Source: an optimization exercise on an open RTL-to-GDS flow (aim: small area and a short achievable clock period). Production flows keep margins and buffers that such runs may drop. Where RTL was checked, it was by simulation tests only, not by an equivalence proof against the original. Some runs may be left out. An edit can pass the tests and still lose a function that they never use. For runs 2 to 11, only the layout was checked, not whether the RTL still works.

`run.sh`:
```
#!/bin/bash
# synth_recipe.tcl (not shown) runs the flow's synth.tcl, then flattens the netlist and writes it again
# the make line also repeats each setting of config.mk as NAME=value (left out here)
make -C /OpenROAD-flow-scripts/flow DESIGN_CONFIG=/design/flow/config.mk WORK_HOME=/design/flow/orfs CLKGATE_MAP_FILE= SYNTH_SCRIPT=/design/flow/synth_recipe.tcl finish
```
`config.mk`:
```
export PLATFORM = sky130hd
export DESIGN_NAME = LDL_crc32_dn_check
export DESIGN_NICKNAME = LDL_crc32_dn_check
export VERILOG_FILES = /design/flow/design.v
export SDC_FILE = /design/flow/constraint.sdc
export NUM_CORES = 4
export LEC_CHECK = 0
export CAP_MARGIN = 20
export CORE_MARGIN = 2
export CORE_UTILIZATION = 40
export SLEW_MARGIN = 20
```
`constraint.sdc`:
```
create_clock -name core_clock -period 24.0 [get_ports {clk}]
set_input_delay 4.8000 -clock core_clock [delete_from_list [all_inputs] [get_ports {clk}]]
set_output_delay 4.8000 -clock core_clock [all_outputs]
set_load 0.01 [all_outputs]
```
`design.v`:
```
module LDL_crc32_d8 (
  input      [ 7:0] data,
  input      [31:0] crc_in,
  output reg [31:0] crc_out
);
always @(*) begin
    crc_out[0] = crc_in[24] ^ crc_in[30] ^ data[0] ^ data[6];
    crc_out[1] = crc_in[24] ^ crc_in[25] ^ crc_in[30] ^ crc_in[31] ^ data[0] ^ data[1] ^ data[6] ^ data[7];
    crc_out[2] = crc_in[24] ^ crc_in[25] ^ crc_in[26] ^ crc_in[30] ^ crc_in[31] ^ data[0] ^ data[1] ^ data[2] ^ data[6] ^ data[7];
    crc_out[3] = crc_in[25] ^ crc_in[26] ^ crc_in[27] ^ crc_in[31] ^ data[1] ^ data[2] ^ data[3] ^ data[7];
    crc_out[4] = crc_in[24] ^ crc_in[26] ^ crc_in[27] ^ crc_in[28] ^ crc_in[30] ^ data[0] ^ data[2] ^ data[3] ^ data[4] ^ data[6];
    crc_out[5] = crc_in[24] ^ crc_in[25] ^ crc_in[27] ^ crc_in[28] ^ crc_in[29] ^ crc_in[30] ^ crc_in[31] ^ data[0] ^ data[1] ^ data[3] ^ data[4] ^ data[5] ^ data[6] ^ data[7];
    crc_out[6] = crc_in[25] ^ crc_in[26] ^ crc_in[28] ^ crc_in[29] ^ crc_in[30] ^ crc_in[31] ^ data[1] ^ data[2] ^ data[4] ^ data[5] ^ data[6] ^ data[7];
    crc_out[7] = crc_in[24] ^ crc_in[26] ^ crc_in[27] ^ crc_in[29] ^ crc_in[31] ^ data[0] ^ data[2] ^ data[3] ^ data[5] ^ data[7];
    crc_out[8] = crc_in[0] ^ crc_in[24] ^ crc_in[25] ^ crc_in[27] ^ crc_in[28] ^ data[0] ^ data[1] ^ data[3] ^ data[4];
    crc_out[9] = crc_in[1] ^ crc_in[25] ^ crc_in[26] ^ crc_in[28] ^ crc_in[29] ^ data[1] ^ data[2] ^ data[4] ^ data[5];
    crc_out[10] = crc_in[2] ^ crc_in[24] ^ crc_in[26] ^ crc_in[27] ^ crc_in[29] ^ data[0] ^ data[2] ^ data[3] ^ data[5];
    crc_out[11] = crc_in[3] ^ crc_in[24] ^ crc_in[25] ^ crc_in[27] ^ crc_in[28] ^ data[0] ^ data[1] ^ data[3] ^ data[4];
    crc_out[12] = crc_in[4] ^ crc_in[24] ^ crc_in[25] ^ crc_in[26] ^ crc_in[28] ^ crc_in[29] ^ crc_in[30] ^ data[0] ^ data[1] ^ data[2] ^ data[4] ^ data[5] ^ data[6];
    crc_out[13] = crc_in[5] ^ crc_in[25] ^ crc_in[26] ^ crc_in[27] ^ crc_in[29] ^ crc_in[30] ^ crc_in[31] ^ data[1] ^ data[2] ^ data[3] ^ data[5] ^ data[6] ^ data[7];
    crc_out[14] = crc_in[6] ^ crc_in[26] ^ crc_in[27] ^ crc_in[28] ^ crc_in[30] ^ crc_in[31] ^ data[2] ^ data[3] ^ data[4] ^ data[6] ^ data[7];
    crc_out[15] = crc_in[7] ^ crc_in[27] ^ crc_in[28] ^ crc_in[29] ^ crc_in[31] ^ data[3] ^ data[4] ^ data[5] ^ data[7];
    crc_out[16] = crc_in[8] ^ crc_in[24] ^ crc_in[28] ^ crc_in[29] ^ data[0] ^ data[4] ^ data[5];
    crc_out[17] = crc_in[9] ^ crc_in[25] ^ crc_in[29] ^ crc_in[30] ^ data[1] ^ data[5] ^ data[6];
    crc_out[18] = crc_in[10] ^ crc_in[26] ^ crc_in[30] ^ crc_in[31] ^ data[2] ^ data[6] ^ data[7];
    crc_out[19] = crc_in[11] ^ crc_in[27] ^ crc_in[31] ^ data[3] ^ data[7];
    crc_out[20] = crc_in[12] ^ crc_in[28] ^ data[4];
    crc_out[21] = crc_in[13] ^ crc_in[29] ^ data[5];
    crc_out[22] = crc_in[14] ^ crc_in[24] ^ data[0];
    crc_out[23] = crc_in[15] ^ crc_in[24] ^ crc_in[25] ^ crc_in[30] ^ data[0] ^ data[1] ^ data[6];
    crc_out[24] = crc_in[16] ^ crc_in[25] ^ crc_in[26] ^ crc_in[31] ^ data[1] ^ data[2] ^ data[7];
    crc_out[25] = crc_in[17] ^ crc_in[26] ^ crc_in[27] ^ data[2] ^ data[3];
    crc_out[26] = crc_in[18] ^ crc_in[24] ^ crc_in[27] ^ crc_in[28] ^ crc_in[30] ^ data[0] ^ data[3] ^ data[4] ^ data[6];
    crc_out[27] = crc_in[19] ^ crc_in[25] ^ crc_in[28] ^ crc_in[29] ^ crc_in[31] ^ data[1] ^ data[4] ^ data[5] ^ data[7];
    crc_out[28] = crc_in[20] ^ crc_in[26] ^ crc_in[29] ^ crc_in[30] ^ data[2] ^ data[5] ^ data[6];
    crc_out[29] = crc_in[21] ^ crc_in[27] ^ crc_in[30] ^ crc_in[31] ^ data[3] ^ data[6] ^ data[7];
    crc_out[30] = crc_in[22] ^ crc_in[28] ^ crc_in[31] ^ data[4] ^ data[7];
    crc_out[31] = crc_in[23] ^ crc_in[29] ^ data[5];
end  
endmodule  
module LDL_crc32_dn
#(parameter
  NUM = 4
)(
  input  [NUM -1:0][7:0] data ,
  input  [$clog2(NUM) -1:0]  bnum,  
  input  [31:0]          crc_in,
  output [31:0]          crc_out
);
wire [NUM-1:0][ 7:0]  d_inv;
wire [NUM  :0][31:0]  connect;
generate
    genvar i;
    for (i=0; i<NUM; i++) begin  
        assign  d_inv[i] = {data[i][0], data[i][1], data[i][2], data[i][3],
                            data[i][4], data[i][5], data[i][6], data[i][7]};
        LDL_crc32_d8  crc32_d8 (
            .data                   ( d_inv[i]               ),  
            .crc_in                 ( connect[i+1]           ),  
            .crc_out                ( connect[i]             )   
        );
    end
endgenerate
assign  connect[NUM] = crc_in;
wire [$clog2(NUM) -1:0]  sel = (bnum == 0) ? 0 : (NUM - bnum);
assign  crc_out = connect[sel];
endmodule  
module LDL_crc32_dn_check
#(parameter
  NUM = 16
)(
  input  [8*NUM -1:0]        data,  
  input  [$clog2(NUM) -1:0]  bnum,  
  input         valid,
  input         eof  ,
  output reg    err  ,
  input         rst_n,
  input         clk
);
reg  [31:0]  crc_in ;
wire [31:0]  crc_out;
always @(posedge clk) begin
    if (!rst_n) begin
        crc_in  <=  '1;
        err  <=  0;
    end
    else if (valid) begin
        crc_in  <= eof ? '1 : crc_out;
        err  <= eof ? (crc_out != 32'hc704dd7b) : 0;
    end
    else
        err  <=  0;
end
LDL_crc32_dn #(
        .NUM                    ( NUM                    )
    ) crc32_dn (
        .data                   ( data                   ),  
        .bnum                   ( eof ? bnum : 0         ),  
        .crc_in                 ( crc_in                 ),  
        .crc_out                ( crc_out                )   
    );
endmodule  
```
**Run 1: clock wiring as the flow saved it**

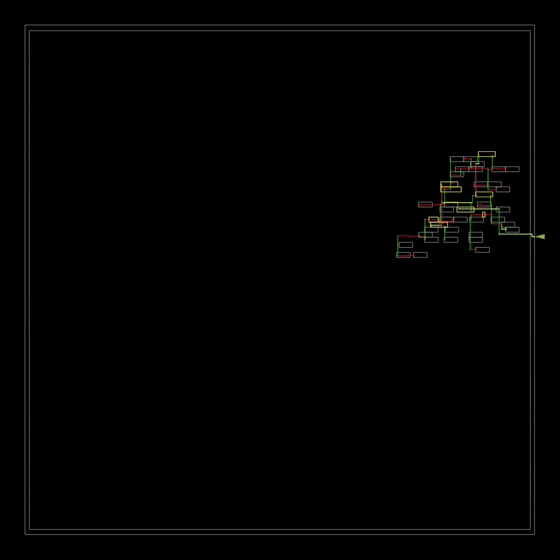
clock latency at the later pin of the worst-skew pair: 0.27 ns
CTS Buf Count: 5
FFs & Latches: 33
skew final: 0.00404 ns

**Run 1: cells by drive strength**

(1.5 px per µm)
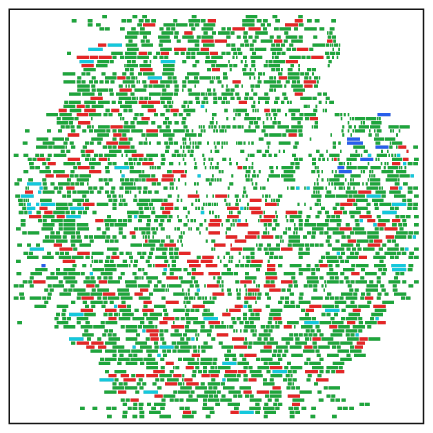
- red: x2 (cells 244)
- blue: x6 and larger (cells 8)
- cyan: x3 and x4 (cells 65)
- green: x1 and smaller (cells 2,282)
non-clock buffer count: 171
fin worst setup slack: 2.22 ns
Area growth syn-to-layout: 8.56%
final instance area: 0.0319 mm²

==> summary.txt, run 1 <==
Detailed routing
  – Met1 WL: 49.5 mm
  – Wire per inst: 33.2 µm
  – Highest Signal Layer: met5
  – Vias per cell: 5.85
  – Vias: 20,834
  – Metal3 WL: 11.1 mm
  – Initial DRC Count: 2,529

Logic synthesis
  – Syn Std Cell Area: 0.0294 mm²
  – Ys async rst share: 0%
  – Distinct cells, synth: 70
  – Simple-gate share of the synthesized area: 4.12%
  – Yosys warning total: 3
  – Post-synthesis sequential area ratio: 2.25%
  – Synth Register Bits: 33

Critical path
  – CP Capture Type: flop
  – Crit path kind: in2reg
  – Worst Path Max Fanout: 16
  – Crit path max-delay family: XOR/XNOR gates
  – Req. time, crit path: 24.14 ns
  – Biggest cell delay along the critical path: 0.89 ns
  – WP data arrival: 21.92 ns
  – CP Depth: 32
  – Worst Setup SP: data[124]
  – Worst reg2reg endpoint: err
  – Slowest cell on crit path: xnor2_1
  – Buf/Inv on CP: 2
  – R2r worst-path depth: 31

Layout
  – Multi-In Gates: 2,375
  – Largest registers: crc_in: 32 flops, err: 1 flops
  – Clock buffers: 7
  – Final nets: 2,735
  – Layout cells sized above 1: 12.2%
  – Leading cell kind: multi-input gates
  – Inverters, non-clock: 12
  – Final Core Density: 43.8%
  – Fin cells: 3,561
  – Multi-input logic area: 0.0282 mm²
  – Fill cells: 6,898

Placed design
  – Post-DP HPWL: 98.7 mm
  – Placed inst area: 0.0317 mm²
  – Final GP Congestion: 1.02

GRT
  – Largest net degree at the start of global routing: 71
  – GRT busiest layer: met2
  – Grt met3 use: 5.12%
  – Vias in the first global route: 20,772

Status
  – Outcome: complete, no violations

Clock tree
  – Setup bufs post-CTS: 0
  – Post-CTS Hold Buffers: 0
  – Clk sinks: 33
  – Root buf cell: clkbuf_16
  – Post_cts resized: 0
  – CTS Buffer Depth: 2

Timing
  – Hold Slack: 0.497 ns
  – RSZ-0062 raised after global routing: false

Die
  – Initial Util: 40.4%
  – Die H: 275 µm
  – Row count: 99
  – Die W: 275 µm
  – Die area: 0.0757 mm²

Hold path
  – Hold Crit Class: reg2reg
  – WHS Endpoint: crc_in[19]
**Run 1: I/O nets highlighted**

(1.5 px per µm)
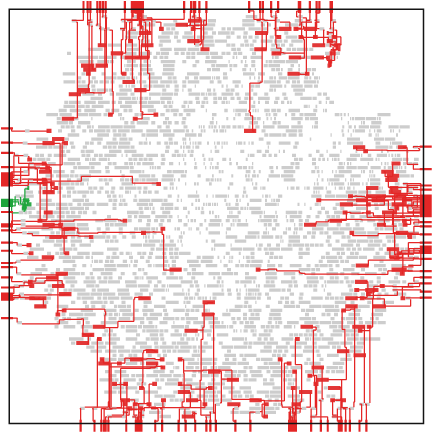
- red: data (bits 128; direction input; edge 38 bottom, 35 top, 29 right, 26 left; end cells 208; buffers 128; wire 6,410 µm)
- green: bnum (bits 4; direction input; edge left; end cells 7; buffers 4; wire 82.0 µm)
# port buffers: 136
num ports: 137

**Run 1: wiring by layer**

(2 px per µm)
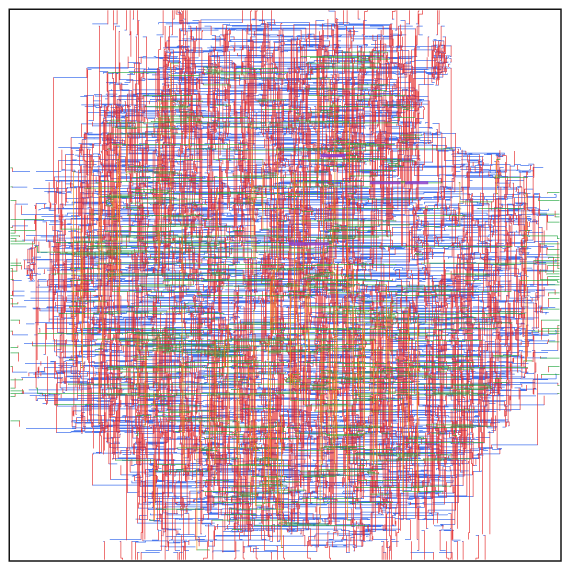
- blue: M1 (wire length 49.5 mm)
- orange: M4 (wire length 4,110 µm)
- red: M2 (wire length 53.4 mm)
- green: M3 (wire length 11,100 µm)
- purple: M5 (wire length 53.4 µm)
Tot GR Track Use: 30.9%
Routed WL: 118 mm

## run 1: cells in the mapped netlist (4+ instances only)
library cell | number | area (µm²)
xnor2_4 | 20 | 551
clkbuf_1 | 74 | 278
o311ai_0 | 4 | 35.0
xor3_2 | 10 | 250
mux2i_1 | 18 | 180
o221ai_1 | 4 | 35.0
nor3_1 | 14 | 70.1
a31oi_1 | 5 | 31.3
a21oi_1 | 75 | 375
buf_1 | 10 | 37.5
dfxtp_1 | 33 | 661
nor2_1 | 112 | 420
a211oi_1 | 16 | 120
xnor3_1 | 394 | 8870
a311oi_1 | 5 | 43.8
a21o_1 | 4 | 30.0
xor2_1 | 272 | 2380
buf_6 | 6 | 67.6
nand2_1 | 140 | 526
buf_4 | 13 | 97.6
nand3_1 | 9 | 45.0
xnor3_2 | 46 | 1090
inv_1 | 10 | 37.5
xor2_2 | 45 | 732
o21ai_1 | 4 | 20.0
o211ai_1 | 16 | 120
xor2_4 | 6 | 165
buf_2 | 19 | 95.1
xnor2_1 | 787 | 6890
a221oi_1 | 8 | 70.1
xor3_1 | 64 | 1520
o21ai_0 | 118 | 591
mux4_2 | 68 | 1530
xnor2_2 | 60 | 976
**Run 1: finished layout with every layer on**

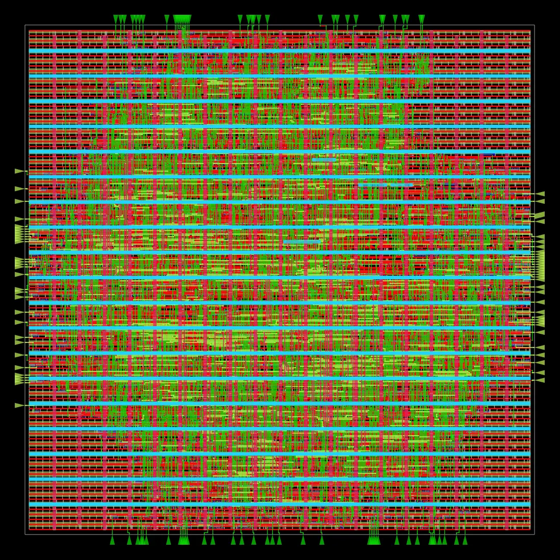

--- run 2: outline of the changes from run 1 ---
design.v: 102 -> 1098 lines; modules unchanged: 2
  LDL_crc32_dn_check: edited, 35 -> 1028 lines
  crc_x2: new, 3 lines
==> module crc_x2 as of run 2 <==
module crc_x2 (input a, input b, output y);
assign y = a ^ b;
endmodule
==> flow/run.sh (new file) <==
#!/bin/bash
set -euo pipefail
bash standard.sh SETUP_SLACK_MARGIN=14 finish > make_finish.log 2>&1
==> standard.sh (new file) <==
#!/bin/bash
# synth_recipe.tcl (not shown) runs the flow's synth.tcl, then flattens the netlist and writes it again
# the make line also repeats each setting of config.mk as NAME=value (left out here)
make -C /OpenROAD-flow-scripts/flow DESIGN_CONFIG=/design/flow/config.mk WORK_HOME=/design/flow/orfs CLKGATE_MAP_FILE= SYNTH_SCRIPT=/design/flow/synth_recipe.tcl "${@:-finish}"
--- a/config.mk
+++ b/config.mk
@@ -6,6 +6,9 @@
 export NUM_CORES = 4
 export LEC_CHECK = 0
+export ABC_CLOCK_PERIOD_IN_PS = 1500
 export CAP_MARGIN = 20
 export CORE_MARGIN = 2
-export CORE_UTILIZATION = 40
+export CORE_UTILIZATION = 50
 export SLEW_MARGIN = 20
+export SYNTH_HIERARCHICAL = 1
+export SYNTH_MINIMUM_KEEP_SIZE = 0
removed: run.sh
**Run 2: finished layout with every layer on**

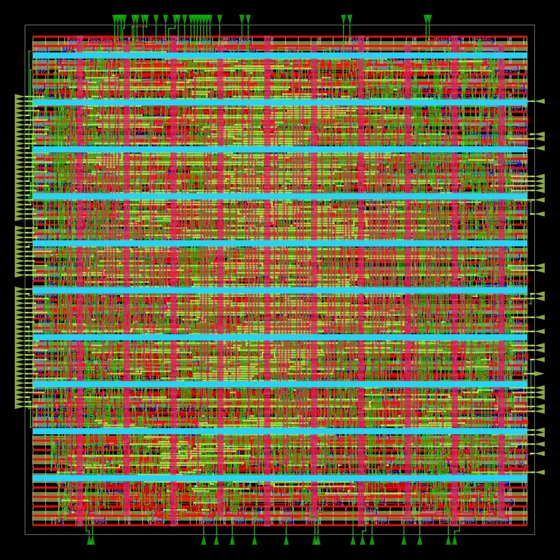
row count: 52
Die W: 148 µm
Die H: 148 µm
die area: 0.0218 mm²

**Run 2: cells by drive strength**

(2 px per µm)
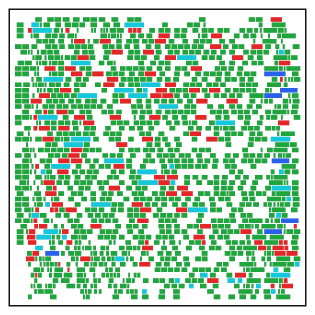
- blue: x6 and larger (cells 7)
- red: x2 (cells 119)
- cyan: x3 and x4 (cells 49)
- green: x1 and smaller (cells 1,230)
Area growth syn-to-layout: 28.4%
fin worst setup slack: 14.04 ns

**Run 2: I/O nets highlighted**

(3 px per µm)
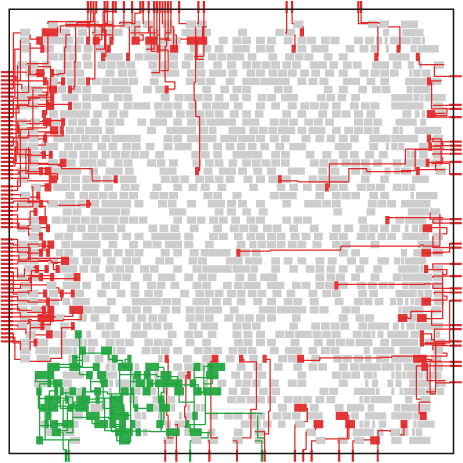
- red: data (bits 128; direction input; edge 64 left, 27 top, 26 right, 11 bottom; end cells 128; buffers 128; wire 2,700 µm)
- green: bnum (bits 4; direction input; edge bottom; end cells 91; buffers 6; wire 748 µm)

==> summary.txt, run 2 <==
Status
  – Outcome: complete, no violations (unchanged)

Layout
  – Final instance area: 0.0132 mm² (was 0.0319 mm²)
  – Non-clock buffer count: 155 (was 171)
  – Inverters, non-clock: 6 (was 12)
  – Leading cell kind: multi-input gates (unchanged)
  – FFs & Latches: 33 (unchanged)
  – FF/Latch Area: 661 µm² (unchanged)
  – Fill cells: 1,769 (was 6,898)
  – Layout cells sized above 1: 12.5% (was 12.2%)
  – Multi-In Gates: 1,204 (was 2,375)
  – Clock buffers: 5 (was 7)
  – Multi-input logic area: 0.0105 mm² (was 0.0282 mm²)
  – Fraction of area in multi-input gates: 79.6% (was 88.4%)
  – Fin cells: 1,675 (was 3,561)
  – Final Core Density: 65.4% (was 43.8%)

Logic synthesis
  – Area leader, netlist: xor2_1 (was xnor3_1)
  – Compound-cell area share of the yosys netlist: 5.98% (was 5.81%)
  – Syn Std Cell Area: 0.0103 mm² (was 0.0294 mm²)
  – Largest cells by area after synthesis: xor2_1, dfxtp_1, nand2_1 (was xnor3_1, xnor2_1, xor2_1)
  – Simple-gate share of the synthesized area: 10.7% (was 4.12%)
  – Post-synth top area share: 72.8% (was 30.2%)
  – Post-Synth XOR/XNOR Area: 74.0% (was 79.7%)
  – Ys async rst share: 0% (unchanged)
  – Synth Register Bits: 33 (unchanged)
  – Distinct cells, synth: 53 (was 70)
  – Synth top cells by count: xor2_1, nand2_1, dfxtp_1 (was xnor2_1, xnor3_1, xor2_1)
  – Yosys warning total: 7 (was 3)

Detailed routing
  – Vias per cell: 5.90 (was 5.85)
  – Routed WL: 50.9 mm (was 118 mm)
  – Wire per inst: 30.4 µm (was 33.2 µm)
  – Initial DRC Count: 1,522 (was 2,529)
  – Vias: 9,888 (was 20,834)

Clock tree
  – CTS Buf Count: 5 (unchanged)
  – Setup bufs post-CTS: 3 (was 0)
  – Clk sinks: 33 (unchanged)
  – Post-CTS Hold Buffers: 0 (unchanged)
  – Clock latency at the later pin of the worst-skew pair: 0.28 ns (was 0.27 ns)
  – Root buf cell: clkbuf_16 (unchanged)
  – CTS Buffer Depth: 2 (unchanged)

Critical path
  – CP Capture Type: flop (unchanged)
  – WP data arrival: 10.14 ns (was 21.92 ns)
  – Buf/Inv on CP: 2 (unchanged)
  – Crit path max-delay family: XOR/XNOR gates (unchanged)
  – Biggest cell delay along the critical path: 0.50 ns (was 0.89 ns)
  – Crit path kind: in2reg (unchanged)
  – Slowest cell on crit path: or3b_4 (was xnor2_1)

Placed design
  – Post-DP HPWL: 43.9 mm (was 98.7 mm)
  – Final GP Congestion: 1.19 (was 1.02)
  – Placed inst area: 0.0119 mm² (was 0.0317 mm²)

Timing
  – Hold Slack: 0.502 ns (was 0.497 ns)
  – Skew final: 0.00627 ns (was 0.00404 ns)

Die
  – Num ports: 137 (unchanged)
  – Initial Util: 50.9% (was 40.4%)

Flow run
  – MaxCap Viol Count: 0 (unchanged)

GRT
  – Largest net degree at the start of global routing: 48 (was 71)
  – Tot GR Track Use: 45.7% (was 30.9%)
  – First-pass GRT wire length: 69.7 mm (was 165 mm)
  – Vias in the first global route: 9,842 (was 20,772)

Hold path
  – Hold Crit Class: reg2reg (unchanged)
-- run 2: cell count changes in the layout (fill, tap and decap cells not counted), moves of 22 or more --
cell | previous run | this run
xor2_2 | 45 | 79
xnor2_1 | 782 | 0
nor2_1 | 112 | 14
xor2_1 | 271 | 762
mux4_2 | 68 | 0
nand2_2 | 0 | 22
o21ai_0 | 118 | 15
xnor3_1 | 394 | 0
xnor3_2 | 46 | 0
a21oi_1 | 75 | 13
xor3_1 | 64 | 0
xnor2_2 | 65 | 0
o22ai_1 | 0 | 32
-- run 2: final timing paths --
path	startpoint	end	slack, ns	depth (start not counted)
worst max-delay path	bnum[0]	err	14.04	17
worst min-delay path	s[20]	s[20]	0.50	2
worst max register to register	s[6]	err	19.36	11
worst min register to register	s[20]	s[20]	0.50	2
-- run 2: routing by layer --
layer / vias up / routed length (µm) / track usage [%]
li1: 4194 / - / -
met1: 4634 / 18700 / 56.0
met2: 826 / 21000 / 68.6
met3: 234 / 6260 / 12.5
met4: 0 / 4950 / 33.8
met5: - / 0 / 0
-- run 2: Yosys stat by module, one instance, submodules excluded --
module	flip-flops and latches	cells	times used
LDL_crc32_dn_check	33	443	1
crc_x2	0	1	832
**Run 2: clock wiring as the flow saved it**

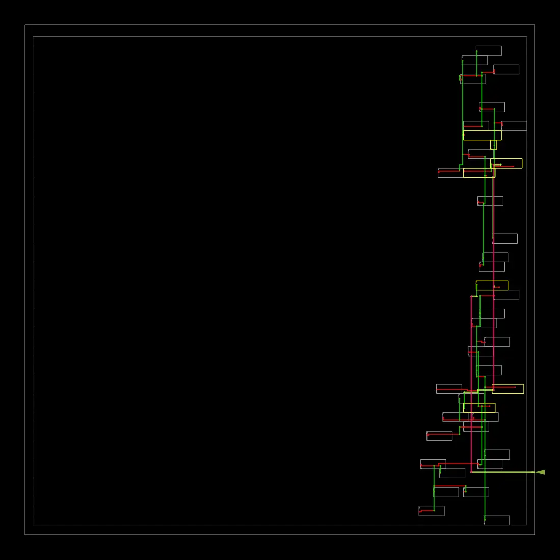

--- run 3 (diff from run 2) ---
==> run.sh (new file) <==
#!/bin/bash
# synth_recipe.tcl (not shown) runs the flow's synth.tcl, then flattens the netlist and writes it again
# the make line also repeats each setting of config.mk as NAME=value (left out here)
make -C /OpenROAD-flow-scripts/flow DESIGN_CONFIG=/design/flow/config.mk WORK_HOME=/design/flow/orfs CLKGATE_MAP_FILE= SYNTH_SCRIPT=/design/flow/synth_recipe.tcl finish
removed: flow/run.sh
removed: standard.sh
**Run 3: clock wiring as the flow saved it**

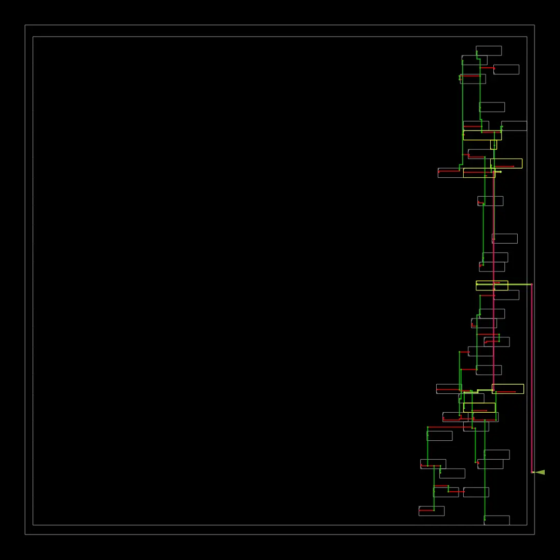
skew final: 0.00587 ns
clock buffers: 5
clk sinks: 33

**Run 3: finished layout with every layer on**

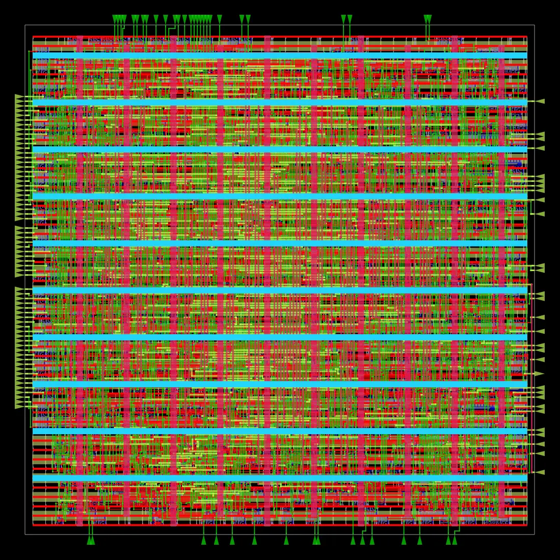
fin cells: 1,668
Routed WL: 50.2 mm
final instance area: 0.0121 mm²
Final Core Density: 59.7%

**Run 3: routed clock nets over the placement**

(4 px per µm)
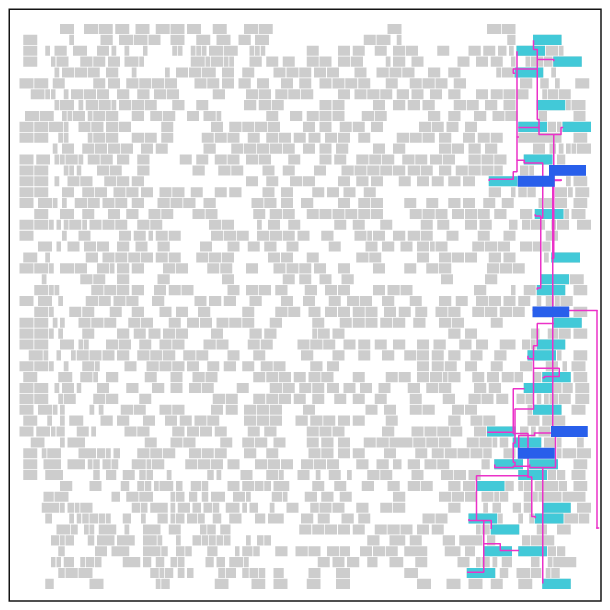
- magenta: clock wires (length 567 µm)
- blue: clock-net drivers (count 5)
- cyan: flip-flops (count 33)
- routed clock nets: 6
clock latency at the later pin of the worst-skew pair: 0.28 ns

==> summary.txt, run 3 <==
Critical path
  – Worst Setup SP: bnum[0] (unchanged)
  – Reg2reg start: s[6] (unchanged)
  – WP data arrival: 11.73 ns (was 10.14 ns)
  – R2r worst-path depth: 11 (unchanged)
  – Worst reg2reg endpoint: err (unchanged)

Logic synthesis
  – Count leader, synth: xor2_1 (unchanged)
  – Synth top cells by count: xor2_1, nand2_1, dfxtp_1 (unchanged)
  – Ys async rst share: 0% (unchanged)
  – Yosys warning total: 7 (unchanged)
  – Area leader, netlist: xor2_1 (unchanged)

Placed design
  – Placed inst area: 0.0119 mm² (unchanged)
  – # port buffers: 136 (unchanged)
  – Final GP Congestion: 1.19 (unchanged)

GRT
  – GRT busiest layer: met2 (unchanged)
  – Met2 Use GR: 68.2% (was 68.6%)
  – Grt met3 use: 9.10% (was 12.5%)

Clock tree
  – Root buf cell: clkbuf_16 (unchanged)
  – CTS Buf Count: 5 (unchanged)
  – Setup bufs post-CTS: 0 (was 3)
  – Post_cts resized: 0 (was 113)

Die
  – Die area: 0.0218 mm² (unchanged)
  – Die H: 148 µm (unchanged)
  – Row count: 52 (unchanged)
  – Num ports: 137 (unchanged)

Detailed routing
  – Vias per cell: 5.86 (was 5.90)
  – Wire per inst: 30.1 µm (was 30.4 µm)
  – Highest Signal Layer: met4 (unchanged)
  – Met1 WL: 19.5 mm (was 18.7 mm)
  – Metal3 WL: 5.36 mm (was 6.26 mm)

Hold path
  – Hold Crit Class: reg2reg (unchanged)
  – Hold Startpoint: s[14] (was s[20])

Layout
  – Non-clock buffer count: 148 (was 155)
  – Leading cell kind: multi-input gates (unchanged)
  – FFs & Latches: 33 (unchanged)
  – Largest registers: s: 32 flops, err: 1 flops (unchanged)
  – Multi-In Gates: 1,204 (unchanged)

Flow run
  – MaxCap Viol Count: 0 (unchanged)

Status
  – Outcome: complete, no violations (unchanged)
[run 3: cell types whose count changed in the layout (fill, tap and decap cells not counted), moves of 6 or more]
| cell | previous run | this run |
|---|---|---|
| xor2_1 | 762 | 856 |
| xor2_4 | 23 | 0 |
| buf_4 | 18 | 12 |
| nand2_1 | 138 | 155 |
| nand2_2 | 22 | 7 |
| xor2_2 | 79 | 8 |
[run 3: kinds of logic after synthesis]
group	Yosys count	share of synthesized area (%)
xor gates and xnor gates	864	74.0
and+or+nand+nor	240	10.7
AOI/OAI and AO/OA	90	5.98
buffers and inverters	38	1.76
DFF	33	6.41
adders and majority gates	8	0.972
muxes	2	0.194
[run 3: worst max-delay path: stages]
cell,delay (ns)
clkdlybuf4s50_1,0.66
inv_1,0.32
ha_1,0.41
or3b_1,0.58
o211ai_2,0.40
nand2_1,0.47
xor2_1,0.57
xor2_1,0.75
xor2_1,0.44
xor2_1,0.33
xor2_1,0.20
xor2_1,0.27
xor2_1,0.22
xor2_1,0.12
nor4_1,0.65
nand4_1,0.23
o2111a_1,0.29
[run 3: Yosys stat by module, one instance, submodules excluded]
module	flops+latches	copies in the design
LDL_crc32_dn_check	33	1
crc_x2	0	832
**Run 3: cells by drive strength**

(2 px per µm)
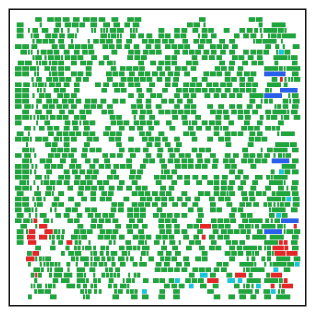

--- run 4 (diff from run 3) ---
==> flow/run.sh (new file) <==
#!/bin/bash
set -euo pipefail
export BUFFER_PORTS_ARGS="-buffer_cell sky130_fd_sc_hd__buf_1"
bash standard.sh SETUP_SLACK_MARGIN=0 finish > make_finish.log 2>&1
==> standard.sh (new file) <==
#!/bin/bash
# synth_recipe.tcl (not shown) runs the flow's synth.tcl, then flattens the netlist and writes it again
# the make line also repeats each setting of config.mk as NAME=value (left out here)
make -C /OpenROAD-flow-scripts/flow DESIGN_CONFIG=/design/flow/config.mk WORK_HOME=/design/flow/orfs CLKGATE_MAP_FILE= SYNTH_SCRIPT=/design/flow/synth_recipe.tcl "${@:-finish}"
removed: run.sh
**Run 4: cells by drive strength**

(2 px per µm)
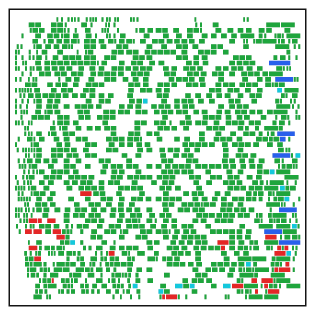
- cyan: x3 and x4 (cells 15)
- green: x1 and smaller (cells 1,348)
- red: x2 (cells 29)
- blue: x6 and larger (cells 8)
final instance area: 0.0113 mm²
non-clock buffer count: 149

**Run 4: routed clock nets over the placement**

(4 px per µm)
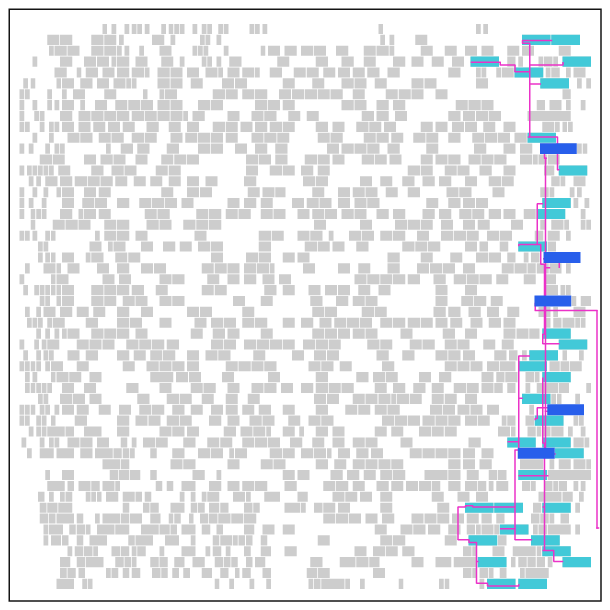
- cyan: flip-flops (count 33)
- blue: clock-net drivers (count 5)
- magenta: clock wires (length 489 µm)
- flops lie: a vertical strip on the right
- routed clock nets: 6
skew final: 0.00707 ns

==> summary.txt, run 4 <==
Status
  – Outcome: complete, no violations (unchanged)

Layout
  – FFs & Latches: 33 (unchanged)
  – Layout cells sized above 1: 3.71% (was 3.36%)
  – Inverters, non-clock: 6 (unchanged)
  – Largest registers: s: 32 flops, err: 1 flops (unchanged)
  – Leading cell kind: multi-input gates (unchanged)
  – Clock buffers: 5 (unchanged)
  – Fill cells: 2,025 (was 1,909)
  – Fraction of area in multi-input gates: 83.8% (was 78.3%)
  – Multi-In Gates: 1,204 (unchanged)
  – FF/Latch Area: 661 µm² (unchanged)
  – Area growth syn-to-layout: 9.64% (was 17.3%)
  – Multi-input logic area: 0.00947 mm² (was 0.00946 mm²)

Clock tree
  – Root buf cell: clkbuf_16 (unchanged)
  – Post_cts resized: 0 (unchanged)
  – CTS Buf Count: 5 (unchanged)
  – Setup bufs post-CTS: 0 (unchanged)
  – Clock latency at the later pin of the worst-skew pair: 0.28 ns (about the same)
  – Post-CTS Hold Buffers: 0 (unchanged)
  – Clk sinks: 33 (unchanged)

Hold path
  – Hold Startpoint: s[7] (was s[14])
  – Hold Crit Class: reg2reg (unchanged)
  – WHS Endpoint: s[7] (was s[14])

Critical path
  – CP Depth: 16 (was 17)
  – Reg2reg start: s[19] (was s[6])
  – Reg-to-reg slack, setup: 19.18 ns (was 19.13 ns)
  – Setup crit end: err (unchanged)
  – Worst reg2reg endpoint: err (unchanged)
  – Req. time, crit path: 24.18 ns (about the same)
  – Worst path cell trace: buf_1 > inv_1 > ha_1 > or4b_1 > nand2_2 > xor2_2 > xor2_1 > xor2_1 > xor2_1 > xor2_1 > xor2_1 > xor2_1 > xor2_1 > nor4_1 > nand4_1 > o2111a_1 (was clkdlybuf4s50_1 > inv_1 > ha_1 > or3b_1 > o211ai_2 > nand2_1 > xor2_1 > xor2_1 > xor2_1 > xor2_1 > xor2_1 > xor2_1 > xor2_1 > xor2_1 > nor4_1 > nand4_1 > o2111a_1)
  – CP most frequent cell: xor2_1 (unchanged)
  – Worst Setup SP: bnum[0] (unchanged)
  – CP Capture Type: flop (unchanged)
  – Buf/Inv on CP: 2 (unchanged)
  – Slowest cell on crit path: or4b_1 (was xor2_1)
  – Biggest cell delay along the critical path: 0.84 ns (was 0.75 ns)
  – Worst Path Max Fanout: 15 (unchanged)
  – Crit path kind: in2reg (unchanged)
  – Crit path max-delay family: XOR/XNOR gates (unchanged)

Detailed routing
  – Highest Signal Layer: met4 (unchanged)
  – Wire per inst: 30.2 µm (was 30.1 µm)
  – Vias per cell: 5.83 (was 5.86)
  – Met1 WL: 20.2 mm (was 19.5 mm)
  – Routed WL: 50.4 mm (was 50.2 mm)
  – Initial DRC Count: 1,472 (was 1,447)
  – Met2 WL: 20.7 mm (was 21.0 mm)
  – Vias: 9,737 (was 9,768)

Logic synthesis
  – Area leader, netlist: xor2_1 (unchanged)
  – Count leader, synth: xor2_1 (unchanged)
  – Largest cells by area after synthesis: xor2_1, dfxtp_1, nand2_1 (unchanged)
  – Post-synth top area share: 72.8% (unchanged)
  – Distinct cells, synth: 53 (unchanged)
  – Ys async rst share: 0% (unchanged)
  – Synth top cells by count: xor2_1, nand2_1, dfxtp_1 (unchanged)
  – Synth Register Bits: 33 (unchanged)

GRT
  – Vias in the first global route: 9,415 (was 9,726)
  – Met1 Track Usage GR: 59.6% (was 57.2%)
  – Largest net degree at the start of global routing: 48 (unchanged)
  – Grt met3 use: 8.92% (was 9.10%)
  – Tot GR Track Use: 45.3% (was 44.9%)

Flow run
  – MaxCap Viol Count: 0 (unchanged)

Timing
  – RSZ-0062 raised after global routing: false (unchanged)

Die
  – Num ports: 137 (unchanged)
  – Die W: 148 µm (unchanged)
  – Initial Util: 50.9% (unchanged)
  – Row count: 52 (unchanged)
  – Die area: 0.0218 mm² (unchanged)
  – Die H: 148 µm (unchanged)

Placed design
  – # port buffers: 136 (unchanged)
  – Post-DP HPWL: 44.0 mm (was 43.9 mm)
**Run 4: I/O nets highlighted**

(3 px per µm)
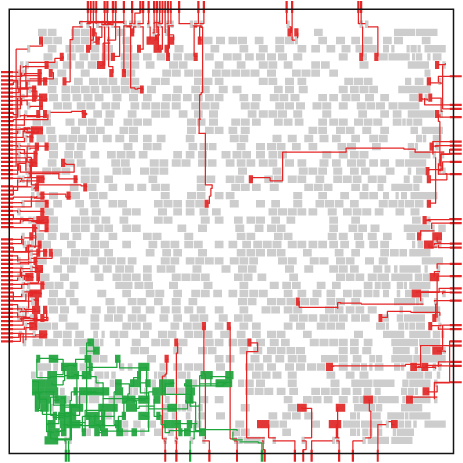
- red: data (bits 128; direction input; edge 64 left, 27 top, 26 right, 11 bottom; end cells 128; buffers 128; wire 2,300 µm)
- green: bnum (bits 4; direction input; edge bottom; end cells 91; buffers 6; wire 747 µm)

==> run 4: cell counts after synthesis <==
Identical to the previous run, type by type.
==> run 4: kinds of logic (layout without fill, tap and decap cells) <==
| group | after synthesis | in the layout | synth area share [%] |
|---|---|---|---|
| AO/OA/AOI/OAI | 90 | 90 | 5.98 |
| XOR/XNOR | 864 | 864 | 74.0 |
| adder cells (fa/ha/maj) | 8 | 8 | 0.972 |
| buffers and inverters | 38 | 163 | 1.76 |
| flip-flops | 33 | 33 | 6.41 |
| multiplexers | 2 | 2 | 0.194 |
| AND/OR/NAND/NOR | 240 | 240 | 10.7 |
==> run 4: per-stage QoR <==
step / cell area (µm²) / utilization [%] / instances / setup slack, ns
4_1_cts: 11300 / 55.8 / 1670 / 13.04
6_report: 11300 / 55.8 / 1670 / 12.91
2_1_floorplan: 10300 / - / 1275 / 14.95
5_1_grt: 11300 / 55.8 / 1670 / 12.82
3_3_place_gp: 11100 / 54.8 / 1662 / 12.81
3_5_place_dp: 11100 / 54.8 / 1662 / 12.77
**Run 4: clock wiring as the flow saved it**

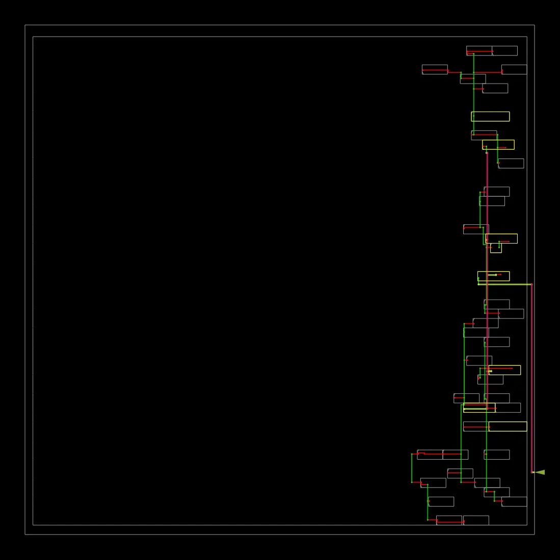

--- run 5 (diff from run 4) ---
==> flow/run.sh (replaced) <==
#!/bin/bash
set -euo pipefail
export BUFFER_PORTS_ARGS="-buffer_cell sky130_fd_sc_hd__buf_1"
bash standard.sh SETUP_SLACK_MARGIN=14 finish > make_finish.log 2>&1
**Run 5: clock wiring as the flow saved it**

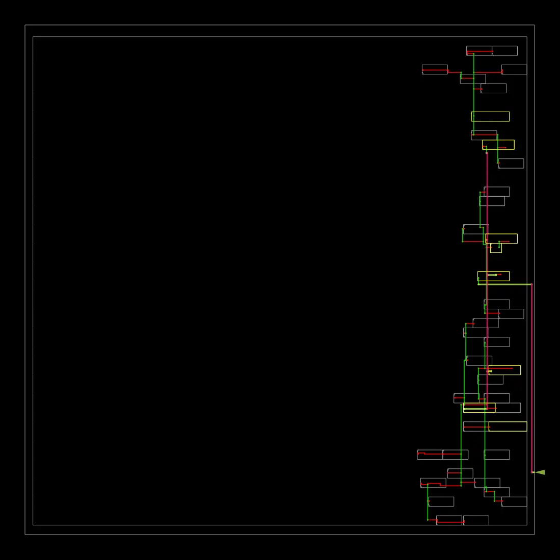
skew final: 0.00642 ns

**Run 5: finished layout with every layer on**

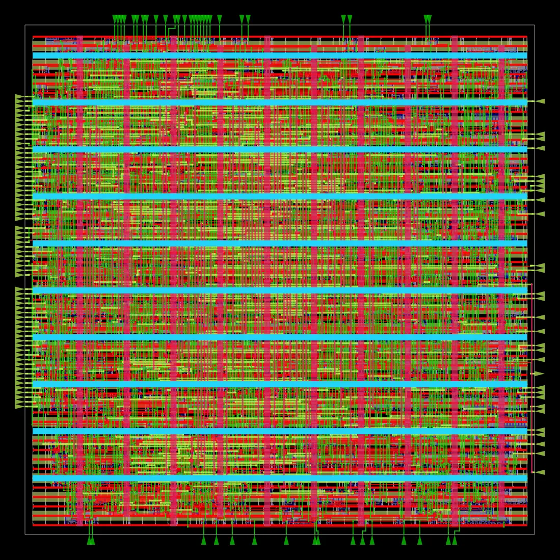
Final Core Density: 58.3%
Routed WL: 50.6 mm
fin cells: 1,670
final instance area: 0.0118 mm²

**Run 5: wiring by layer**

(4 px per µm)
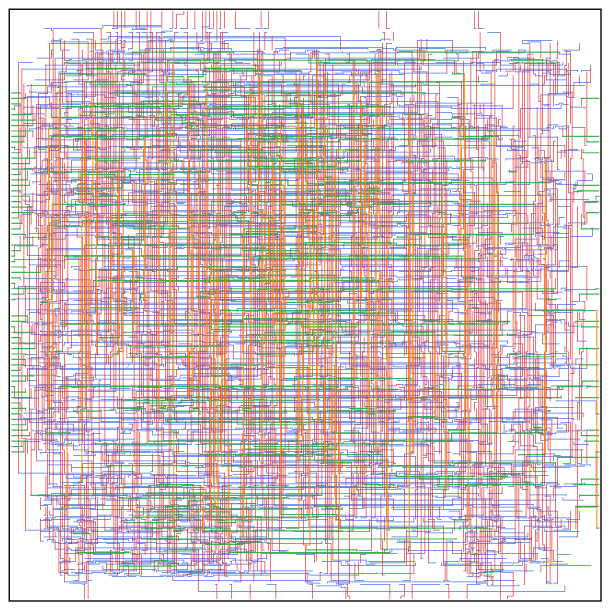
- green: M3 (wire length 5,680 µm)
- blue: M1 (wire length 19,900 µm)
- red: M2 (wire length 21.1 mm)
- orange: M4 (wire length 3,960 µm)
Tot GR Track Use: 45.7%
wire per inst: 30.3 µm
vias: 9,616

==> summary.txt, run 5 <==
Status
  – Outcome: complete, no violations (unchanged)

Critical path
  – R2r worst-path depth: 11 (unchanged)
  – Req. time, crit path: 24.18 ns (about the same)
  – Worst path cell trace: buf_2 > inv_1 > ha_1 > or3b_4 > o211ai_2 > nand2_1 > xor2_4 > xor2_2 > xor2_1 > xor2_1 > xor2_1 > xor2_1 > xor2_1 > xor2_1 > nor4_1 > nand4_1 > o2111a_1 (was buf_1 > inv_1 > ha_1 > or4b_1 > nand2_2 > xor2_2 > xor2_1 > xor2_1 > xor2_1 > xor2_1 > xor2_1 > xor2_1 > xor2_1 > nor4_1 > nand4_1 > o2111a_1)
  – Worst reg2reg endpoint: err (unchanged)
  – Slowest cell on crit path: or3b_4 (was or4b_1)
  – Reg-to-reg slack, setup: 19.67 ns (was 19.18 ns)
  – WP data arrival: 10.08 ns (was 11.26 ns)
  – Crit path max-delay family: XOR/XNOR gates (unchanged)
  – Worst Setup SP: bnum[0] (unchanged)
  – CP most frequent cell: xor2_1 (unchanged)
  – Reg2reg start: s[1] (was s[19])
  – CP Capture Type: flop (unchanged)

GRT
  – Grt met3 use: 11.0% (was 8.92%)
  – GRT busiest layer: met2 (unchanged)
  – Largest net degree at the start of global routing: 48 (unchanged)
  – First-pass GRT wire length: 69.2 mm (was 68.9 mm)
  – Met1 Track Usage GR: 58.8% (was 59.6%)

Detailed routing
  – Vias per cell: 5.76 (was 5.83)
  – Highest Signal Layer: met4 (unchanged)
  – Met2 WL: 21.1 mm (was 20.7 mm)
  – Met1 WL: 19.9 mm (was 20.2 mm)

Placed design
  – Final GP Congestion: 1.13 (unchanged)
  – Placed inst area: 0.0111 mm² (unchanged)
  – Post-DP HPWL: 44.0 mm (unchanged)
  – # port buffers: 136 (unchanged)

Layout
  – Fill cells: 1,974 (was 2,025)
  – Largest registers: s: 32 flops, err: 1 flops (unchanged)
  – Multi-In Gates: 1,204 (unchanged)
  – FF/Latch Area: 661 µm² (unchanged)
  – FFs & Latches: 33 (unchanged)
  – Layout cells sized above 1: 7.93% (was 3.71%)
  – Final nets: 1,543 (unchanged)
  – Fraction of area in multi-input gates: 84.5% (was 83.8%)
  – Leading cell kind: multi-input gates (unchanged)
  – Inverters, non-clock: 6 (unchanged)

Flow run
  – MaxCap Viol Count: 0 (unchanged)

Logic synthesis
  – Syn Std Cell Area: 0.0103 mm² (unchanged)
  – Synth Register Bits: 33 (unchanged)
  – Largest cells by area after synthesis: xor2_1, dfxtp_1, nand2_1 (unchanged)
  – Post-synthesis sequential area ratio: 6.41% (unchanged)
  – Post-synth top area share: 72.8% (unchanged)
  – Count leader, synth: xor2_1 (unchanged)
  – Yosys warning total: 7 (unchanged)

Clock tree
  – Post-CTS Hold Buffers: 0 (unchanged)
  – Setup bufs post-CTS: 0 (unchanged)
  – CTS Buf Count: 5 (unchanged)
  – Root buf cell: clkbuf_16 (unchanged)
  – Clk sinks: 33 (unchanged)
  – Post_cts resized: 43 (was 0)

Timing
  – Hold Slack: 0.503 ns (was 0.500 ns)
  – Fin worst setup slack: 14.10 ns (was 12.91 ns)

Hold path
  – WHS Endpoint: s[7] (unchanged)
  – Hold depth: 2 (unchanged)
  – Hold Startpoint: s[7] (unchanged)

Die
  – Num ports: 137 (unchanged)
  – Die H: 148 µm (unchanged)
  – Die W: 148 µm (unchanged)
==> run 5: cell types whose count changed in the layout (fill, tap and decap cells not counted), moves of 2 or more <==
| cell | delta |
|---|---|
| xor2_2 | +34 |
| nand4bb_1 | -2 |
| nand3_2 | +2 |
| nand4bb_2 | +2 |
| nand2_2 | +5 |
| xor2_1 | -44 |
| nand2_1 | -5 |
| xor2_4 | +10 |
| nand3_1 | -2 |
| buf_1 | -2 |
==> run 5: kinds of logic (layout without fill, tap and decap cells) <==
kind of cell	after synthesis	after routing	share of synthesized area [%]
xor gates and xnor gates	864	864	74.0
and+or+nand+nor	240	240	10.7
AOI/OAI and AO/OA	90	90	5.98
buffers and inverters	38	163	1.76
DFF	33	33	6.41
adders and majority gates	8	8	0.972
muxes	2	2	0.194
==> run 5: metrics by stage <==
stage	std cells	util (%)
after floorplan	1275	-
after global placement	1662	54.8
after detailed placement	1662	54.8
after CTS	1670	57.3
after global routing	1670	58.3
final	1670	58.3
**Run 5: routed clock nets over the placement**

(4 px per µm)
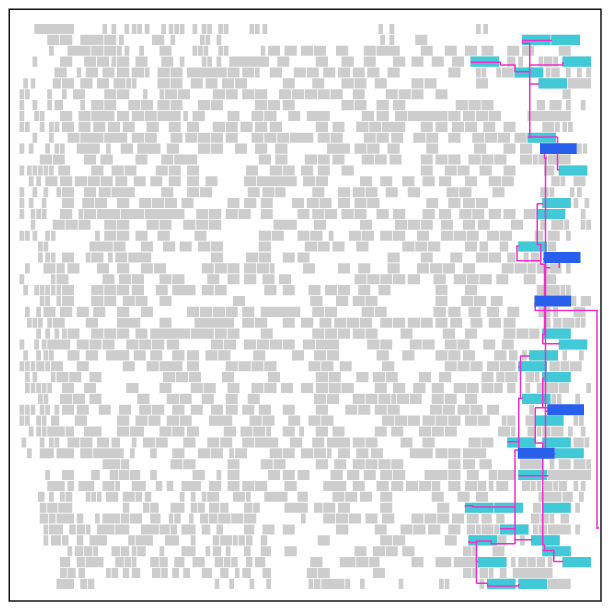

--- run 6: outline of the changes from run 5 ---
design.v: 1098 -> 1442 lines; modules unchanged: 3
  LDL_crc32_dn_check: edited, 1028 -> 1284 lines
  crc_lanes: new, 40 lines
  crc_fn_q: new, 3 lines
  crc_fn_p: new, 3 lines
  crc_fn_d7: new, 3 lines
  crc_fn_d15: new, 3 lines
  crc_fn_or2: new, 3 lines
  crc_fn_or3: new, 3 lines
  crc_fn_nor2: new, 3 lines
  crc_fn_nor3: new, 3 lines
  crc_fn_a21o: new, 3 lines
  crc_fn_a21oi: new, 3 lines
  crc_fn_a31oi: new, 3 lines
  crc_fn_a41oi: new, 3 lines
  crc_fn_a211oi: new, 3 lines
  crc_fn_inv: new, 3 lines
  crc_nand2: new, 3 lines
  crc_nor2: new, 3 lines
==> module crc_fn_a21o as of run 6 <==
module crc_fn_a21o (input a1, input a2, input b1, output y);
assign y = (a1 & a2) | b1;
endmodule
==> module crc_fn_inv as of run 6 <==
module crc_fn_inv (input a, output y);
assign y = ~a;
endmodule
==> module crc_fn_a31oi as of run 6 <==
module crc_fn_a31oi (input a1, input a2, input a3, input b1, output y);
assign y = ~((a1 & a2 & a3) | b1);
endmodule
==> module crc_fn_d7 as of run 6 <==
module crc_fn_d7 (input [3:0] b, input e, output y);
assign y = e & ~b[3] & (b[2] | b[1] | b[0]);
endmodule
==> module crc_fn_or3 as of run 6 <==
module crc_fn_or3 (input a, input b, input c, output y);
assign y = a | b | c;
endmodule
==> module crc_fn_q as of run 6 <==
module crc_fn_q (input [3:0] b, input e, output y);
assign y = ~(e & (b[3] | b[2] | b[1] | b[0]));
endmodule
==> module crc_fn_a41oi as of run 6 <==
module crc_fn_a41oi (input a1, input a2, input a3, input a4, input b1, output y);
assign y = ~((a1 & a2 & a3 & a4) | b1);
endmodule
==> module crc_fn_a21oi as of run 6 <==
module crc_fn_a21oi (input a1, input a2, input b1, output y);
assign y = ~((a1 & a2) | b1);
endmodule
==> module crc_nand2 as of run 6 <==
module crc_nand2 (input a, input b, output y);
assign y = ~(a & b);
endmodule
==> module crc_fn_or2 as of run 6 <==
module crc_fn_or2 (input a, input b, output y);
assign y = a | b;
endmodule
==> module crc_fn_nor2 as of run 6 <==
module crc_fn_nor2 (input a, input b, output y);
assign y = ~(a | b);
endmodule
==> module crc_fn_d15 as of run 6 <==
module crc_fn_d15 (input [3:0] b, input e, output y);
assign y = e & (b[3] | b[2] | b[1] | b[0]);
endmodule
==> module crc_nor2 as of run 6 <==
module crc_nor2 (input a, input b, output y);
assign y = ~(a | b);
endmodule
==> module crc_fn_p as of run 6 <==
module crc_fn_p (input [3:0] b, input e, output y);
assign y = ~(e & ~b[3] & (b[2] | b[1] | b[0]));
endmodule
==> module crc_lanes as of run 6 <==
module crc_lanes (input eof, input [3:0] bnum, output [15:1] en, output [15:1] dis);
wire [3:0] b = bnum;
wire q, p, nb3, w10, w21, w210, x10;
crc_fn_q  u_q  (.b(b), .e(eof), .y(q));           
crc_fn_p  u_p  (.b(b), .e(eof), .y(p));           
crc_fn_or2 u_w10 (.a(b[1]), .b(b[0]), .y(w10));
crc_fn_or2 u_w21 (.a(b[2]), .b(b[1]), .y(w21));
crc_fn_or3 u_w210 (.a(b[2]), .b(b[1]), .c(b[0]), .y(w210));
crc_fn_a21o u_x10 (.a1(b[1]), .a2(b[0]), .b1(b[2]), .y(x10));
crc_fn_nor3  u_d1  (.a(p), .b(b[2]), .c(b[1]), .y(dis[1]));
crc_fn_a211oi u_d2 (.a1(b[1]), .a2(b[0]), .b1(b[2]), .c1(p), .y(dis[2]));
crc_fn_nor2  u_d3  (.a(p), .b(b[2]), .y(dis[3]));
crc_fn_a21oi u_d4  (.a1(b[2]), .a2(w10), .b1(p), .y(dis[4]));
crc_fn_a21oi u_d5  (.a1(b[2]), .a2(b[1]), .b1(p), .y(dis[5]));
crc_fn_a31oi u_d6  (.a1(b[2]), .a2(b[1]), .a3(b[0]), .b1(p), .y(dis[6]));
crc_fn_d7    u_d7  (.b(b), .e(eof), .y(dis[7]));   
crc_fn_a21oi u_d8  (.a1(b[3]), .a2(w210), .b1(q), .y(dis[8]));
crc_fn_a21oi u_d9  (.a1(b[3]), .a2(w21), .b1(q), .y(dis[9]));
crc_fn_a21oi u_d10 (.a1(b[3]), .a2(x10), .b1(q), .y(dis[10]));
crc_fn_a21oi u_d11 (.a1(b[3]), .a2(b[2]), .b1(q), .y(dis[11]));
crc_fn_a31oi u_d12 (.a1(b[3]), .a2(b[2]), .a3(w10), .b1(q), .y(dis[12]));
crc_fn_a31oi u_d13 (.a1(b[3]), .a2(b[2]), .a3(b[1]), .b1(q), .y(dis[13]));
crc_fn_a41oi u_d14 (.a1(b[3]), .a2(b[2]), .a3(b[1]), .a4(b[0]), .b1(q), .y(dis[14]));
crc_fn_d15   u_d15 (.b(b), .e(eof), .y(dis[15]));  
crc_fn_inv u_e1 (.a(dis[1]), .y(en[1]));
crc_fn_inv u_e2 (.a(dis[2]), .y(en[2]));
crc_fn_inv u_e3 (.a(dis[3]), .y(en[3]));
crc_fn_inv u_e4 (.a(dis[4]), .y(en[4]));
crc_fn_inv u_e5 (.a(dis[5]), .y(en[5]));
crc_fn_inv u_e6 (.a(dis[6]), .y(en[6]));
crc_fn_inv u_e7 (.a(dis[7]), .y(en[7]));
crc_fn_inv u_e8 (.a(dis[8]), .y(en[8]));
crc_fn_inv u_e9 (.a(dis[9]), .y(en[9]));
crc_fn_inv u_e10 (.a(dis[10]), .y(en[10]));
crc_fn_inv u_e11 (.a(dis[11]), .y(en[11]));
crc_fn_inv u_e12 (.a(dis[12]), .y(en[12]));
crc_fn_inv u_e13 (.a(dis[13]), .y(en[13]));
crc_fn_inv u_e14 (.a(dis[14]), .y(en[14]));
crc_fn_inv u_e15 (.a(dis[15]), .y(en[15]));
endmodule
==> module crc_fn_nor3 as of run 6 <==
module crc_fn_nor3 (input a, input b, input c, output y);
assign y = ~(a | b | c);
endmodule
==> module crc_fn_a211oi as of run 6 <==
module crc_fn_a211oi (input a1, input a2, input b1, input c1, output y);
assign y = ~((a1 & a2) | b1 | c1);
endmodule
==> flow/run.sh (replaced) <==
#!/bin/bash
# Layout: the standard ORFS flow (standard.sh) with the standard synthesis, and these
# changes to how the rest of the layout is made:
#  - port buffers are sky130_fd_sc_hd__buf_1 cells (buffer_ports -buffer_cell) instead of
#    the delay-buffer cells buffer_ports picks by default;
#  - after synthesis, the delay cells (clkdlybuf4s*, dlygate*, dlymetal*) join the
#    platform's DONT_USE_CELLS, so placement and repair do not use them;
set -euo pipefail
bash standard.sh synth > make_synth.log 2>&1
export BUFFER_PORTS_ARGS="-buffer_cell sky130_fd_sc_hd__buf_1"
DU="sky130_fd_sc_hd__probe_p_8 sky130_fd_sc_hd__probec_p_8 sky130_fd_sc_hd__lpflow_bleeder_1 sky130_fd_sc_hd__lpflow_clkbufkapwr_1 sky130_fd_sc_hd__lpflow_clkbufkapwr_16 sky130_fd_sc_hd__lpflow_clkbufkapwr_2 sky130_fd_sc_hd__lpflow_clkbufkapwr_4 sky130_fd_sc_hd__lpflow_clkbufkapwr_8 sky130_fd_sc_hd__lpflow_clkinvkapwr_1 sky130_fd_sc_hd__lpflow_clkinvkapwr_16 sky130_fd_sc_hd__lpflow_clkinvkapwr_2 sky130_fd_sc_hd__lpflow_clkinvkapwr_4 sky130_fd_sc_hd__lpflow_clkinvkapwr_8 sky130_fd_sc_hd__lpflow_decapkapwr_12 sky130_fd_sc_hd__lpflow_decapkapwr_3 sky130_fd_sc_hd__lpflow_decapkapwr_4 sky130_fd_sc_hd__lpflow_decapkapwr_6 sky130_fd_sc_hd__lpflow_decapkapwr_8 sky130_fd_sc_hd__lpflow_inputiso0n_1 sky130_fd_sc_hd__lpflow_inputiso0p_1 sky130_fd_sc_hd__lpflow_inputiso1n_1 sky130_fd_sc_hd__lpflow_inputiso1p_1 sky130_fd_sc_hd__lpflow_inputisolatch_1 sky130_fd_sc_hd__lpflow_isobufsrc_1 sky130_fd_sc_hd__lpflow_isobufsrc_16 sky130_fd_sc_hd__lpflow_isobufsrc_2 sky130_fd_sc_hd__lpflow_isobufsrc_4 sky130_fd_sc_hd__lpflow_isobufsrc_8 sky130_fd_sc_hd__lpflow_isobufsrckapwr_16 sky130_fd_sc_hd__lpflow_lsbuf_lh_hl_isowell_tap_1 sky130_fd_sc_hd__lpflow_lsbuf_lh_hl_isowell_tap_2 sky130_fd_sc_hd__lpflow_lsbuf_lh_hl_isowell_tap_4 sky130_fd_sc_hd__lpflow_lsbuf_lh_isowell_4 sky130_fd_sc_hd__lpflow_lsbuf_lh_isowell_tap_1 sky130_fd_sc_hd__lpflow_lsbuf_lh_isowell_tap_2 sky130_fd_sc_hd__lpflow_lsbuf_lh_isowell_tap_4"
DU="$DU sky130_fd_sc_hd__clkdlybuf4s15_1 sky130_fd_sc_hd__clkdlybuf4s15_2 sky130_fd_sc_hd__clkdlybuf4s18_1 sky130_fd_sc_hd__clkdlybuf4s18_2 sky130_fd_sc_hd__clkdlybuf4s25_1 sky130_fd_sc_hd__clkdlybuf4s25_2 sky130_fd_sc_hd__clkdlybuf4s50_1 sky130_fd_sc_hd__clkdlybuf4s50_2 sky130_fd_sc_hd__dlygate4sd1_1 sky130_fd_sc_hd__dlygate4sd2_1 sky130_fd_sc_hd__dlygate4sd3_1 sky130_fd_sc_hd__dlymetal6s2s_1 sky130_fd_sc_hd__dlymetal6s4s_1 sky130_fd_sc_hd__dlymetal6s6s_1"
bash standard.sh "DONT_USE_CELLS=$DU" SETUP_SLACK_MARGIN=14 finish > make_finish.log 2>&1
--- a/config.mk
+++ b/config.mk
@@ -10,4 +10,5 @@
 export CORE_MARGIN = 2
 export CORE_UTILIZATION = 50
+export PLACE_DENSITY = 0.75
 export SLEW_MARGIN = 20
 export SYNTH_HIERARCHICAL = 1
**Run 6: routed clock nets over the placement**

(4 px per µm)
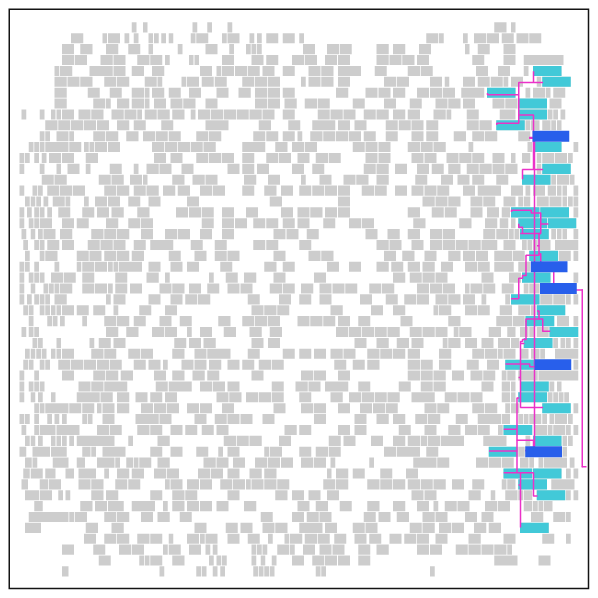
- blue: clock-net drivers (count 5)
- magenta: clock wires (length 406 µm)
- cyan: flip-flops (count 33)
- routed clock nets: 6
- flops lie: a vertical strip on the right
skew final: 0.00243 ns

**Run 6: cells by drive strength**

(2 px per µm)
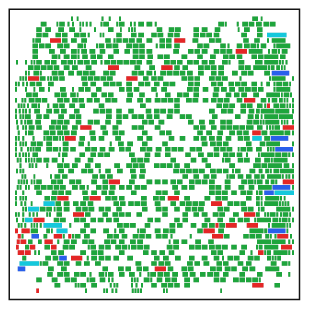
- green: x1 and smaller (cells 1,287)
- cyan: x3 and x4 (cells 9)
- red: x2 (cells 47)
- blue: x6 and larger (cells 9)
non-clock buffer count: 167
final instance area: 0.0112 mm²

==> summary.txt, run 6 <==
Status
  – Outcome: complete, no violations (unchanged)

GRT
  – Largest net degree at the start of global routing: 26 (was 48)
  – Vias in the first global route: 8,986 (was 9,463)
  – First-pass GRT wire length: 69.1 mm (was 69.2 mm)
  – Tot GR Track Use: 49.5% (was 45.7%)

Clock tree
  – Setup bufs post-CTS: 0 (unchanged)
  – Post_cts resized: 36 (was 43)
  – CTS tree: done (unchanged)
  – CTS Buffer Depth: 2 (unchanged)
  – Root buf cell: clkbuf_16 (unchanged)
  – Clk sinks: 33 (unchanged)
  – Post-CTS Hold Buffers: 0 (unchanged)
  – CTS Buf Count: 5 (unchanged)

Critical path
  – Worst path cell trace: buf_2 > or3_1 > a21oi_2 > inv_1 > nand2_1 > xor2_1 > xor2_2 > xor2_1 > xor2_1 > xor2_1 > xor2_1 > xor2_1 > nand4b_1 > nor4_2 > a31oi_1 (was buf_2 > inv_1 > ha_1 > or3b_4 > o211ai_2 > nand2_1 > xor2_4 > xor2_2 > xor2_1 > xor2_1 > xor2_1 > xor2_1 > xor2_1 > xor2_1 > nor4_1 > nand4_1 > o2111a_1)
  – CP most frequent cell: xor2_1 (unchanged)
  – WP data arrival: 10.15 ns (was 10.08 ns)
  – Req. time, crit path: 24.15 ns (was 24.18 ns)
  – CP Capture Type: flop (unchanged)
  – Crit path max-delay family: XOR/XNOR gates (unchanged)
  – Biggest cell delay along the critical path: 0.73 ns (was 0.52 ns)
  – Crit path kind: in2reg (unchanged)
  – CP Launch Type: primary input (unchanged)
  – Buf/Inv on CP: 2 (unchanged)
  – Worst Path Max Fanout: 17 (was 15)
  – Slowest cell on crit path: xor2_1 (was or3b_4)
  – Reg-to-reg slack, setup: 18.87 ns (was 19.67 ns)

Hold path
  – Hold Crit Class: reg2reg (unchanged)

Detailed routing
  – Initial DRC Count: 1,413 (was 1,309)
  – Routed WL: 52.0 mm (was 50.6 mm)
  – Vias per cell: 5.78 (was 5.76)
  – DR pass1 iterations: 7 (was 6)
  – Vias: 9,346 (was 9,616)
  – Wire per inst: 32.2 µm (was 30.3 µm)

Die
  – Num ports: 137 (unchanged)
  – Die H: 144 µm (was 148 µm)
  – Row count: 51 (was 52)
  – Die area: 0.0209 mm² (was 0.0218 mm²)
  – Die W: 144 µm (was 148 µm)
  – Initial Util: 50.8% (was 50.9%)

Logic synthesis
  – Yosys warning total: 7 (unchanged)
  – Ys async rst share: 0% (unchanged)
  – Area leader, netlist: xor2_1 (unchanged)
  – Synth Area in Adders: 0% (was 0.972%)
  – Count leader, synth: xor2_1 (unchanged)
  – Post-Synth XOR/XNOR Area: 80.6% (was 74.0%)
  – Number of flops mapped to enable cells by yosys: 0 (unchanged)
  – Compound-cell area share of the yosys netlist: 4.01% (was 5.98%)
  – Largest family of logic cells by synthesized area: XOR/XNOR gates (unchanged)
  – Simple-gate share of the synthesized area: 7.51% (was 10.7%)
  – Distinct cells, synth: 31 (was 53)
  – Largest cells by area after synthesis: xor2_1, dfxtp_1, nand2_1 (unchanged)
  – Post-synthesis mux area share: 0% (was 0.194%)
  – Post-synthesis sequential area ratio: 6.70% (was 6.41%)
  – Post-synth top area share: 79.9% (was 72.8%)
  – Synth top cells by count: xor2_1, nand2_1, nor2_1 (was xor2_1, nand2_1, dfxtp_1)
  – Syn Std Cell Area: 0.00986 mm² (was 0.0103 mm²)
  – Synth Register Bits: 33 (unchanged)

Timing
  – RSZ-0062 raised after global routing: false (unchanged)
  – Final worst-path cycle share: 41.7% (was 41.3%)
  – Hold Slack: 0.492 ns (was 0.503 ns)
  – Slew headroom: 13.4% (was 28.5%)
  – TNS Setup: 0 ns (unchanged)
  – Fin worst setup slack: 14.00 ns (was 14.10 ns)

Placed design
  – Final GP Congestion: 1.17 (was 1.13)
  – Placed Cells: 1,606 (was 1,662)
  – Post-DP HPWL: 45.4 mm (was 44.0 mm)
  – Placed inst area: 0.0108 mm² (was 0.0111 mm²)

Layout
  – Fin cells: 1,617 (was 1,670)
  – Final nets: 1,488 (was 1,543)
  – Area growth syn-to-layout: 14.1% (was 14.5%)
  – Largest registers: s: 32 flops, err: 1 flops (unchanged)
  – Final Core Density: 58.0% (was 58.3%)
  – Layout cells sized above 1: 4.81% (was 7.93%)

Flow run
  – MaxCap Viol Count: 0 (unchanged)
**Run 6: clock wiring as the flow saved it**

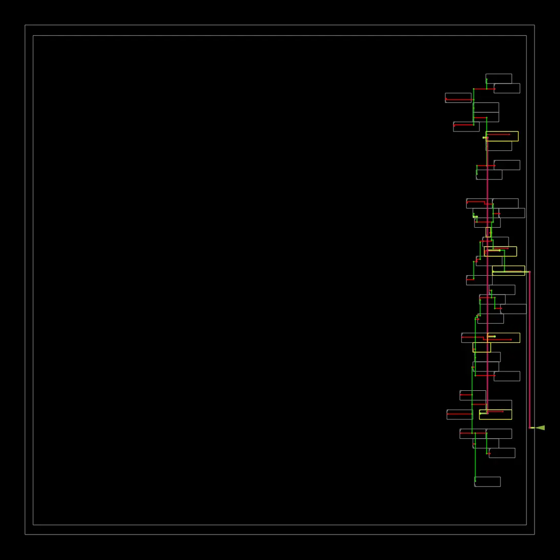
clock buffers: 7

run 6: cell count changes in the layout (fill, tap and decap cells not counted), moves of 15 or more:
cell	previous run	this run
o2bb2ai_1	0	15
o21ai_0	15	0
nor2_1	14	71
xor2_2	43	28
buf_1	132	156
o22ai_1	32	17
nand2_1	150	83
xor2_1	811	870
run 6: layer usage:
layer | GRT usage [%] | share of wire (%) | vias up
li1 | - | - | 3973
met1 | 61.7 | 38 | 4331
met2 | 71.0 | 39 | 812
met3 | 12.5 | 12 | 230
met4 | 41.5 | 10 | 0
met5 | 0 | 0 | -
run 6: final timing paths:
path         depth (start not counted)  endpoint    start
max reg2reg                         13       err     s[4]
max                                 15       err  bnum[2]
min reg2reg                          2     s[25]    s[25]
min                                  2     s[25]    s[25]
run 6: Yosys stat by module (local to each module, per instance), excerpt:
module	cell area (µm²)	copies in the design
crc_fn_inv	3.75	15
crc_fn_a21o	7.51	1
crc_nand2	3.75	49
crc_x2	8.76	876
crc_fn_d15	11.3	1
crc_fn_p	20.0	1
crc_fn_q	16.3	1
run 6: area by class of cell:
class	count	area, µm²
timing repair buffer	167	659
fill	1880	8150
clock buffer	7	143
tap	265	332
inverter	16	60.1
multi-input combinational	1129	9400
sequential	33	661
**Run 6: I/O nets highlighted**

(3 px per µm)
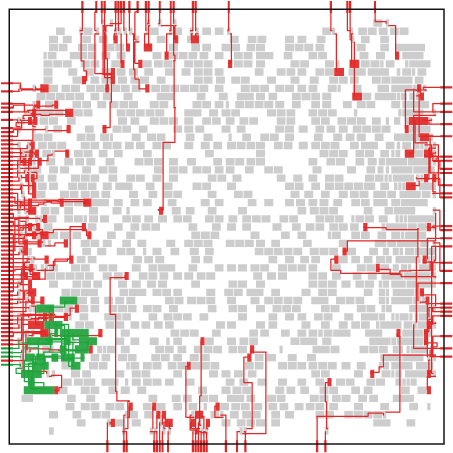

--- run 7 (diff from run 6) ---
--- a/config.mk
+++ b/config.mk
@@ -11,3 +11,3 @@
 export CORE_UTILIZATION = 50
-export PLACE_DENSITY = 0.75
+export PLACE_DENSITY = 0.85
 export SLEW_MARGIN = 20
**Run 7: I/O nets highlighted**

(3 px per µm)
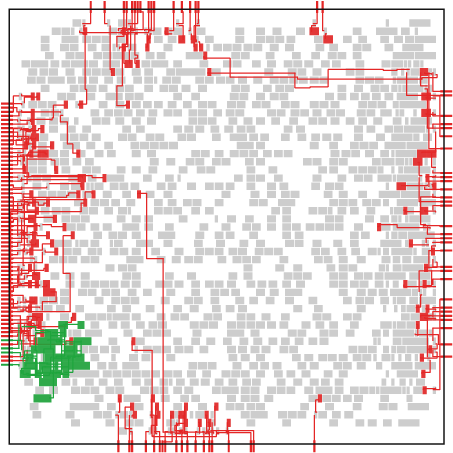
- red: data (bits 128; direction input; edge 61 left, 30 right, 19 bottom, 18 top; end cells 128; buffers 128; wire 2,420 µm)
- green: bnum (bits 4; direction input; edge left; end cells 23; buffers 4; wire 282 µm)

**Run 7: finished layout with every layer on**

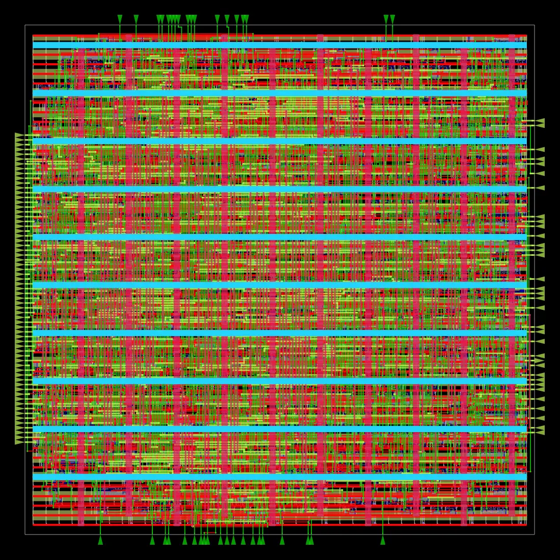
Die W: 144 µm
fin cells: 1,623
die area: 0.0209 mm²
Die H: 144 µm

**Run 7: routed clock nets over the placement**

(4 px per µm)
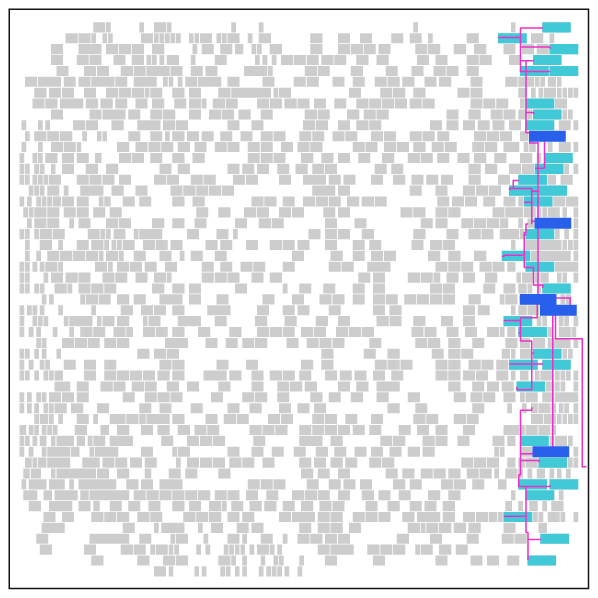
- magenta: clock wires (length 413 µm)
- blue: clock-net drivers (count 5)
- cyan: flip-flops (count 33)
- routed clock nets: 6
skew final: 0.00398 ns

==> summary.txt, run 7 <==
Critical path
  – Worst Path Max Fanout: 11 (was 17)
  – Crit path kind: in2reg (unchanged)
  – Worst Setup SP: bnum[3] (was bnum[2])
  – Setup crit end: err (unchanged)
  – CP Capture Type: flop (unchanged)
  – R2r worst-path depth: 14 (was 13)
  – CP Launch Type: primary input (unchanged)
  – Req. time, crit path: 24.14 ns (was 24.15 ns)
  – WP data arrival: 10.30 ns (was 10.15 ns)
  – Reg2reg start: s[4] (unchanged)
  – Reg-to-reg slack, setup: 19.01 ns (was 18.87 ns)

Detailed routing
  – DR pass1 iterations: 5 (was 7)
  – Highest Signal Layer: met4 (unchanged)
  – Vias: 9,283 (was 9,346)
  – Met1 WL: 19.8 mm (was 19.6 mm)
  – Wire per inst: 32.3 µm (was 32.2 µm)
  – Met2 WL: 21.2 mm (was 20.5 mm)
  – Metal3 WL: 6.01 mm (was 6.49 mm)
  – Vias per cell: 5.72 (was 5.78)
  – Routed WL: 52.4 mm (was 52.0 mm)

Logic synthesis
  – Count leader, synth: xor2_1 (unchanged)
  – Distinct cells, synth: 31 (unchanged)
  – Synth top cells by count: xor2_1, nand2_1, nor2_1 (unchanged)
  – Largest cells by area after synthesis: xor2_1, dfxtp_1, nand2_1 (unchanged)
  – Area leader, netlist: xor2_1 (unchanged)
  – Syn Std Cell Area: 0.00986 mm² (unchanged)
  – Synth Area in Adders: 0% (unchanged)
  – Post-synth top area share: 79.9% (unchanged)
  – Yosys warning total: 7 (unchanged)
  – Number of flops mapped to enable cells by yosys: 0 (unchanged)
  – Largest family of logic cells by synthesized area: XOR/XNOR gates (unchanged)
  – Post-synthesis mux area share: 0% (unchanged)
  – Simple-gate share of the synthesized area: 7.51% (unchanged)
  – Compound-cell area share of the yosys netlist: 4.01% (unchanged)
  – Ys async rst share: 0% (unchanged)
  – Synth Register Bits: 33 (unchanged)

Layout
  – Seq/total area: 5.81% (was 5.87%)
  – NonClk Buf Share: 5.89% (was 5.86%)
  – Final Core Density: 58.6% (was 58.0%)
  – Non-clock buffer count: 172 (was 167)
  – Layout cells sized above 1: 6.11% (was 4.81%)
  – Final instance area: 0.0114 mm² (was 0.0112 mm²)
  – Fill cells: 1,905 (was 1,880)
  – Inverters, non-clock: 16 (unchanged)
  – Multi-input logic area: 0.00951 mm² (was 0.00940 mm²)
  – Leading cell kind: multi-input gates (unchanged)
  – Clock-cell share: 1.25% (was 1.27%)

GRT
  – First-pass GRT wire length: 69.0 mm (was 69.1 mm)
  – Tot GR Track Use: 49.6% (was 49.5%)
  – Met2 Use GR: 73.4% (was 71.0%)
  – GRT busiest layer: met2 (unchanged)
  – Met1 Track Usage GR: 61.1% (was 61.7%)

Placed design
  – Post-DP HPWL: 46.1 mm (was 45.4 mm)
  – Placed Cells: 1,612 (was 1,606)
  – Setup Slack @ Placement: 12.63 ns (was 12.72 ns)
  – Placed inst area: 0.0108 mm² (about the same)
  – Final GP Congestion: 1.20 (was 1.17)

Clock tree
  – Setup bufs post-CTS: 2 (was 0)
  – Post_cts resized: 32 (was 36)
  – CTS tree: done (unchanged)
  – CTS Buf Count: 5 (unchanged)
  – Clock latency at the later pin of the worst-skew pair: 0.28 ns (about the same)
  – CTS Buffer Depth: 2 (unchanged)
  – Root buf cell: clkbuf_16 (unchanged)

Timing
  – Slew headroom: 31.5% (was 13.4%)
  – Hold Slack: 0.493 ns (was 0.492 ns)
  – TNS Setup: 0 ns (unchanged)
  – Final worst-path cycle share: 42.3% (was 41.7%)
  – Fin worst setup slack: 13.85 ns (was 14.00 ns)
  – RSZ-0062 raised after global routing: false (unchanged)

Hold path
  – Hold Startpoint: s[25] (unchanged)
  – Hold Crit Class: reg2reg (unchanged)
  – Hold depth: 2 (unchanged)
  – WHS Endpoint: s[25] (unchanged)

Flow run
  – MaxCap Viol Count: 0 (unchanged)

Die
  – Row count: 51 (unchanged)
  – Tapcells: 265 (unchanged)

Status
  – Outcome: complete, no violations (unchanged)
## run 7: cell counts after synthesis
No cell type changed its count.
## run 7: worst max-delay path, cell delays in order
cell and delay (ns):
clkbuf_2 0.27, o41ai_4 0.81, a31oi_2 0.33, buf_2 0.35, nor2_2 0.35, xor2_2 0.42
xor2_1 0.37, xor2_2 0.38, xor2_1 0.20, xor2_1 0.21, xor2_1 0.48, xor2_1 0.23
or4bb_1 0.51, nor4_1 0.40, a31oi_1 0.16
## run 7: modules after synthesis (local to each module, per instance), a selection
| module | flops+latches | copies in the design | cells inside |
|---|---|---|---|
| crc_fn_or2 | 0 | 2 | 1 |
| crc_x2 | 0 | 876 | 1 |
| crc_fn_a21o | 0 | 1 | 1 |
| crc_fn_a21oi | 0 | 6 | 1 |
| crc_fn_a211oi | 0 | 1 | 1 |
| crc_fn_a41oi | 0 | 1 | 1 |
| crc_fn_a31oi | 0 | 3 | 1 |
| crc_fn_or3 | 0 | 1 | 1 |
| crc_fn_q | 0 | 1 | 1 |
| crc_fn_nor3 | 0 | 1 | 1 |
| crc_fn_d7 | 0 | 1 | 2 |
| crc_fn_d15 | 0 | 1 | 1 |
**Run 7: cells by drive strength**

(2 px per µm)
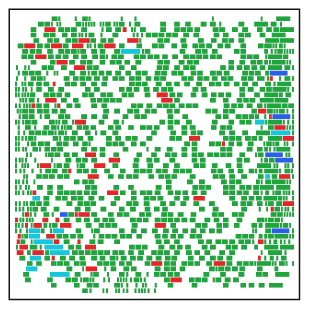

--- run 8 (diff from run 7) ---
--- a/config.mk
+++ b/config.mk
@@ -10,4 +10,4 @@
 export CORE_MARGIN = 2
-export CORE_UTILIZATION = 50
-export PLACE_DENSITY = 0.85
+export CORE_UTILIZATION = 40
+export PLACE_DENSITY = 0.8
 export SLEW_MARGIN = 20
**Run 8: cells by drive strength**

(2 px per µm)
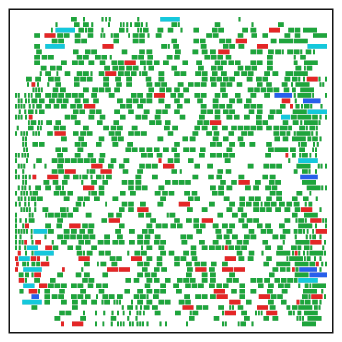
- cyan: x3 and x4 (cells 15)
- green: x1 and smaller (cells 1,255)
- red: x2 (cells 76)
- blue: x6 and larger (cells 6)
fin worst setup slack: 13.99 ns
non-clock buffer count: 166
Area growth syn-to-layout: 17.3%

**Run 8: finished layout with every layer on**

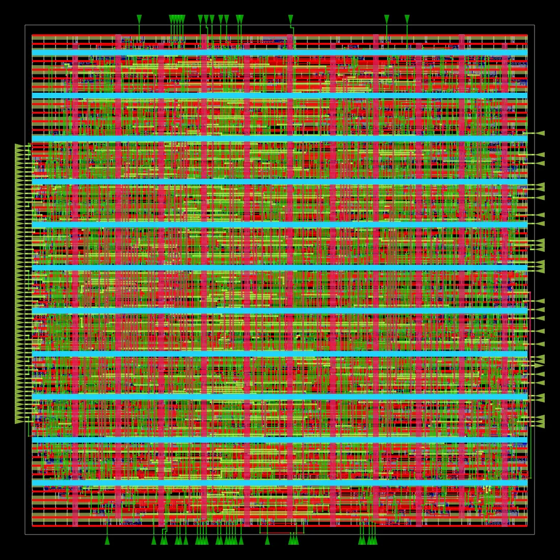
final instance area: 0.0116 mm²
fin cells: 1,676
die area: 0.0259 mm²

==> summary.txt, run 8 <==
Critical path
  – R2r worst-path depth: 14 (unchanged)
  – Reg-to-reg slack, setup: 18.78 ns (was 19.01 ns)
  – Biggest cell delay along the critical path: 0.70 ns (was 0.81 ns)
  – CP Capture Type: flop (unchanged)
  – Worst Path Max Fanout: 14 (was 11)
  – Worst path cell trace: buf_2 > o311ai_4 > a21oi_2 > buf_2 > nor2_1 > xor2_1 > xor2_1 > xor2_1 > xor2_2 > xor2_1 > xor2_1 > xor2_1 > xor2_1 > or4bb_1 > nor4_1 > a31oi_1 (was clkbuf_2 > o41ai_4 > a31oi_2 > buf_2 > nor2_2 > xor2_2 > xor2_1 > xor2_2 > xor2_1 > xor2_1 > xor2_1 > xor2_1 > or4bb_1 > nor4_1 > a31oi_1)
  – Crit path kind: in2reg (unchanged)
  – Slowest cell on crit path: xor2_1 (was o41ai_4)
  – Worst reg2reg endpoint: err (unchanged)
  – WP data arrival: 10.17 ns (was 10.30 ns)
  – Reg2reg start: s[4] (unchanged)
  – CP most frequent cell: xor2_1 (unchanged)

Hold path
  – Hold Crit Class: reg2reg (unchanged)
  – Hold Startpoint: s[3] (was s[25])
  – Hold depth: 2 (unchanged)
  – WHS Endpoint: s[3] (was s[25])

Detailed routing
  – DR pass1 iterations: 5 (unchanged)
  – Routed WL: 56.1 mm (was 52.4 mm)
  – Vias per cell: 5.40 (was 5.72)
  – Wire per inst: 33.5 µm (was 32.3 µm)
  – Vias: 9,054 (was 9,283)
  – Initial DRC Count: 1,106 (was 1,209)

Status
  – Outcome: complete, no violations (unchanged)

Logic synthesis
  – Simple-gate share of the synthesized area: 7.51% (unchanged)
  – Distinct cells, synth: 31 (unchanged)
  – Count leader, synth: xor2_1 (unchanged)
  – Syn Std Cell Area: 0.00986 mm² (unchanged)
  – Synth Register Bits: 33 (unchanged)
  – Number of flops mapped to enable cells by yosys: 0 (unchanged)
  – Area leader, netlist: xor2_1 (unchanged)
  – Post-synth top area share: 79.9% (unchanged)
  – Largest cells by area after synthesis: xor2_1, dfxtp_1, nand2_1 (unchanged)
  – Post-synthesis sequential area ratio: 6.70% (unchanged)
  – Largest family of logic cells by synthesized area: XOR/XNOR gates (unchanged)
  – Ys async rst share: 0% (unchanged)
  – Post-synthesis mux area share: 0% (unchanged)
  – Compound-cell area share of the yosys netlist: 4.01% (unchanged)
  – Synth top cells by count: xor2_1, nand2_1, nor2_1 (unchanged)
  – Synth Area in Adders: 0% (unchanged)
  – Yosys warning total: 7 (unchanged)
  – Post-Synth XOR/XNOR Area: 80.6% (unchanged)

Layout
  – Inverters, non-clock: 16 (unchanged)
  – Largest registers: s: 32 flops, err: 1 flops (unchanged)
  – FFs & Latches: 33 (unchanged)
  – Fraction of area in multi-input gates: 83.5% (was 83.6%)
  – NonClk Buf Share: 5.60% (was 5.89%)
  – FF/Latch Area: 661 µm² (unchanged)
  – Fill cells: 2,553 (was 1,905)
  – Final Core Density: 47.7% (was 58.6%)
  – Leading cell kind: multi-input gates (unchanged)
  – Multi-In Gates: 1,129 (unchanged)
  – Clock-cell share: 1.20% (was 1.25%)
  – Final nets: 1,487 (was 1,493)
  – Seq/total area: 5.71% (was 5.81%)

Timing
  – Hold Slack: 0.494 ns (was 0.493 ns)
  – Slew headroom: 24.0% (was 31.5%)
  – TNS Setup: 0 ns (unchanged)
  – Final worst-path cycle share: 41.7% (was 42.3%)
  – RSZ-0062 raised after global routing: false (unchanged)
  – Skew final: 0.00434 ns (was 0.00398 ns)

GRT
  – First-pass GRT wire length: 73.9 mm (was 69.0 mm)
  – Largest net degree at the start of global routing: 25 (was 27)
  – Tot GR Track Use: 42.5% (was 49.6%)
  – Vias in the first global route: 8,993 (was 9,102)

Die
  – Die H: 161 µm (was 144 µm)
  – Row count: 57 (was 51)
  – Die W: 161 µm (was 144 µm)
  – Num ports: 137 (unchanged)
  – Initial Util: 40.7% (was 50.8%)
  – Tapcells: 324 (was 265)

Placed design
  – Setup Slack @ Placement: 12.69 ns (was 12.63 ns)
  – Final GP Congestion: 1.13 (was 1.20)
  – Post-DP HPWL: 49.7 mm (was 46.1 mm)
  – Placed Cells: 1,664 (was 1,612)
  – # port buffers: 136 (unchanged)
  – Placed inst area: 0.0108 mm² (about the same)

Clock tree
  – Post-CTS Hold Buffers: 0 (unchanged)
  – Clk sinks: 33 (unchanged)
  – CTS Buffer Depth: 2 (unchanged)
  – CTS Buf Count: 5 (unchanged)
  – Clock latency at the later pin of the worst-skew pair: 0.29 ns (was 0.28 ns)
  – CTS tree: done (unchanged)
  – Root buf cell: clkbuf_16 (unchanged)
  – CTS clk-pin slew, worst paths: 0.06 ns (was 0.05 ns)

Flow run
  – MaxCap Viol Count: 0 (unchanged)
**Run 8: clock wiring as the flow saved it**

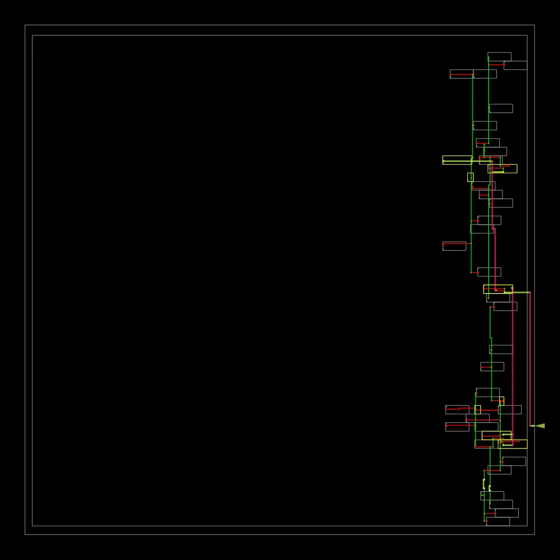
clock buffers: 6

run 8: cell counts after synthesis:
No cell type changed its count.
run 8: worst max-delay path: cells and delay by family:
| family | cells | cell delay, ns |
|---|---|---|
| xor+xnor | 8 | 2.75 |
| simple gates | 3 | 1.36 |
| compound gates | 3 | 0.69 |
| buf+inv | 2 | 0.53 |
run 8: per-layer routing:
layer,wire length [µm],track usage [%],vias to the layer above
met5,0,0,-
met4,4400,26.1,0
met3,5440,7.78,169
met2,23900,66.3,616
met1,22300,54.3,4318
li1,-,-,3951
run 8: worst max-delay path by stage:
stage | depth (start not counted) | startpoint | end | slack [ns]
after floorplan | 14 | bnum[2] | err | 14.86
after global placement | 16 | bnum[2] | err | 12.66
after detailed placement | 16 | bnum[2] | err | 12.69
after CTS | 14 | bnum[2] | err | 14.03
after global routing | 16 | bnum[2] | err | 13.99
final | 16 | bnum[1] | err | 13.99
run 8: timing repair:
action                     in CTS  in global routing
pin swaps                       2                  1
buffers inserted                2                  2
gates resized for setup        56                 30
setup endpoints to repair      15                  1
**Run 8: wiring by layer**

(4 px per µm)
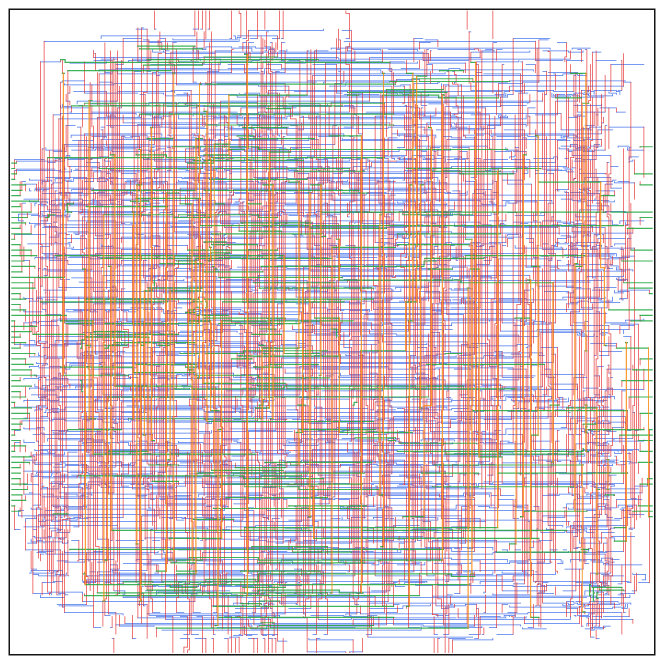

--- run 9 (diff from run 8) ---
--- a/flow/run.sh
+++ b/flow/run.sh
@@ -12,2 +12,2 @@
 DU="$DU sky130_fd_sc_hd__clkdlybuf4s15_1 sky130_fd_sc_hd__clkdlybuf4s15_2 sky130_fd_sc_hd__clkdlybuf4s18_1 sky130_fd_sc_hd__clkdlybuf4s18_2 sky130_fd_sc_hd__clkdlybuf4s25_1 sky130_fd_sc_hd__clkdlybuf4s25_2 sky130_fd_sc_hd__clkdlybuf4s50_1 sky130_fd_sc_hd__clkdlybuf4s50_2 sky130_fd_sc_hd__dlygate4sd1_1 sky130_fd_sc_hd__dlygate4sd2_1 sky130_fd_sc_hd__dlygate4sd3_1 sky130_fd_sc_hd__dlymetal6s2s_1 sky130_fd_sc_hd__dlymetal6s4s_1 sky130_fd_sc_hd__dlymetal6s6s_1"
-bash standard.sh "DONT_USE_CELLS=$DU" SETUP_SLACK_MARGIN=14 finish > make_finish.log 2>&1
+bash standard.sh "DONT_USE_CELLS=$DU" SETUP_SLACK_MARGIN=13 finish > make_finish.log 2>&1
--- a/config.mk
+++ b/config.mk
@@ -10,4 +10,4 @@
 export CORE_MARGIN = 2
-export CORE_UTILIZATION = 40
-export PLACE_DENSITY = 0.8
+export CORE_UTILIZATION = 50
+export PLACE_DENSITY = 0.75
 export SLEW_MARGIN = 20
**Run 9: wiring by layer**

(4 px per µm)
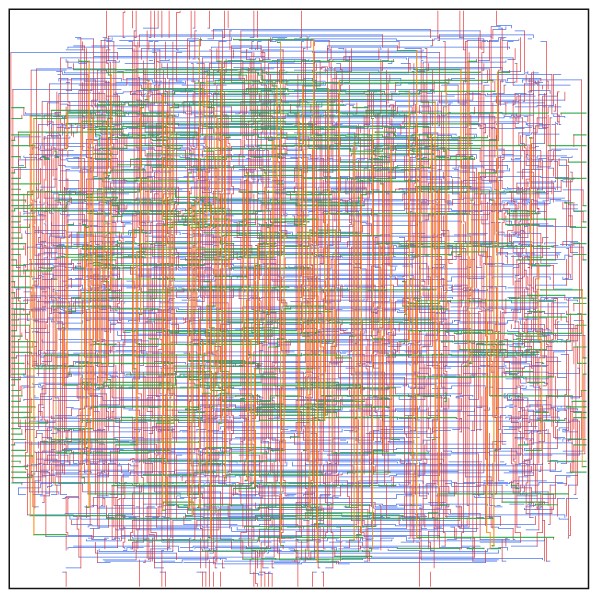
- green: M3 (wire length 6,060 µm)
- blue: M1 (wire length 19,800 µm)
- red: M2 (wire length 20.9 mm)
- orange: M4 (wire length 4,990 µm)
wire per inst: 32.0 µm
vias: 9,246
Routed WL: 51.7 mm

**Run 9: finished layout with every layer on**

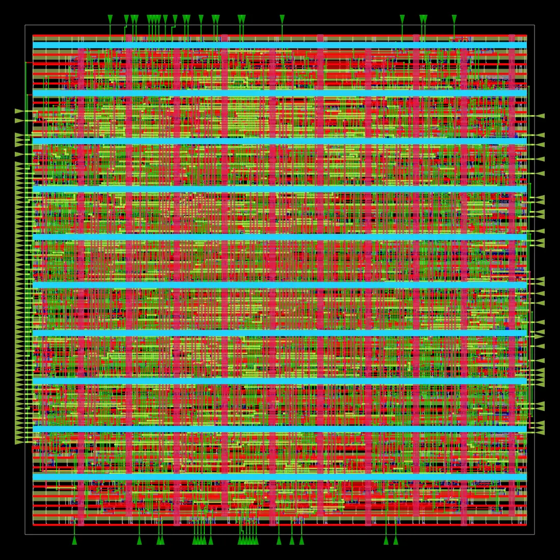
Final Core Density: 56.3%
row count: 51
fin cells: 1,613

**Run 9: I/O nets highlighted**

(3 px per µm)
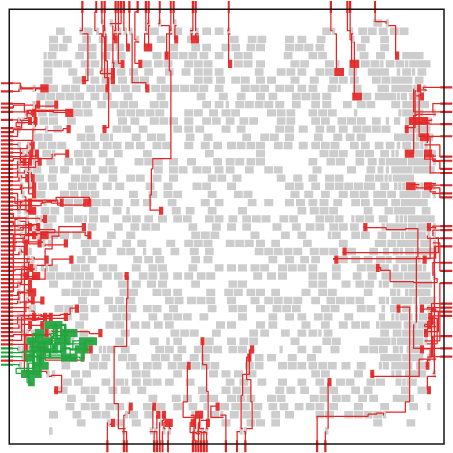
- red: data (bits 128; direction input; edge 61 left, 26 right, 22 top, 19 bottom; end cells 128; buffers 128; wire 2,490 µm)
- green: bnum (bits 4; direction input; edge left; end cells 23; buffers 4; wire 273 µm)

==> summary.txt, run 9 <==
Status
  – Outcome: complete, no violations (unchanged)

Clock tree
  – Root buf cell: clkbuf_16 (unchanged)
  – CTS clk-pin slew, worst paths: 0.05 ns (was 0.06 ns)
  – CTS tree: done (unchanged)
  – Setup bufs post-CTS: 0 (was 2)
  – Clk sinks: 33 (unchanged)
  – CTS Buf Count: 5 (unchanged)
  – Post_cts resized: 0 (was 56)

Critical path
  – Worst Path Max Fanout: 14 (unchanged)
  – Slowest cell on crit path: nor3_4 (was xor2_1)
  – CP Launch Type: primary input (unchanged)
  – CP most frequent cell: xor2_1 (unchanged)
  – Req. time, crit path: 24.15 ns (was 24.16 ns)
  – Crit path kind: in2reg (unchanged)
  – Worst path cell trace: buf_1 > o311ai_2 > nor3_4 > inv_1 > nand2_1 > xor2_2 > xor2_1 > xor2_1 > xor2_1 > xor2_1 > xor2_1 > xor2_1 > xor2_1 > or4b_4 > nor4_2 > a31oi_1 (was buf_2 > o311ai_4 > a21oi_2 > buf_2 > nor2_1 > xor2_1 > xor2_1 > xor2_1 > xor2_2 > xor2_1 > xor2_1 > xor2_1 > xor2_1 > or4bb_1 > nor4_1 > a31oi_1)
  – CP Capture Type: flop (unchanged)
  – WP data arrival: 11.10 ns (was 10.17 ns)

GRT
  – Vias in the first global route: 8,930 (was 8,993)
  – Grt met3 use: 11.7% (was 7.78%)
  – First-pass GRT wire length: 68.6 mm (was 73.9 mm)
  – GRT busiest layer: met2 (unchanged)
  – Met1 Track Usage GR: 61.8% (was 54.3%)
  – Tot GR Track Use: 49.2% (was 42.5%)
  – Largest net degree at the start of global routing: 26 (was 25)

Die
  – Initial Util: 50.8% (was 40.7%)
  – Die H: 144 µm (was 161 µm)
  – Die W: 144 µm (was 161 µm)
  – Die area: 0.0209 mm² (was 0.0259 mm²)
  – Num ports: 137 (unchanged)

Timing
  – Final worst-path cycle share: 45.6% (was 41.7%)
  – Fin worst setup slack: 13.05 ns (was 13.99 ns)
  – Slew headroom: 18.9% (was 24.0%)
  – Skew final: 0.00302 ns (was 0.00434 ns)
  – RSZ-0062 raised after global routing: false (unchanged)

Detailed routing
  – Met1 WL: 19.8 mm (was 22.3 mm)
  – Initial DRC Count: 1,384 (was 1,106)
  – Vias per cell: 5.73 (was 5.40)
  – DR pass1 iterations: 6 (was 5)
  – Met2 WL: 20.9 mm (was 23.9 mm)

Layout
  – Layout cells sized above 1: 1.85% (was 7.17%)
  – Final nets: 1,484 (was 1,487)
  – Largest registers: s: 32 flops, err: 1 flops (unchanged)

Logic synthesis
  – Post-synthesis sequential area ratio: 6.70% (unchanged)
  – Area leader, netlist: xor2_1 (unchanged)
  – Synth Register Bits: 33 (unchanged)
  – Post-synth top area share: 79.9% (unchanged)
  – Syn Std Cell Area: 0.00986 mm² (unchanged)
  – Synth top cells by count: xor2_1, nand2_1, nor2_1 (unchanged)
  – Yosys warning total: 7 (unchanged)
  – Distinct cells, synth: 31 (unchanged)

Placed design
  – Placed inst area: 0.0108 mm² (about the same)
  – # port buffers: 136 (unchanged)
  – Post-DP HPWL: 45.4 mm (was 49.7 mm)
  – Setup Slack @ Placement: 12.72 ns (was 12.69 ns)
  – Final GP Congestion: 1.17 (was 1.13)

Hold path
  – Hold Crit Class: reg2reg (unchanged)

Flow run
  – MaxCap Viol Count: 0 (unchanged)
[run 9: cell counts after synthesis]
No cell type changed its count.
[run 9: cell type report]
type                            instances  area, µm²
Sequential cell                        33        661
Fill cell                            1910       8480
Clock buffer                            7        143
Timing Repair Buffer                  163        613
Multi-Input combinational cell       1129       9110
Tap cell                              265        332
Inverter                               16       60.1
[run 9: cell families after synthesis]
group / Yosys count / share of synthesized area (%)
xor gates and xnor gates: 908 / 80.6
and+or+nand+nor: 173 / 7.51
AOI/OAI and AO/OA: 48 / 4.01
DFF: 33 / 6.70
buffers and inverters: 28 / 1.13
[run 9: path summary, 6_finish.rpt]
check	from	end	slack (ns)	cells after the start
worst max-delay path	bnum[1]	err	13.05	16
worst min register to register	s[25]	s[25]	0.49	2
worst min-delay path	s[25]	s[25]	0.49	2
worst max register to register	s[4]	err	18.66	13
[run 9: critical path: cells and delay by family]
kind                      cells  cell delay [ns]
AOI/OAI and AO/OA             2             0.44
xor gates and xnor gates      8             3.52
buffers and inverters         2             0.74
and+or+nand+nor               4             1.57
**Run 9: routed clock nets over the placement**

(4 px per µm)
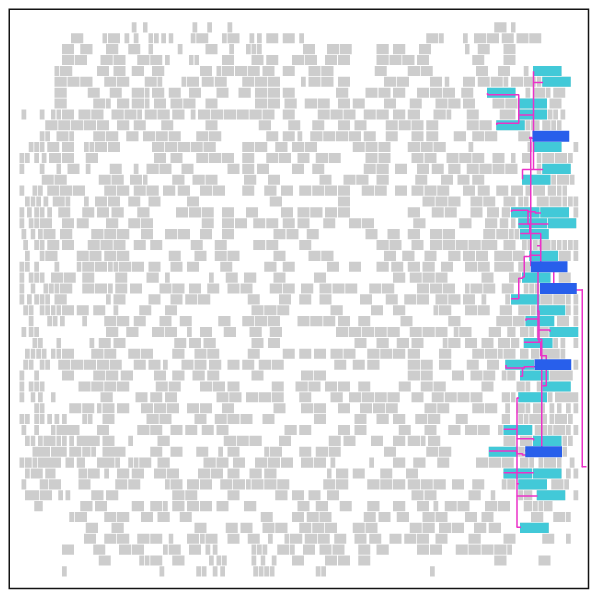

--- run 10 (diff from run 9) ---
--- a/flow/run.sh
+++ b/flow/run.sh
@@ -12,2 +12,2 @@
 DU="$DU sky130_fd_sc_hd__clkdlybuf4s15_1 sky130_fd_sc_hd__clkdlybuf4s15_2 sky130_fd_sc_hd__clkdlybuf4s18_1 sky130_fd_sc_hd__clkdlybuf4s18_2 sky130_fd_sc_hd__clkdlybuf4s25_1 sky130_fd_sc_hd__clkdlybuf4s25_2 sky130_fd_sc_hd__clkdlybuf4s50_1 sky130_fd_sc_hd__clkdlybuf4s50_2 sky130_fd_sc_hd__dlygate4sd1_1 sky130_fd_sc_hd__dlygate4sd2_1 sky130_fd_sc_hd__dlygate4sd3_1 sky130_fd_sc_hd__dlymetal6s2s_1 sky130_fd_sc_hd__dlymetal6s4s_1 sky130_fd_sc_hd__dlymetal6s6s_1"
-bash standard.sh "DONT_USE_CELLS=$DU" SETUP_SLACK_MARGIN=13 finish > make_finish.log 2>&1
+bash standard.sh "DONT_USE_CELLS=$DU" SETUP_SLACK_MARGIN=14.5 finish > make_finish.log 2>&1
**Run 10: routed clock nets over the placement**

(4 px per µm)
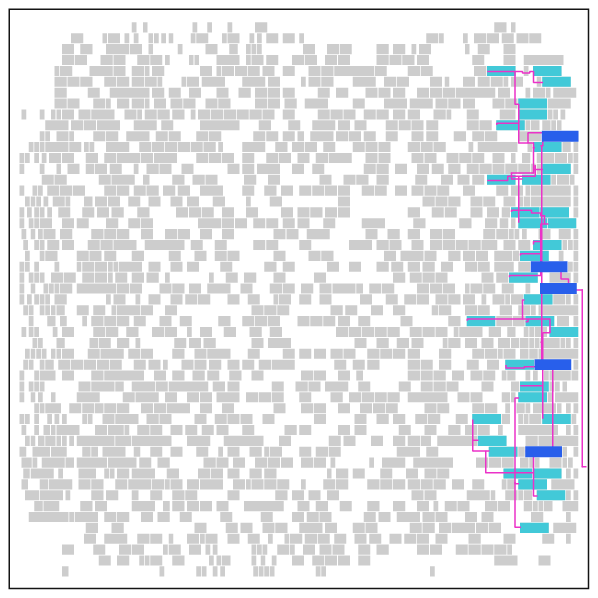
- cyan: flip-flops (count 33)
- magenta: clock wires (length 482 µm)
- blue: clock-net drivers (count 5)
- routed clock nets: 6
skew final: 0.00110 ns

**Run 10: wiring by layer**

(4 px per µm)
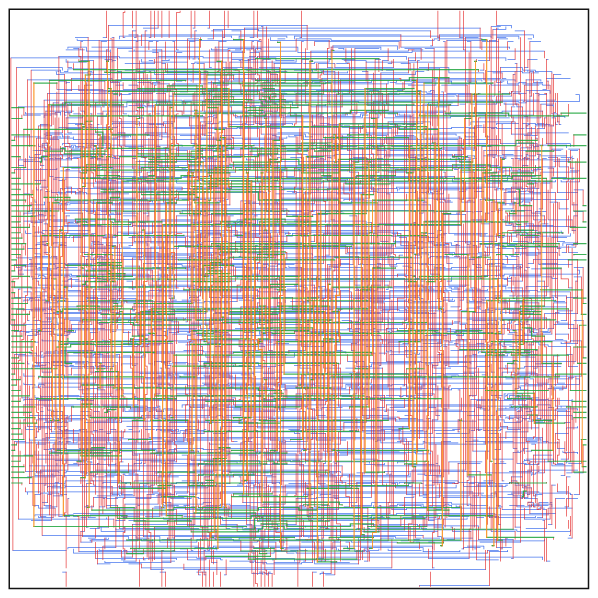
- red: M2 (wire length 21.3 mm)
- orange: M4 (wire length 5,590 µm)
- green: M3 (wire length 6,340 µm)
- blue: M1 (wire length 19,700 µm)
vias: 9,470
Routed WL: 53.0 mm
wire per inst: 32.5 µm

**Run 10: clock wiring as the flow saved it**

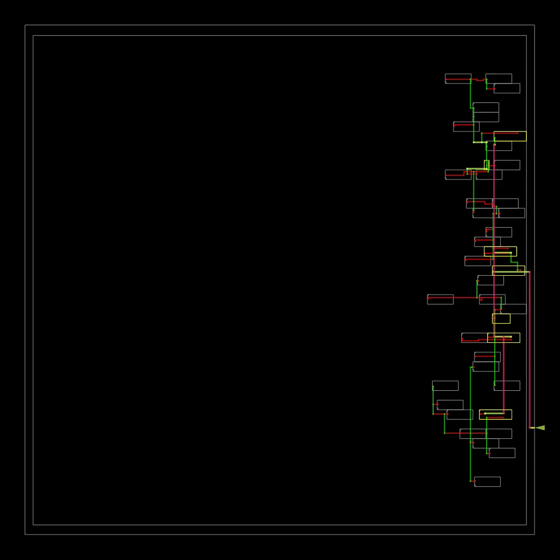
clock buffers: 7

==> summary.txt, run 10 <==
Detailed routing
  – Initial DRC Count: 1,241 (was 1,384)
  – Met2 WL: 21.3 mm (was 20.9 mm)
  – DR pass1 iterations: 5 (was 6)
  – Vias per cell: 5.80 (was 5.73)
  – Metal3 WL: 6.34 mm (was 6.06 mm)

Layout
  – Area growth syn-to-layout: 22.8% (was 10.7%)
  – Layout cells sized above 1: 11.3% (was 1.85%)
  – Fill cells: 1,758 (was 1,910)
  – Leading cell kind: multi-input gates (unchanged)
  – Clock-cell share: 1.18% (was 1.31%)
  – Final nets: 1,503 (was 1,484)
  – Fraction of area in multi-input gates: 83.7% (was 83.4%)
  – Inverters, non-clock: 16 (unchanged)
  – Multi-input logic area: 0.0101 mm² (was 0.00911 mm²)
  – Multi-In Gates: 1,129 (unchanged)
  – NonClk Buf Share: 6.39% (was 5.61%)
  – FFs & Latches: 33 (unchanged)
  – Seq/total area: 5.45% (was 6.05%)
  – Non-clock buffer count: 182 (was 163)
  – Largest registers: s: 32 flops, err: 1 flops (unchanged)

Critical path
  – CP Capture Type: flop (unchanged)
  – WP data arrival: 9.69 ns (was 11.10 ns)
  – CP Launch Type: primary input (unchanged)
  – Worst path cell trace: clkbuf_4 > or3_1 > a21oi_4 > inv_1 > nand2_1 > xor2_2 > xor2_2 > xor2_1 > xor2_1 > xor2_1 > xor2_1 > xor2_1 > nand4b_1 > nor4_2 > a31oi_1 (was buf_1 > o311ai_2 > nor3_4 > inv_1 > nand2_1 > xor2_2 > xor2_1 > xor2_1 > xor2_1 > xor2_1 > xor2_1 > xor2_1 > xor2_1 > or4b_4 > nor4_2 > a31oi_1)
  – Worst Path Max Fanout: 17 (was 14)
  – Slowest cell on crit path: xor2_2 (was nor3_4)
  – CP Depth: 15 (was 16)
  – Req. time, crit path: 24.15 ns (about the same)
  – Reg-to-reg slack, setup: 19.30 ns (was 18.66 ns)
  – Crit path max-delay family: XOR/XNOR gates (unchanged)
  – Worst Setup SP: bnum[2] (was bnum[1])
  – Biggest cell delay along the critical path: 0.58 ns (was 0.63 ns)
  – Worst reg2reg endpoint: err (unchanged)
  – Reg2reg start: s[4] (unchanged)
  – CP most frequent cell: xor2_1 (unchanged)
  – Buf/Inv on CP: 2 (unchanged)

GRT
  – Met1 Track Usage GR: 60.8% (was 61.8%)
  – First-pass GRT wire length: 69.3 mm (was 68.6 mm)
  – Met2 Use GR: 72.4% (was 72.1%)
  – Grt met3 use: 14.0% (was 11.7%)
  – Vias in the first global route: 9,149 (was 8,930)
  – Tot GR Track Use: 49.7% (was 49.2%)
  – Largest net degree at the start of global routing: 26 (unchanged)
  – GRT busiest layer: met2 (unchanged)

Logic synthesis
  – Synth Area in Adders: 0% (unchanged)
  – Syn Std Cell Area: 0.00986 mm² (unchanged)
  – Number of flops mapped to enable cells by yosys: 0 (unchanged)
  – Post-synthesis mux area share: 0% (unchanged)
  – Area leader, netlist: xor2_1 (unchanged)
  – Compound-cell area share of the yosys netlist: 4.01% (unchanged)
  – Ys async rst share: 0% (unchanged)
  – Yosys warning total: 7 (unchanged)
  – Synth Register Bits: 33 (unchanged)
  – Largest family of logic cells by synthesized area: XOR/XNOR gates (unchanged)
  – Post-synthesis sequential area ratio: 6.70% (unchanged)
  – Post-Synth XOR/XNOR Area: 80.6% (unchanged)
  – Post-synth top area share: 79.9% (unchanged)
  – Synth top cells by count: xor2_1, nand2_1, nor2_1 (unchanged)
  – Largest cells by area after synthesis: xor2_1, dfxtp_1, nand2_1 (unchanged)
  – Simple-gate share of the synthesized area: 7.51% (unchanged)

Timing
  – RSZ-0062 raised after global routing: false (unchanged)
  – Slew headroom: 17.3% (was 18.9%)
  – Final worst-path cycle share: 39.7% (was 45.6%)

Placed design
  – Final GP Congestion: 1.17 (unchanged)
  – Post-DP HPWL: 45.4 mm (unchanged)
  – # port buffers: 136 (unchanged)

Clock tree
  – Clk sinks: 33 (unchanged)
  – Root buf cell: clkbuf_16 (unchanged)
  – Clock latency at the later pin of the worst-skew pair: 0.28 ns (about the same)
  – CTS clk-pin slew, worst paths: 0.05 ns (about the same)
  – Post-CTS Hold Buffers: 0 (unchanged)
  – CTS Buffer Depth: 2 (unchanged)
  – CTS tree: done (unchanged)

Die
  – Tapcells: 265 (unchanged)
  – Die area: 0.0209 mm² (unchanged)
  – Die H: 144 µm (unchanged)
  – Initial Util: 50.8% (unchanged)
  – Row count: 51 (unchanged)
  – Die W: 144 µm (unchanged)
  – Num ports: 137 (unchanged)

Hold path
  – WHS Endpoint: s[25] (unchanged)
  – Hold depth: 2 (unchanged)
  – Hold Crit Class: reg2reg (unchanged)
  – Hold Startpoint: s[25] (unchanged)

Status
  – Outcome: complete, no violations (unchanged)

Flow run
  – MaxCap Viol Count: 0 (unchanged)
[run 10: cell counts after synthesis]
Identical to the previous run, type by type.
[run 10: repair_timing]
| item | 4_1_cts | 5_1_grt |
|---|---|---|
| cloned | 0 | 0 |
| gates resized for setup | 100 | 57 |
| setup endpoints to repair | 33 | 3 |
| pin swaps | 6 | 4 |
| buffers inserted | 6 | 13 |
| endpoints found under the hold margin | 0 | 0 |
[run 10: stage by stage]
step                area (µm²)  hold WS (ns)  utilization [%]  instances  setup slack [ns]
finish                   12100         0.506             62.4       1632             14.47
CTS                      11600         0.488             59.9       1619             14.50
detailed placement       10800         0.474             55.4       1606             12.72
global route             12100         0.514             62.4       1632             14.49
floorplan                 9860         0.453                -       1190             14.86
global placement         10800         0.461             55.4       1606             12.71
[run 10: worst reg2reg max path, stage by stage (launching register included)]
cell	delay, ns
dfxtp_1	0.37
xnor2_1	0.14
buf_1	0.68
xor2_4	0.37
xor2_2	0.42
xor2_2	0.44
xor2_1	0.37
xor2_1	0.29
xor2_1	0.21
xor2_1	0.21
xor2_1	0.14
or4b_4	0.53
nor4_2	0.27
a31oi_1	0.12
**Run 10: I/O nets highlighted**

(3 px per µm)
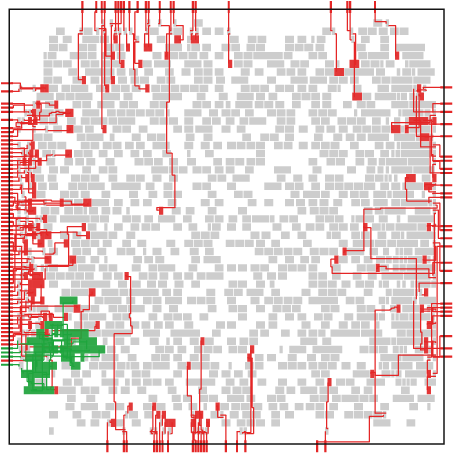

--- run 11 (diff from run 10) ---
--- a/design.v
+++ b/design.v
@@ -1375,17 +1375,20 @@
 crc_fn_d15   u_d15 (.b(b), .e(eof), .y(dis[15]));  
-crc_fn_inv u_e1 (.a(dis[1]), .y(en[1]));
-crc_fn_inv u_e2 (.a(dis[2]), .y(en[2]));
-crc_fn_inv u_e3 (.a(dis[3]), .y(en[3]));
-crc_fn_inv u_e4 (.a(dis[4]), .y(en[4]));
-crc_fn_inv u_e5 (.a(dis[5]), .y(en[5]));
-crc_fn_inv u_e6 (.a(dis[6]), .y(en[6]));
-crc_fn_inv u_e7 (.a(dis[7]), .y(en[7]));
-crc_fn_inv u_e8 (.a(dis[8]), .y(en[8]));
-crc_fn_inv u_e9 (.a(dis[9]), .y(en[9]));
-crc_fn_inv u_e10 (.a(dis[10]), .y(en[10]));
-crc_fn_inv u_e11 (.a(dis[11]), .y(en[11]));
-crc_fn_inv u_e12 (.a(dis[12]), .y(en[12]));
-crc_fn_inv u_e13 (.a(dis[13]), .y(en[13]));
-crc_fn_inv u_e14 (.a(dis[14]), .y(en[14]));
-crc_fn_inv u_e15 (.a(dis[15]), .y(en[15]));
+wire q2, p2;
+crc_fn_q  u_q2 (.b(b), .e(eof), .y(q2));
+crc_fn_p  u_p2 (.b(b), .e(eof), .y(p2));
+crc_fn_or3 u_e1 (.a(p2), .b(b[2]), .c(b[1]), .y(en[1]));
+crc_fn_a211o u_e2 (.a1(b[1]), .a2(b[0]), .b1(b[2]), .c1(p2), .y(en[2]));
+crc_fn_or2 u_e3 (.a(p2), .b(b[2]), .y(en[3]));
+crc_fn_a21o u_e4 (.a1(b[2]), .a2(w10), .b1(p2), .y(en[4]));
+crc_fn_a21o u_e5 (.a1(b[2]), .a2(b[1]), .b1(p2), .y(en[5]));
+crc_fn_a31o u_e6 (.a1(b[2]), .a2(b[1]), .a3(b[0]), .b1(p2), .y(en[6]));
+crc_fn_p u_e7 (.b(b), .e(eof), .y(en[7]));
+crc_fn_a21o u_e8 (.a1(b[3]), .a2(w210), .b1(q2), .y(en[8]));
+crc_fn_a21o u_e9 (.a1(b[3]), .a2(w21), .b1(q2), .y(en[9]));
+crc_fn_a21o u_e10 (.a1(b[3]), .a2(x10), .b1(q2), .y(en[10]));
+crc_fn_a21o u_e11 (.a1(b[3]), .a2(b[2]), .b1(q2), .y(en[11]));
+crc_fn_a31o u_e12 (.a1(b[3]), .a2(b[2]), .a3(w10), .b1(q2), .y(en[12]));
+crc_fn_a31o u_e13 (.a1(b[3]), .a2(b[2]), .a3(b[1]), .b1(q2), .y(en[13]));
+crc_fn_a41o u_e14 (.a1(b[3]), .a2(b[2]), .a3(b[1]), .a4(b[0]), .b1(q2), .y(en[14]));
+crc_fn_q u_e15 (.b(b), .e(eof), .y(en[15]));
 endmodule
@@ -1430,4 +1433,10 @@
 endmodule
-module crc_fn_inv (input a, output y);
-assign y = ~a;
+module crc_fn_a211o (input a1, input a2, input b1, input c1, output y);
+assign y = (a1 & a2) | b1 | c1;
+endmodule
+module crc_fn_a31o (input a1, input a2, input a3, input b1, output y);
+assign y = (a1 & a2 & a3) | b1;
+endmodule
+module crc_fn_a41o (input a1, input a2, input a3, input a4, input b1, output y);
+assign y = (a1 & a2 & a3 & a4) | b1;
 endmodule
--- a/flow/run.sh
+++ b/flow/run.sh
@@ -12,2 +12,2 @@
 DU="$DU sky130_fd_sc_hd__clkdlybuf4s15_1 sky130_fd_sc_hd__clkdlybuf4s15_2 sky130_fd_sc_hd__clkdlybuf4s18_1 sky130_fd_sc_hd__clkdlybuf4s18_2 sky130_fd_sc_hd__clkdlybuf4s25_1 sky130_fd_sc_hd__clkdlybuf4s25_2 sky130_fd_sc_hd__clkdlybuf4s50_1 sky130_fd_sc_hd__clkdlybuf4s50_2 sky130_fd_sc_hd__dlygate4sd1_1 sky130_fd_sc_hd__dlygate4sd2_1 sky130_fd_sc_hd__dlygate4sd3_1 sky130_fd_sc_hd__dlymetal6s2s_1 sky130_fd_sc_hd__dlymetal6s4s_1 sky130_fd_sc_hd__dlymetal6s6s_1"
-bash standard.sh "DONT_USE_CELLS=$DU" SETUP_SLACK_MARGIN=14.5 finish > make_finish.log 2>&1
+bash standard.sh "DONT_USE_CELLS=$DU" SETUP_SLACK_MARGIN=14 finish > make_finish.log 2>&1
**Run 11: I/O nets highlighted**

(3 px per µm)
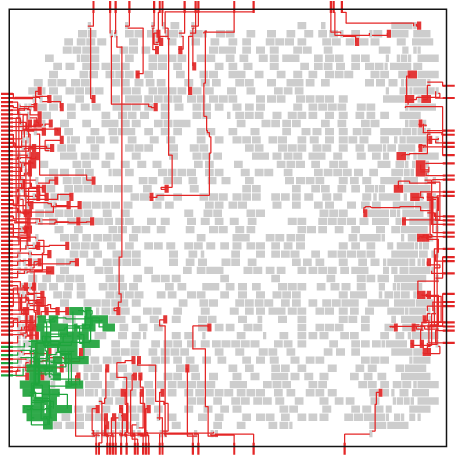
- green: bnum (bits 4; direction input; edge left; end cells 42; buffers 7; wire 558 µm)
- red: data (bits 128; direction input; edge 65 left, 28 right, 20 bottom, 15 top; end cells 128; buffers 128; wire 2,900 µm)

**Run 11: wiring by layer**

(4 px per µm)
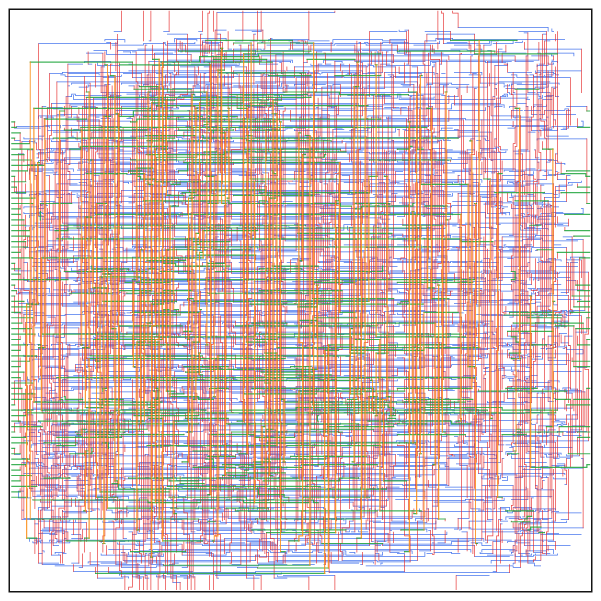
- orange: M4 (wire length 6,160 µm)
- green: M3 (wire length 5,920 µm)
- red: M2 (wire length 21.0 mm)
- blue: M1 (wire length 20.2 mm)
Tot GR Track Use: 48.6%
vias: 9,474
Routed WL: 53.3 mm

==> summary.txt, run 11 <==
Timing
  – Final worst-path cycle share: 41.8% (was 39.7%)
  – Hold Slack: 0.489 ns (was 0.506 ns)
  – Slew headroom: 30.9% (was 17.3%)
  – TNS Setup: 0 ns (unchanged)
  – RSZ-0062 raised after global routing: false (unchanged)
  – Skew final: 0.00351 ns (was 0.00110 ns)
  – Fin worst setup slack: 13.96 ns (was 14.47 ns)
  – Slew Viols, Final: 0 (unchanged)

Critical path
  – CP Launch Type: primary input (unchanged)
  – Worst reg2reg endpoint: err (unchanged)
  – Req. time, crit path: 24.15 ns (about the same)
  – WP data arrival: 10.19 ns (was 9.69 ns)
  – Crit path kind: in2reg (unchanged)
  – Reg2reg start: s[7] (was s[4])
  – R2r worst-path depth: 13 (unchanged)
  – CP Capture Type: flop (unchanged)
  – Worst path cell trace: buf_1 > buf_2 > o311ai_4 > or3_1 > nand2_1 > xor2_2 > xor2_1 > xor2_1 > xor2_1 > xor2_1 > xor2_1 > xor2_1 > or4bb_1 > nor4_2 > a31oi_1 (was clkbuf_4 > or3_1 > a21oi_4 > inv_1 > nand2_1 > xor2_2 > xor2_2 > xor2_1 > xor2_1 > xor2_1 > xor2_1 > xor2_1 > nand4b_1 > nor4_2 > a31oi_1)
  – Buf/Inv on CP: 2 (unchanged)
  – Slowest cell on crit path: xor2_1 (was xor2_2)
  – CP most frequent cell: xor2_1 (unchanged)
  – Biggest cell delay along the critical path: 0.62 ns (was 0.58 ns)
  – Worst Path Max Fanout: 10 (was 17)
  – Reg-to-reg slack, setup: 18.88 ns (was 19.30 ns)
  – Crit path max-delay family: XOR/XNOR gates (unchanged)

Layout
  – Largest reg by FF count: s (unchanged)
  – Largest registers: s: 32 flops, err: 1 flops (unchanged)
  – Layout cells sized above 1: 6.31% (was 11.3%)
  – Final nets: 1,498 (was 1,503)
  – Area growth syn-to-layout: 15.6% (was 22.8%)
  – Fin cells: 1,629 (was 1,632)

Hold path
  – WHS Endpoint: s[8] (was s[25])
  – Hold Startpoint: s[8] (was s[25])
  – Hold Crit Class: reg2reg (unchanged)
  – Hold depth: 2 (unchanged)

Placed design
  – Placed inst area: 0.0109 mm² (was 0.0108 mm²)
  – # port buffers: 136 (unchanged)
  – Post-DP HPWL: 46.5 mm (was 45.4 mm)
  – Final GP Congestion: 1.21 (was 1.17)
  – Placed Cells: 1,612 (was 1,606)
  – Setup Slack @ Placement: 12.41 ns (was 12.72 ns)

Logic synthesis
  – Ys async rst share: 0% (unchanged)
  – Post-synth top area share: 79.0% (was 79.9%)
  – Synth top cells by count: xor2_1, nand2_1, nor2_1 (unchanged)
  – Synth Register Bits: 33 (unchanged)
  – Yosys warning total: 7 (unchanged)
  – Post-synthesis sequential area ratio: 6.62% (was 6.70%)
  – Post-Synth XOR/XNOR Area: 79.7% (was 80.6%)
  – Number of flops mapped to enable cells by yosys: 0 (unchanged)
  – Simple-gate share of the synthesized area: 7.55% (was 7.51%)
  – Area leader, netlist: xor2_1 (unchanged)
  – Synth Area in Adders: 0% (unchanged)
  – Cells after Synth: 1,194 (was 1,190)
  – Distinct cells, synth: 34 (was 31)
  – Syn Std Cell Area: 0.00998 mm² (was 0.00986 mm²)
  – Largest cells by area after synthesis: xor2_1, dfxtp_1, nand2_1 (unchanged)
  – Compound-cell area share of the yosys netlist: 5.52% (was 4.01%)
  – Largest family of logic cells by synthesized area: XOR/XNOR gates (unchanged)
  – Post-synthesis mux area share: 0% (unchanged)
  – Count leader, synth: xor2_1 (unchanged)

Detailed routing
  – DR pass1 iterations: 5 (unchanged)
  – Initial DRC Count: 1,198 (was 1,241)
  – Final ANT Viol Nets: 0 (unchanged)
  – Wire per inst: 32.7 µm (was 32.5 µm)
  – Vias per cell: 5.82 (was 5.80)

GRT
  – First-pass GRT wire length: 71.0 mm (was 69.3 mm)
  – Vias in the first global route: 9,333 (was 9,149)
  – Initial antenna violation count: 1 (was 0)
  – Largest net degree at the start of global routing: 32 (was 26)

Clock tree
  – Root buf cell: clkbuf_16 (unchanged)
  – Post_cts resized: 44 (was 100)
  – CTS Buf Count: 5 (unchanged)
  – CTS clk-pin slew, worst paths: 0.05 ns (about the same)
  – Setup bufs post-CTS: 6 (unchanged)
  – CTS tree: done (unchanged)
  – Htree depth: 2 (unchanged)
  – CTS Buffer Depth: 2 (unchanged)
  – Clock latency at the later pin of the worst-skew pair: 0.28 ns (about the same)
  – Post-CTS Hold Buffers: 0 (unchanged)
  – Clk sinks: 33 (unchanged)

Die
  – Num ports: 137 (unchanged)
  – Row count: 51 (unchanged)
  – Initial Util: 51.1% (was 50.8%)

Flow run
  – MaxCap Viol Count: 0 (unchanged)

Status
  – Outcome: complete, no violations (unchanged)
**Run 11: finished layout with every layer on**

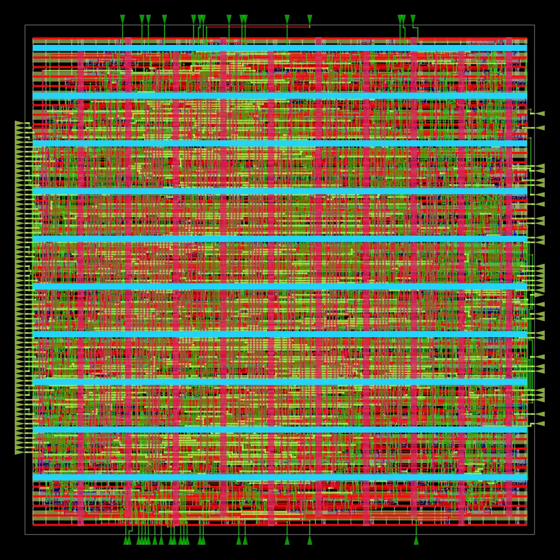
final instance area: 0.0115 mm²
Final Core Density: 59.1%
Die W: 145 µm
die area: 0.0211 mm²

## run 11: cell count changes after synthesis, sizes merged
cell / delta
o41ai: +2
a211o: +1
a41o: +1
o311ai: +2
a31o: +3
a21o: +6
or3: +1
or2: +1
inv: -13
## run 11: layer usage
layer  vias to the layer above  wire length [µm]  global-route usage (%)
met1                      4404             20200                    60.1
met5                         -                 0                       0
met4                         0              6160                    43.4
li1                       4035                 -                       -
met2                       785             21000                    70.4
met3                       250              5920                    10.7
## run 11: area by class of cell
cell class,instances,area (µm²)
Antenna cell,1,2.50
Tap cell,265,332
Inverter,3,11.3
Clock buffer,7,143
Sequential cell,33,661
Timing Repair Buffer,173,684
Multi-Input combinational cell,1146,9680
Fill cell,1888,7990
Clock inverter,1,30.0
## run 11: worst max-delay path by stage
stage	start	endpoint	slack [ns]	cells after the start
2_1_floorplan	bnum[2]	err	14.88	14
6_report	eof	err	13.96	15
3_5_place_dp	bnum[1]	err	12.41	16
5_1_grt	bnum[1]	err	14.00	18
3_3_place_gp	bnum[1]	err	12.31	16
4_1_cts	bnum[2]	err	14.01	17

separate check: timing with driven ports:
In the flow no input, the clock included, has a driving cell. The finished layouts below were timed again as built, in two steps. Step 1, drivers: a clkbuf_16 drives clk and a buf_2 each remaining input, both assumed. Step 2, shift: input delay + t, output delay - t, t = (earliest + latest rising clock arrival at the registers) / 2. This alone moves slack from input paths to output paths. a / b / c = no drivers / after step 1 / after step 2; a / b = the first two.
| run | shift t [ns] | slack for setup (ns) | worst setup path at the end | worst slew at a driven data input, ns |
|---|---|---|---|---|
| run 1 | 0.302 | 2.218 / 2.223 / 1.921 | input to register | 0.06 |
| run 2 | 0.318 | 14.036 / 14.052 / 13.734 | input to register | 0.04 |
| run 3 | 0.314 | 12.443 / 12.454 / 12.140 | input to register | 0.05 |
| run 4 | 0.312 | 12.913 / 12.921 / 12.609 | input to register | 0.05 |
| run 5 | 0.313 | 14.098 / 14.112 / 13.799 | input to register | 0.05 |
| run 6 | 0.306 | 14.001 / 14.011 / 13.705 | input to register | 0.06 |
| run 7 | 0.309 | 13.847 / 13.851 / 13.542 | input to register | 0.05 |
| run 8 | 0.317 | 13.991 / 14.003 / 13.686 | input to register | 0.05 |
| run 9 | 0.309 | 13.049 / 13.055 / 12.746 | input to register | 0.06 |
| run 10 | 0.312 | 14.465 / 14.476 / 14.163 | input to register | 0.06 |
| run 11 | 0.312 | 13.958 / 13.970 / 13.658 | input to register | 0.06 |
After both steps every run listed still meets setup and hold.
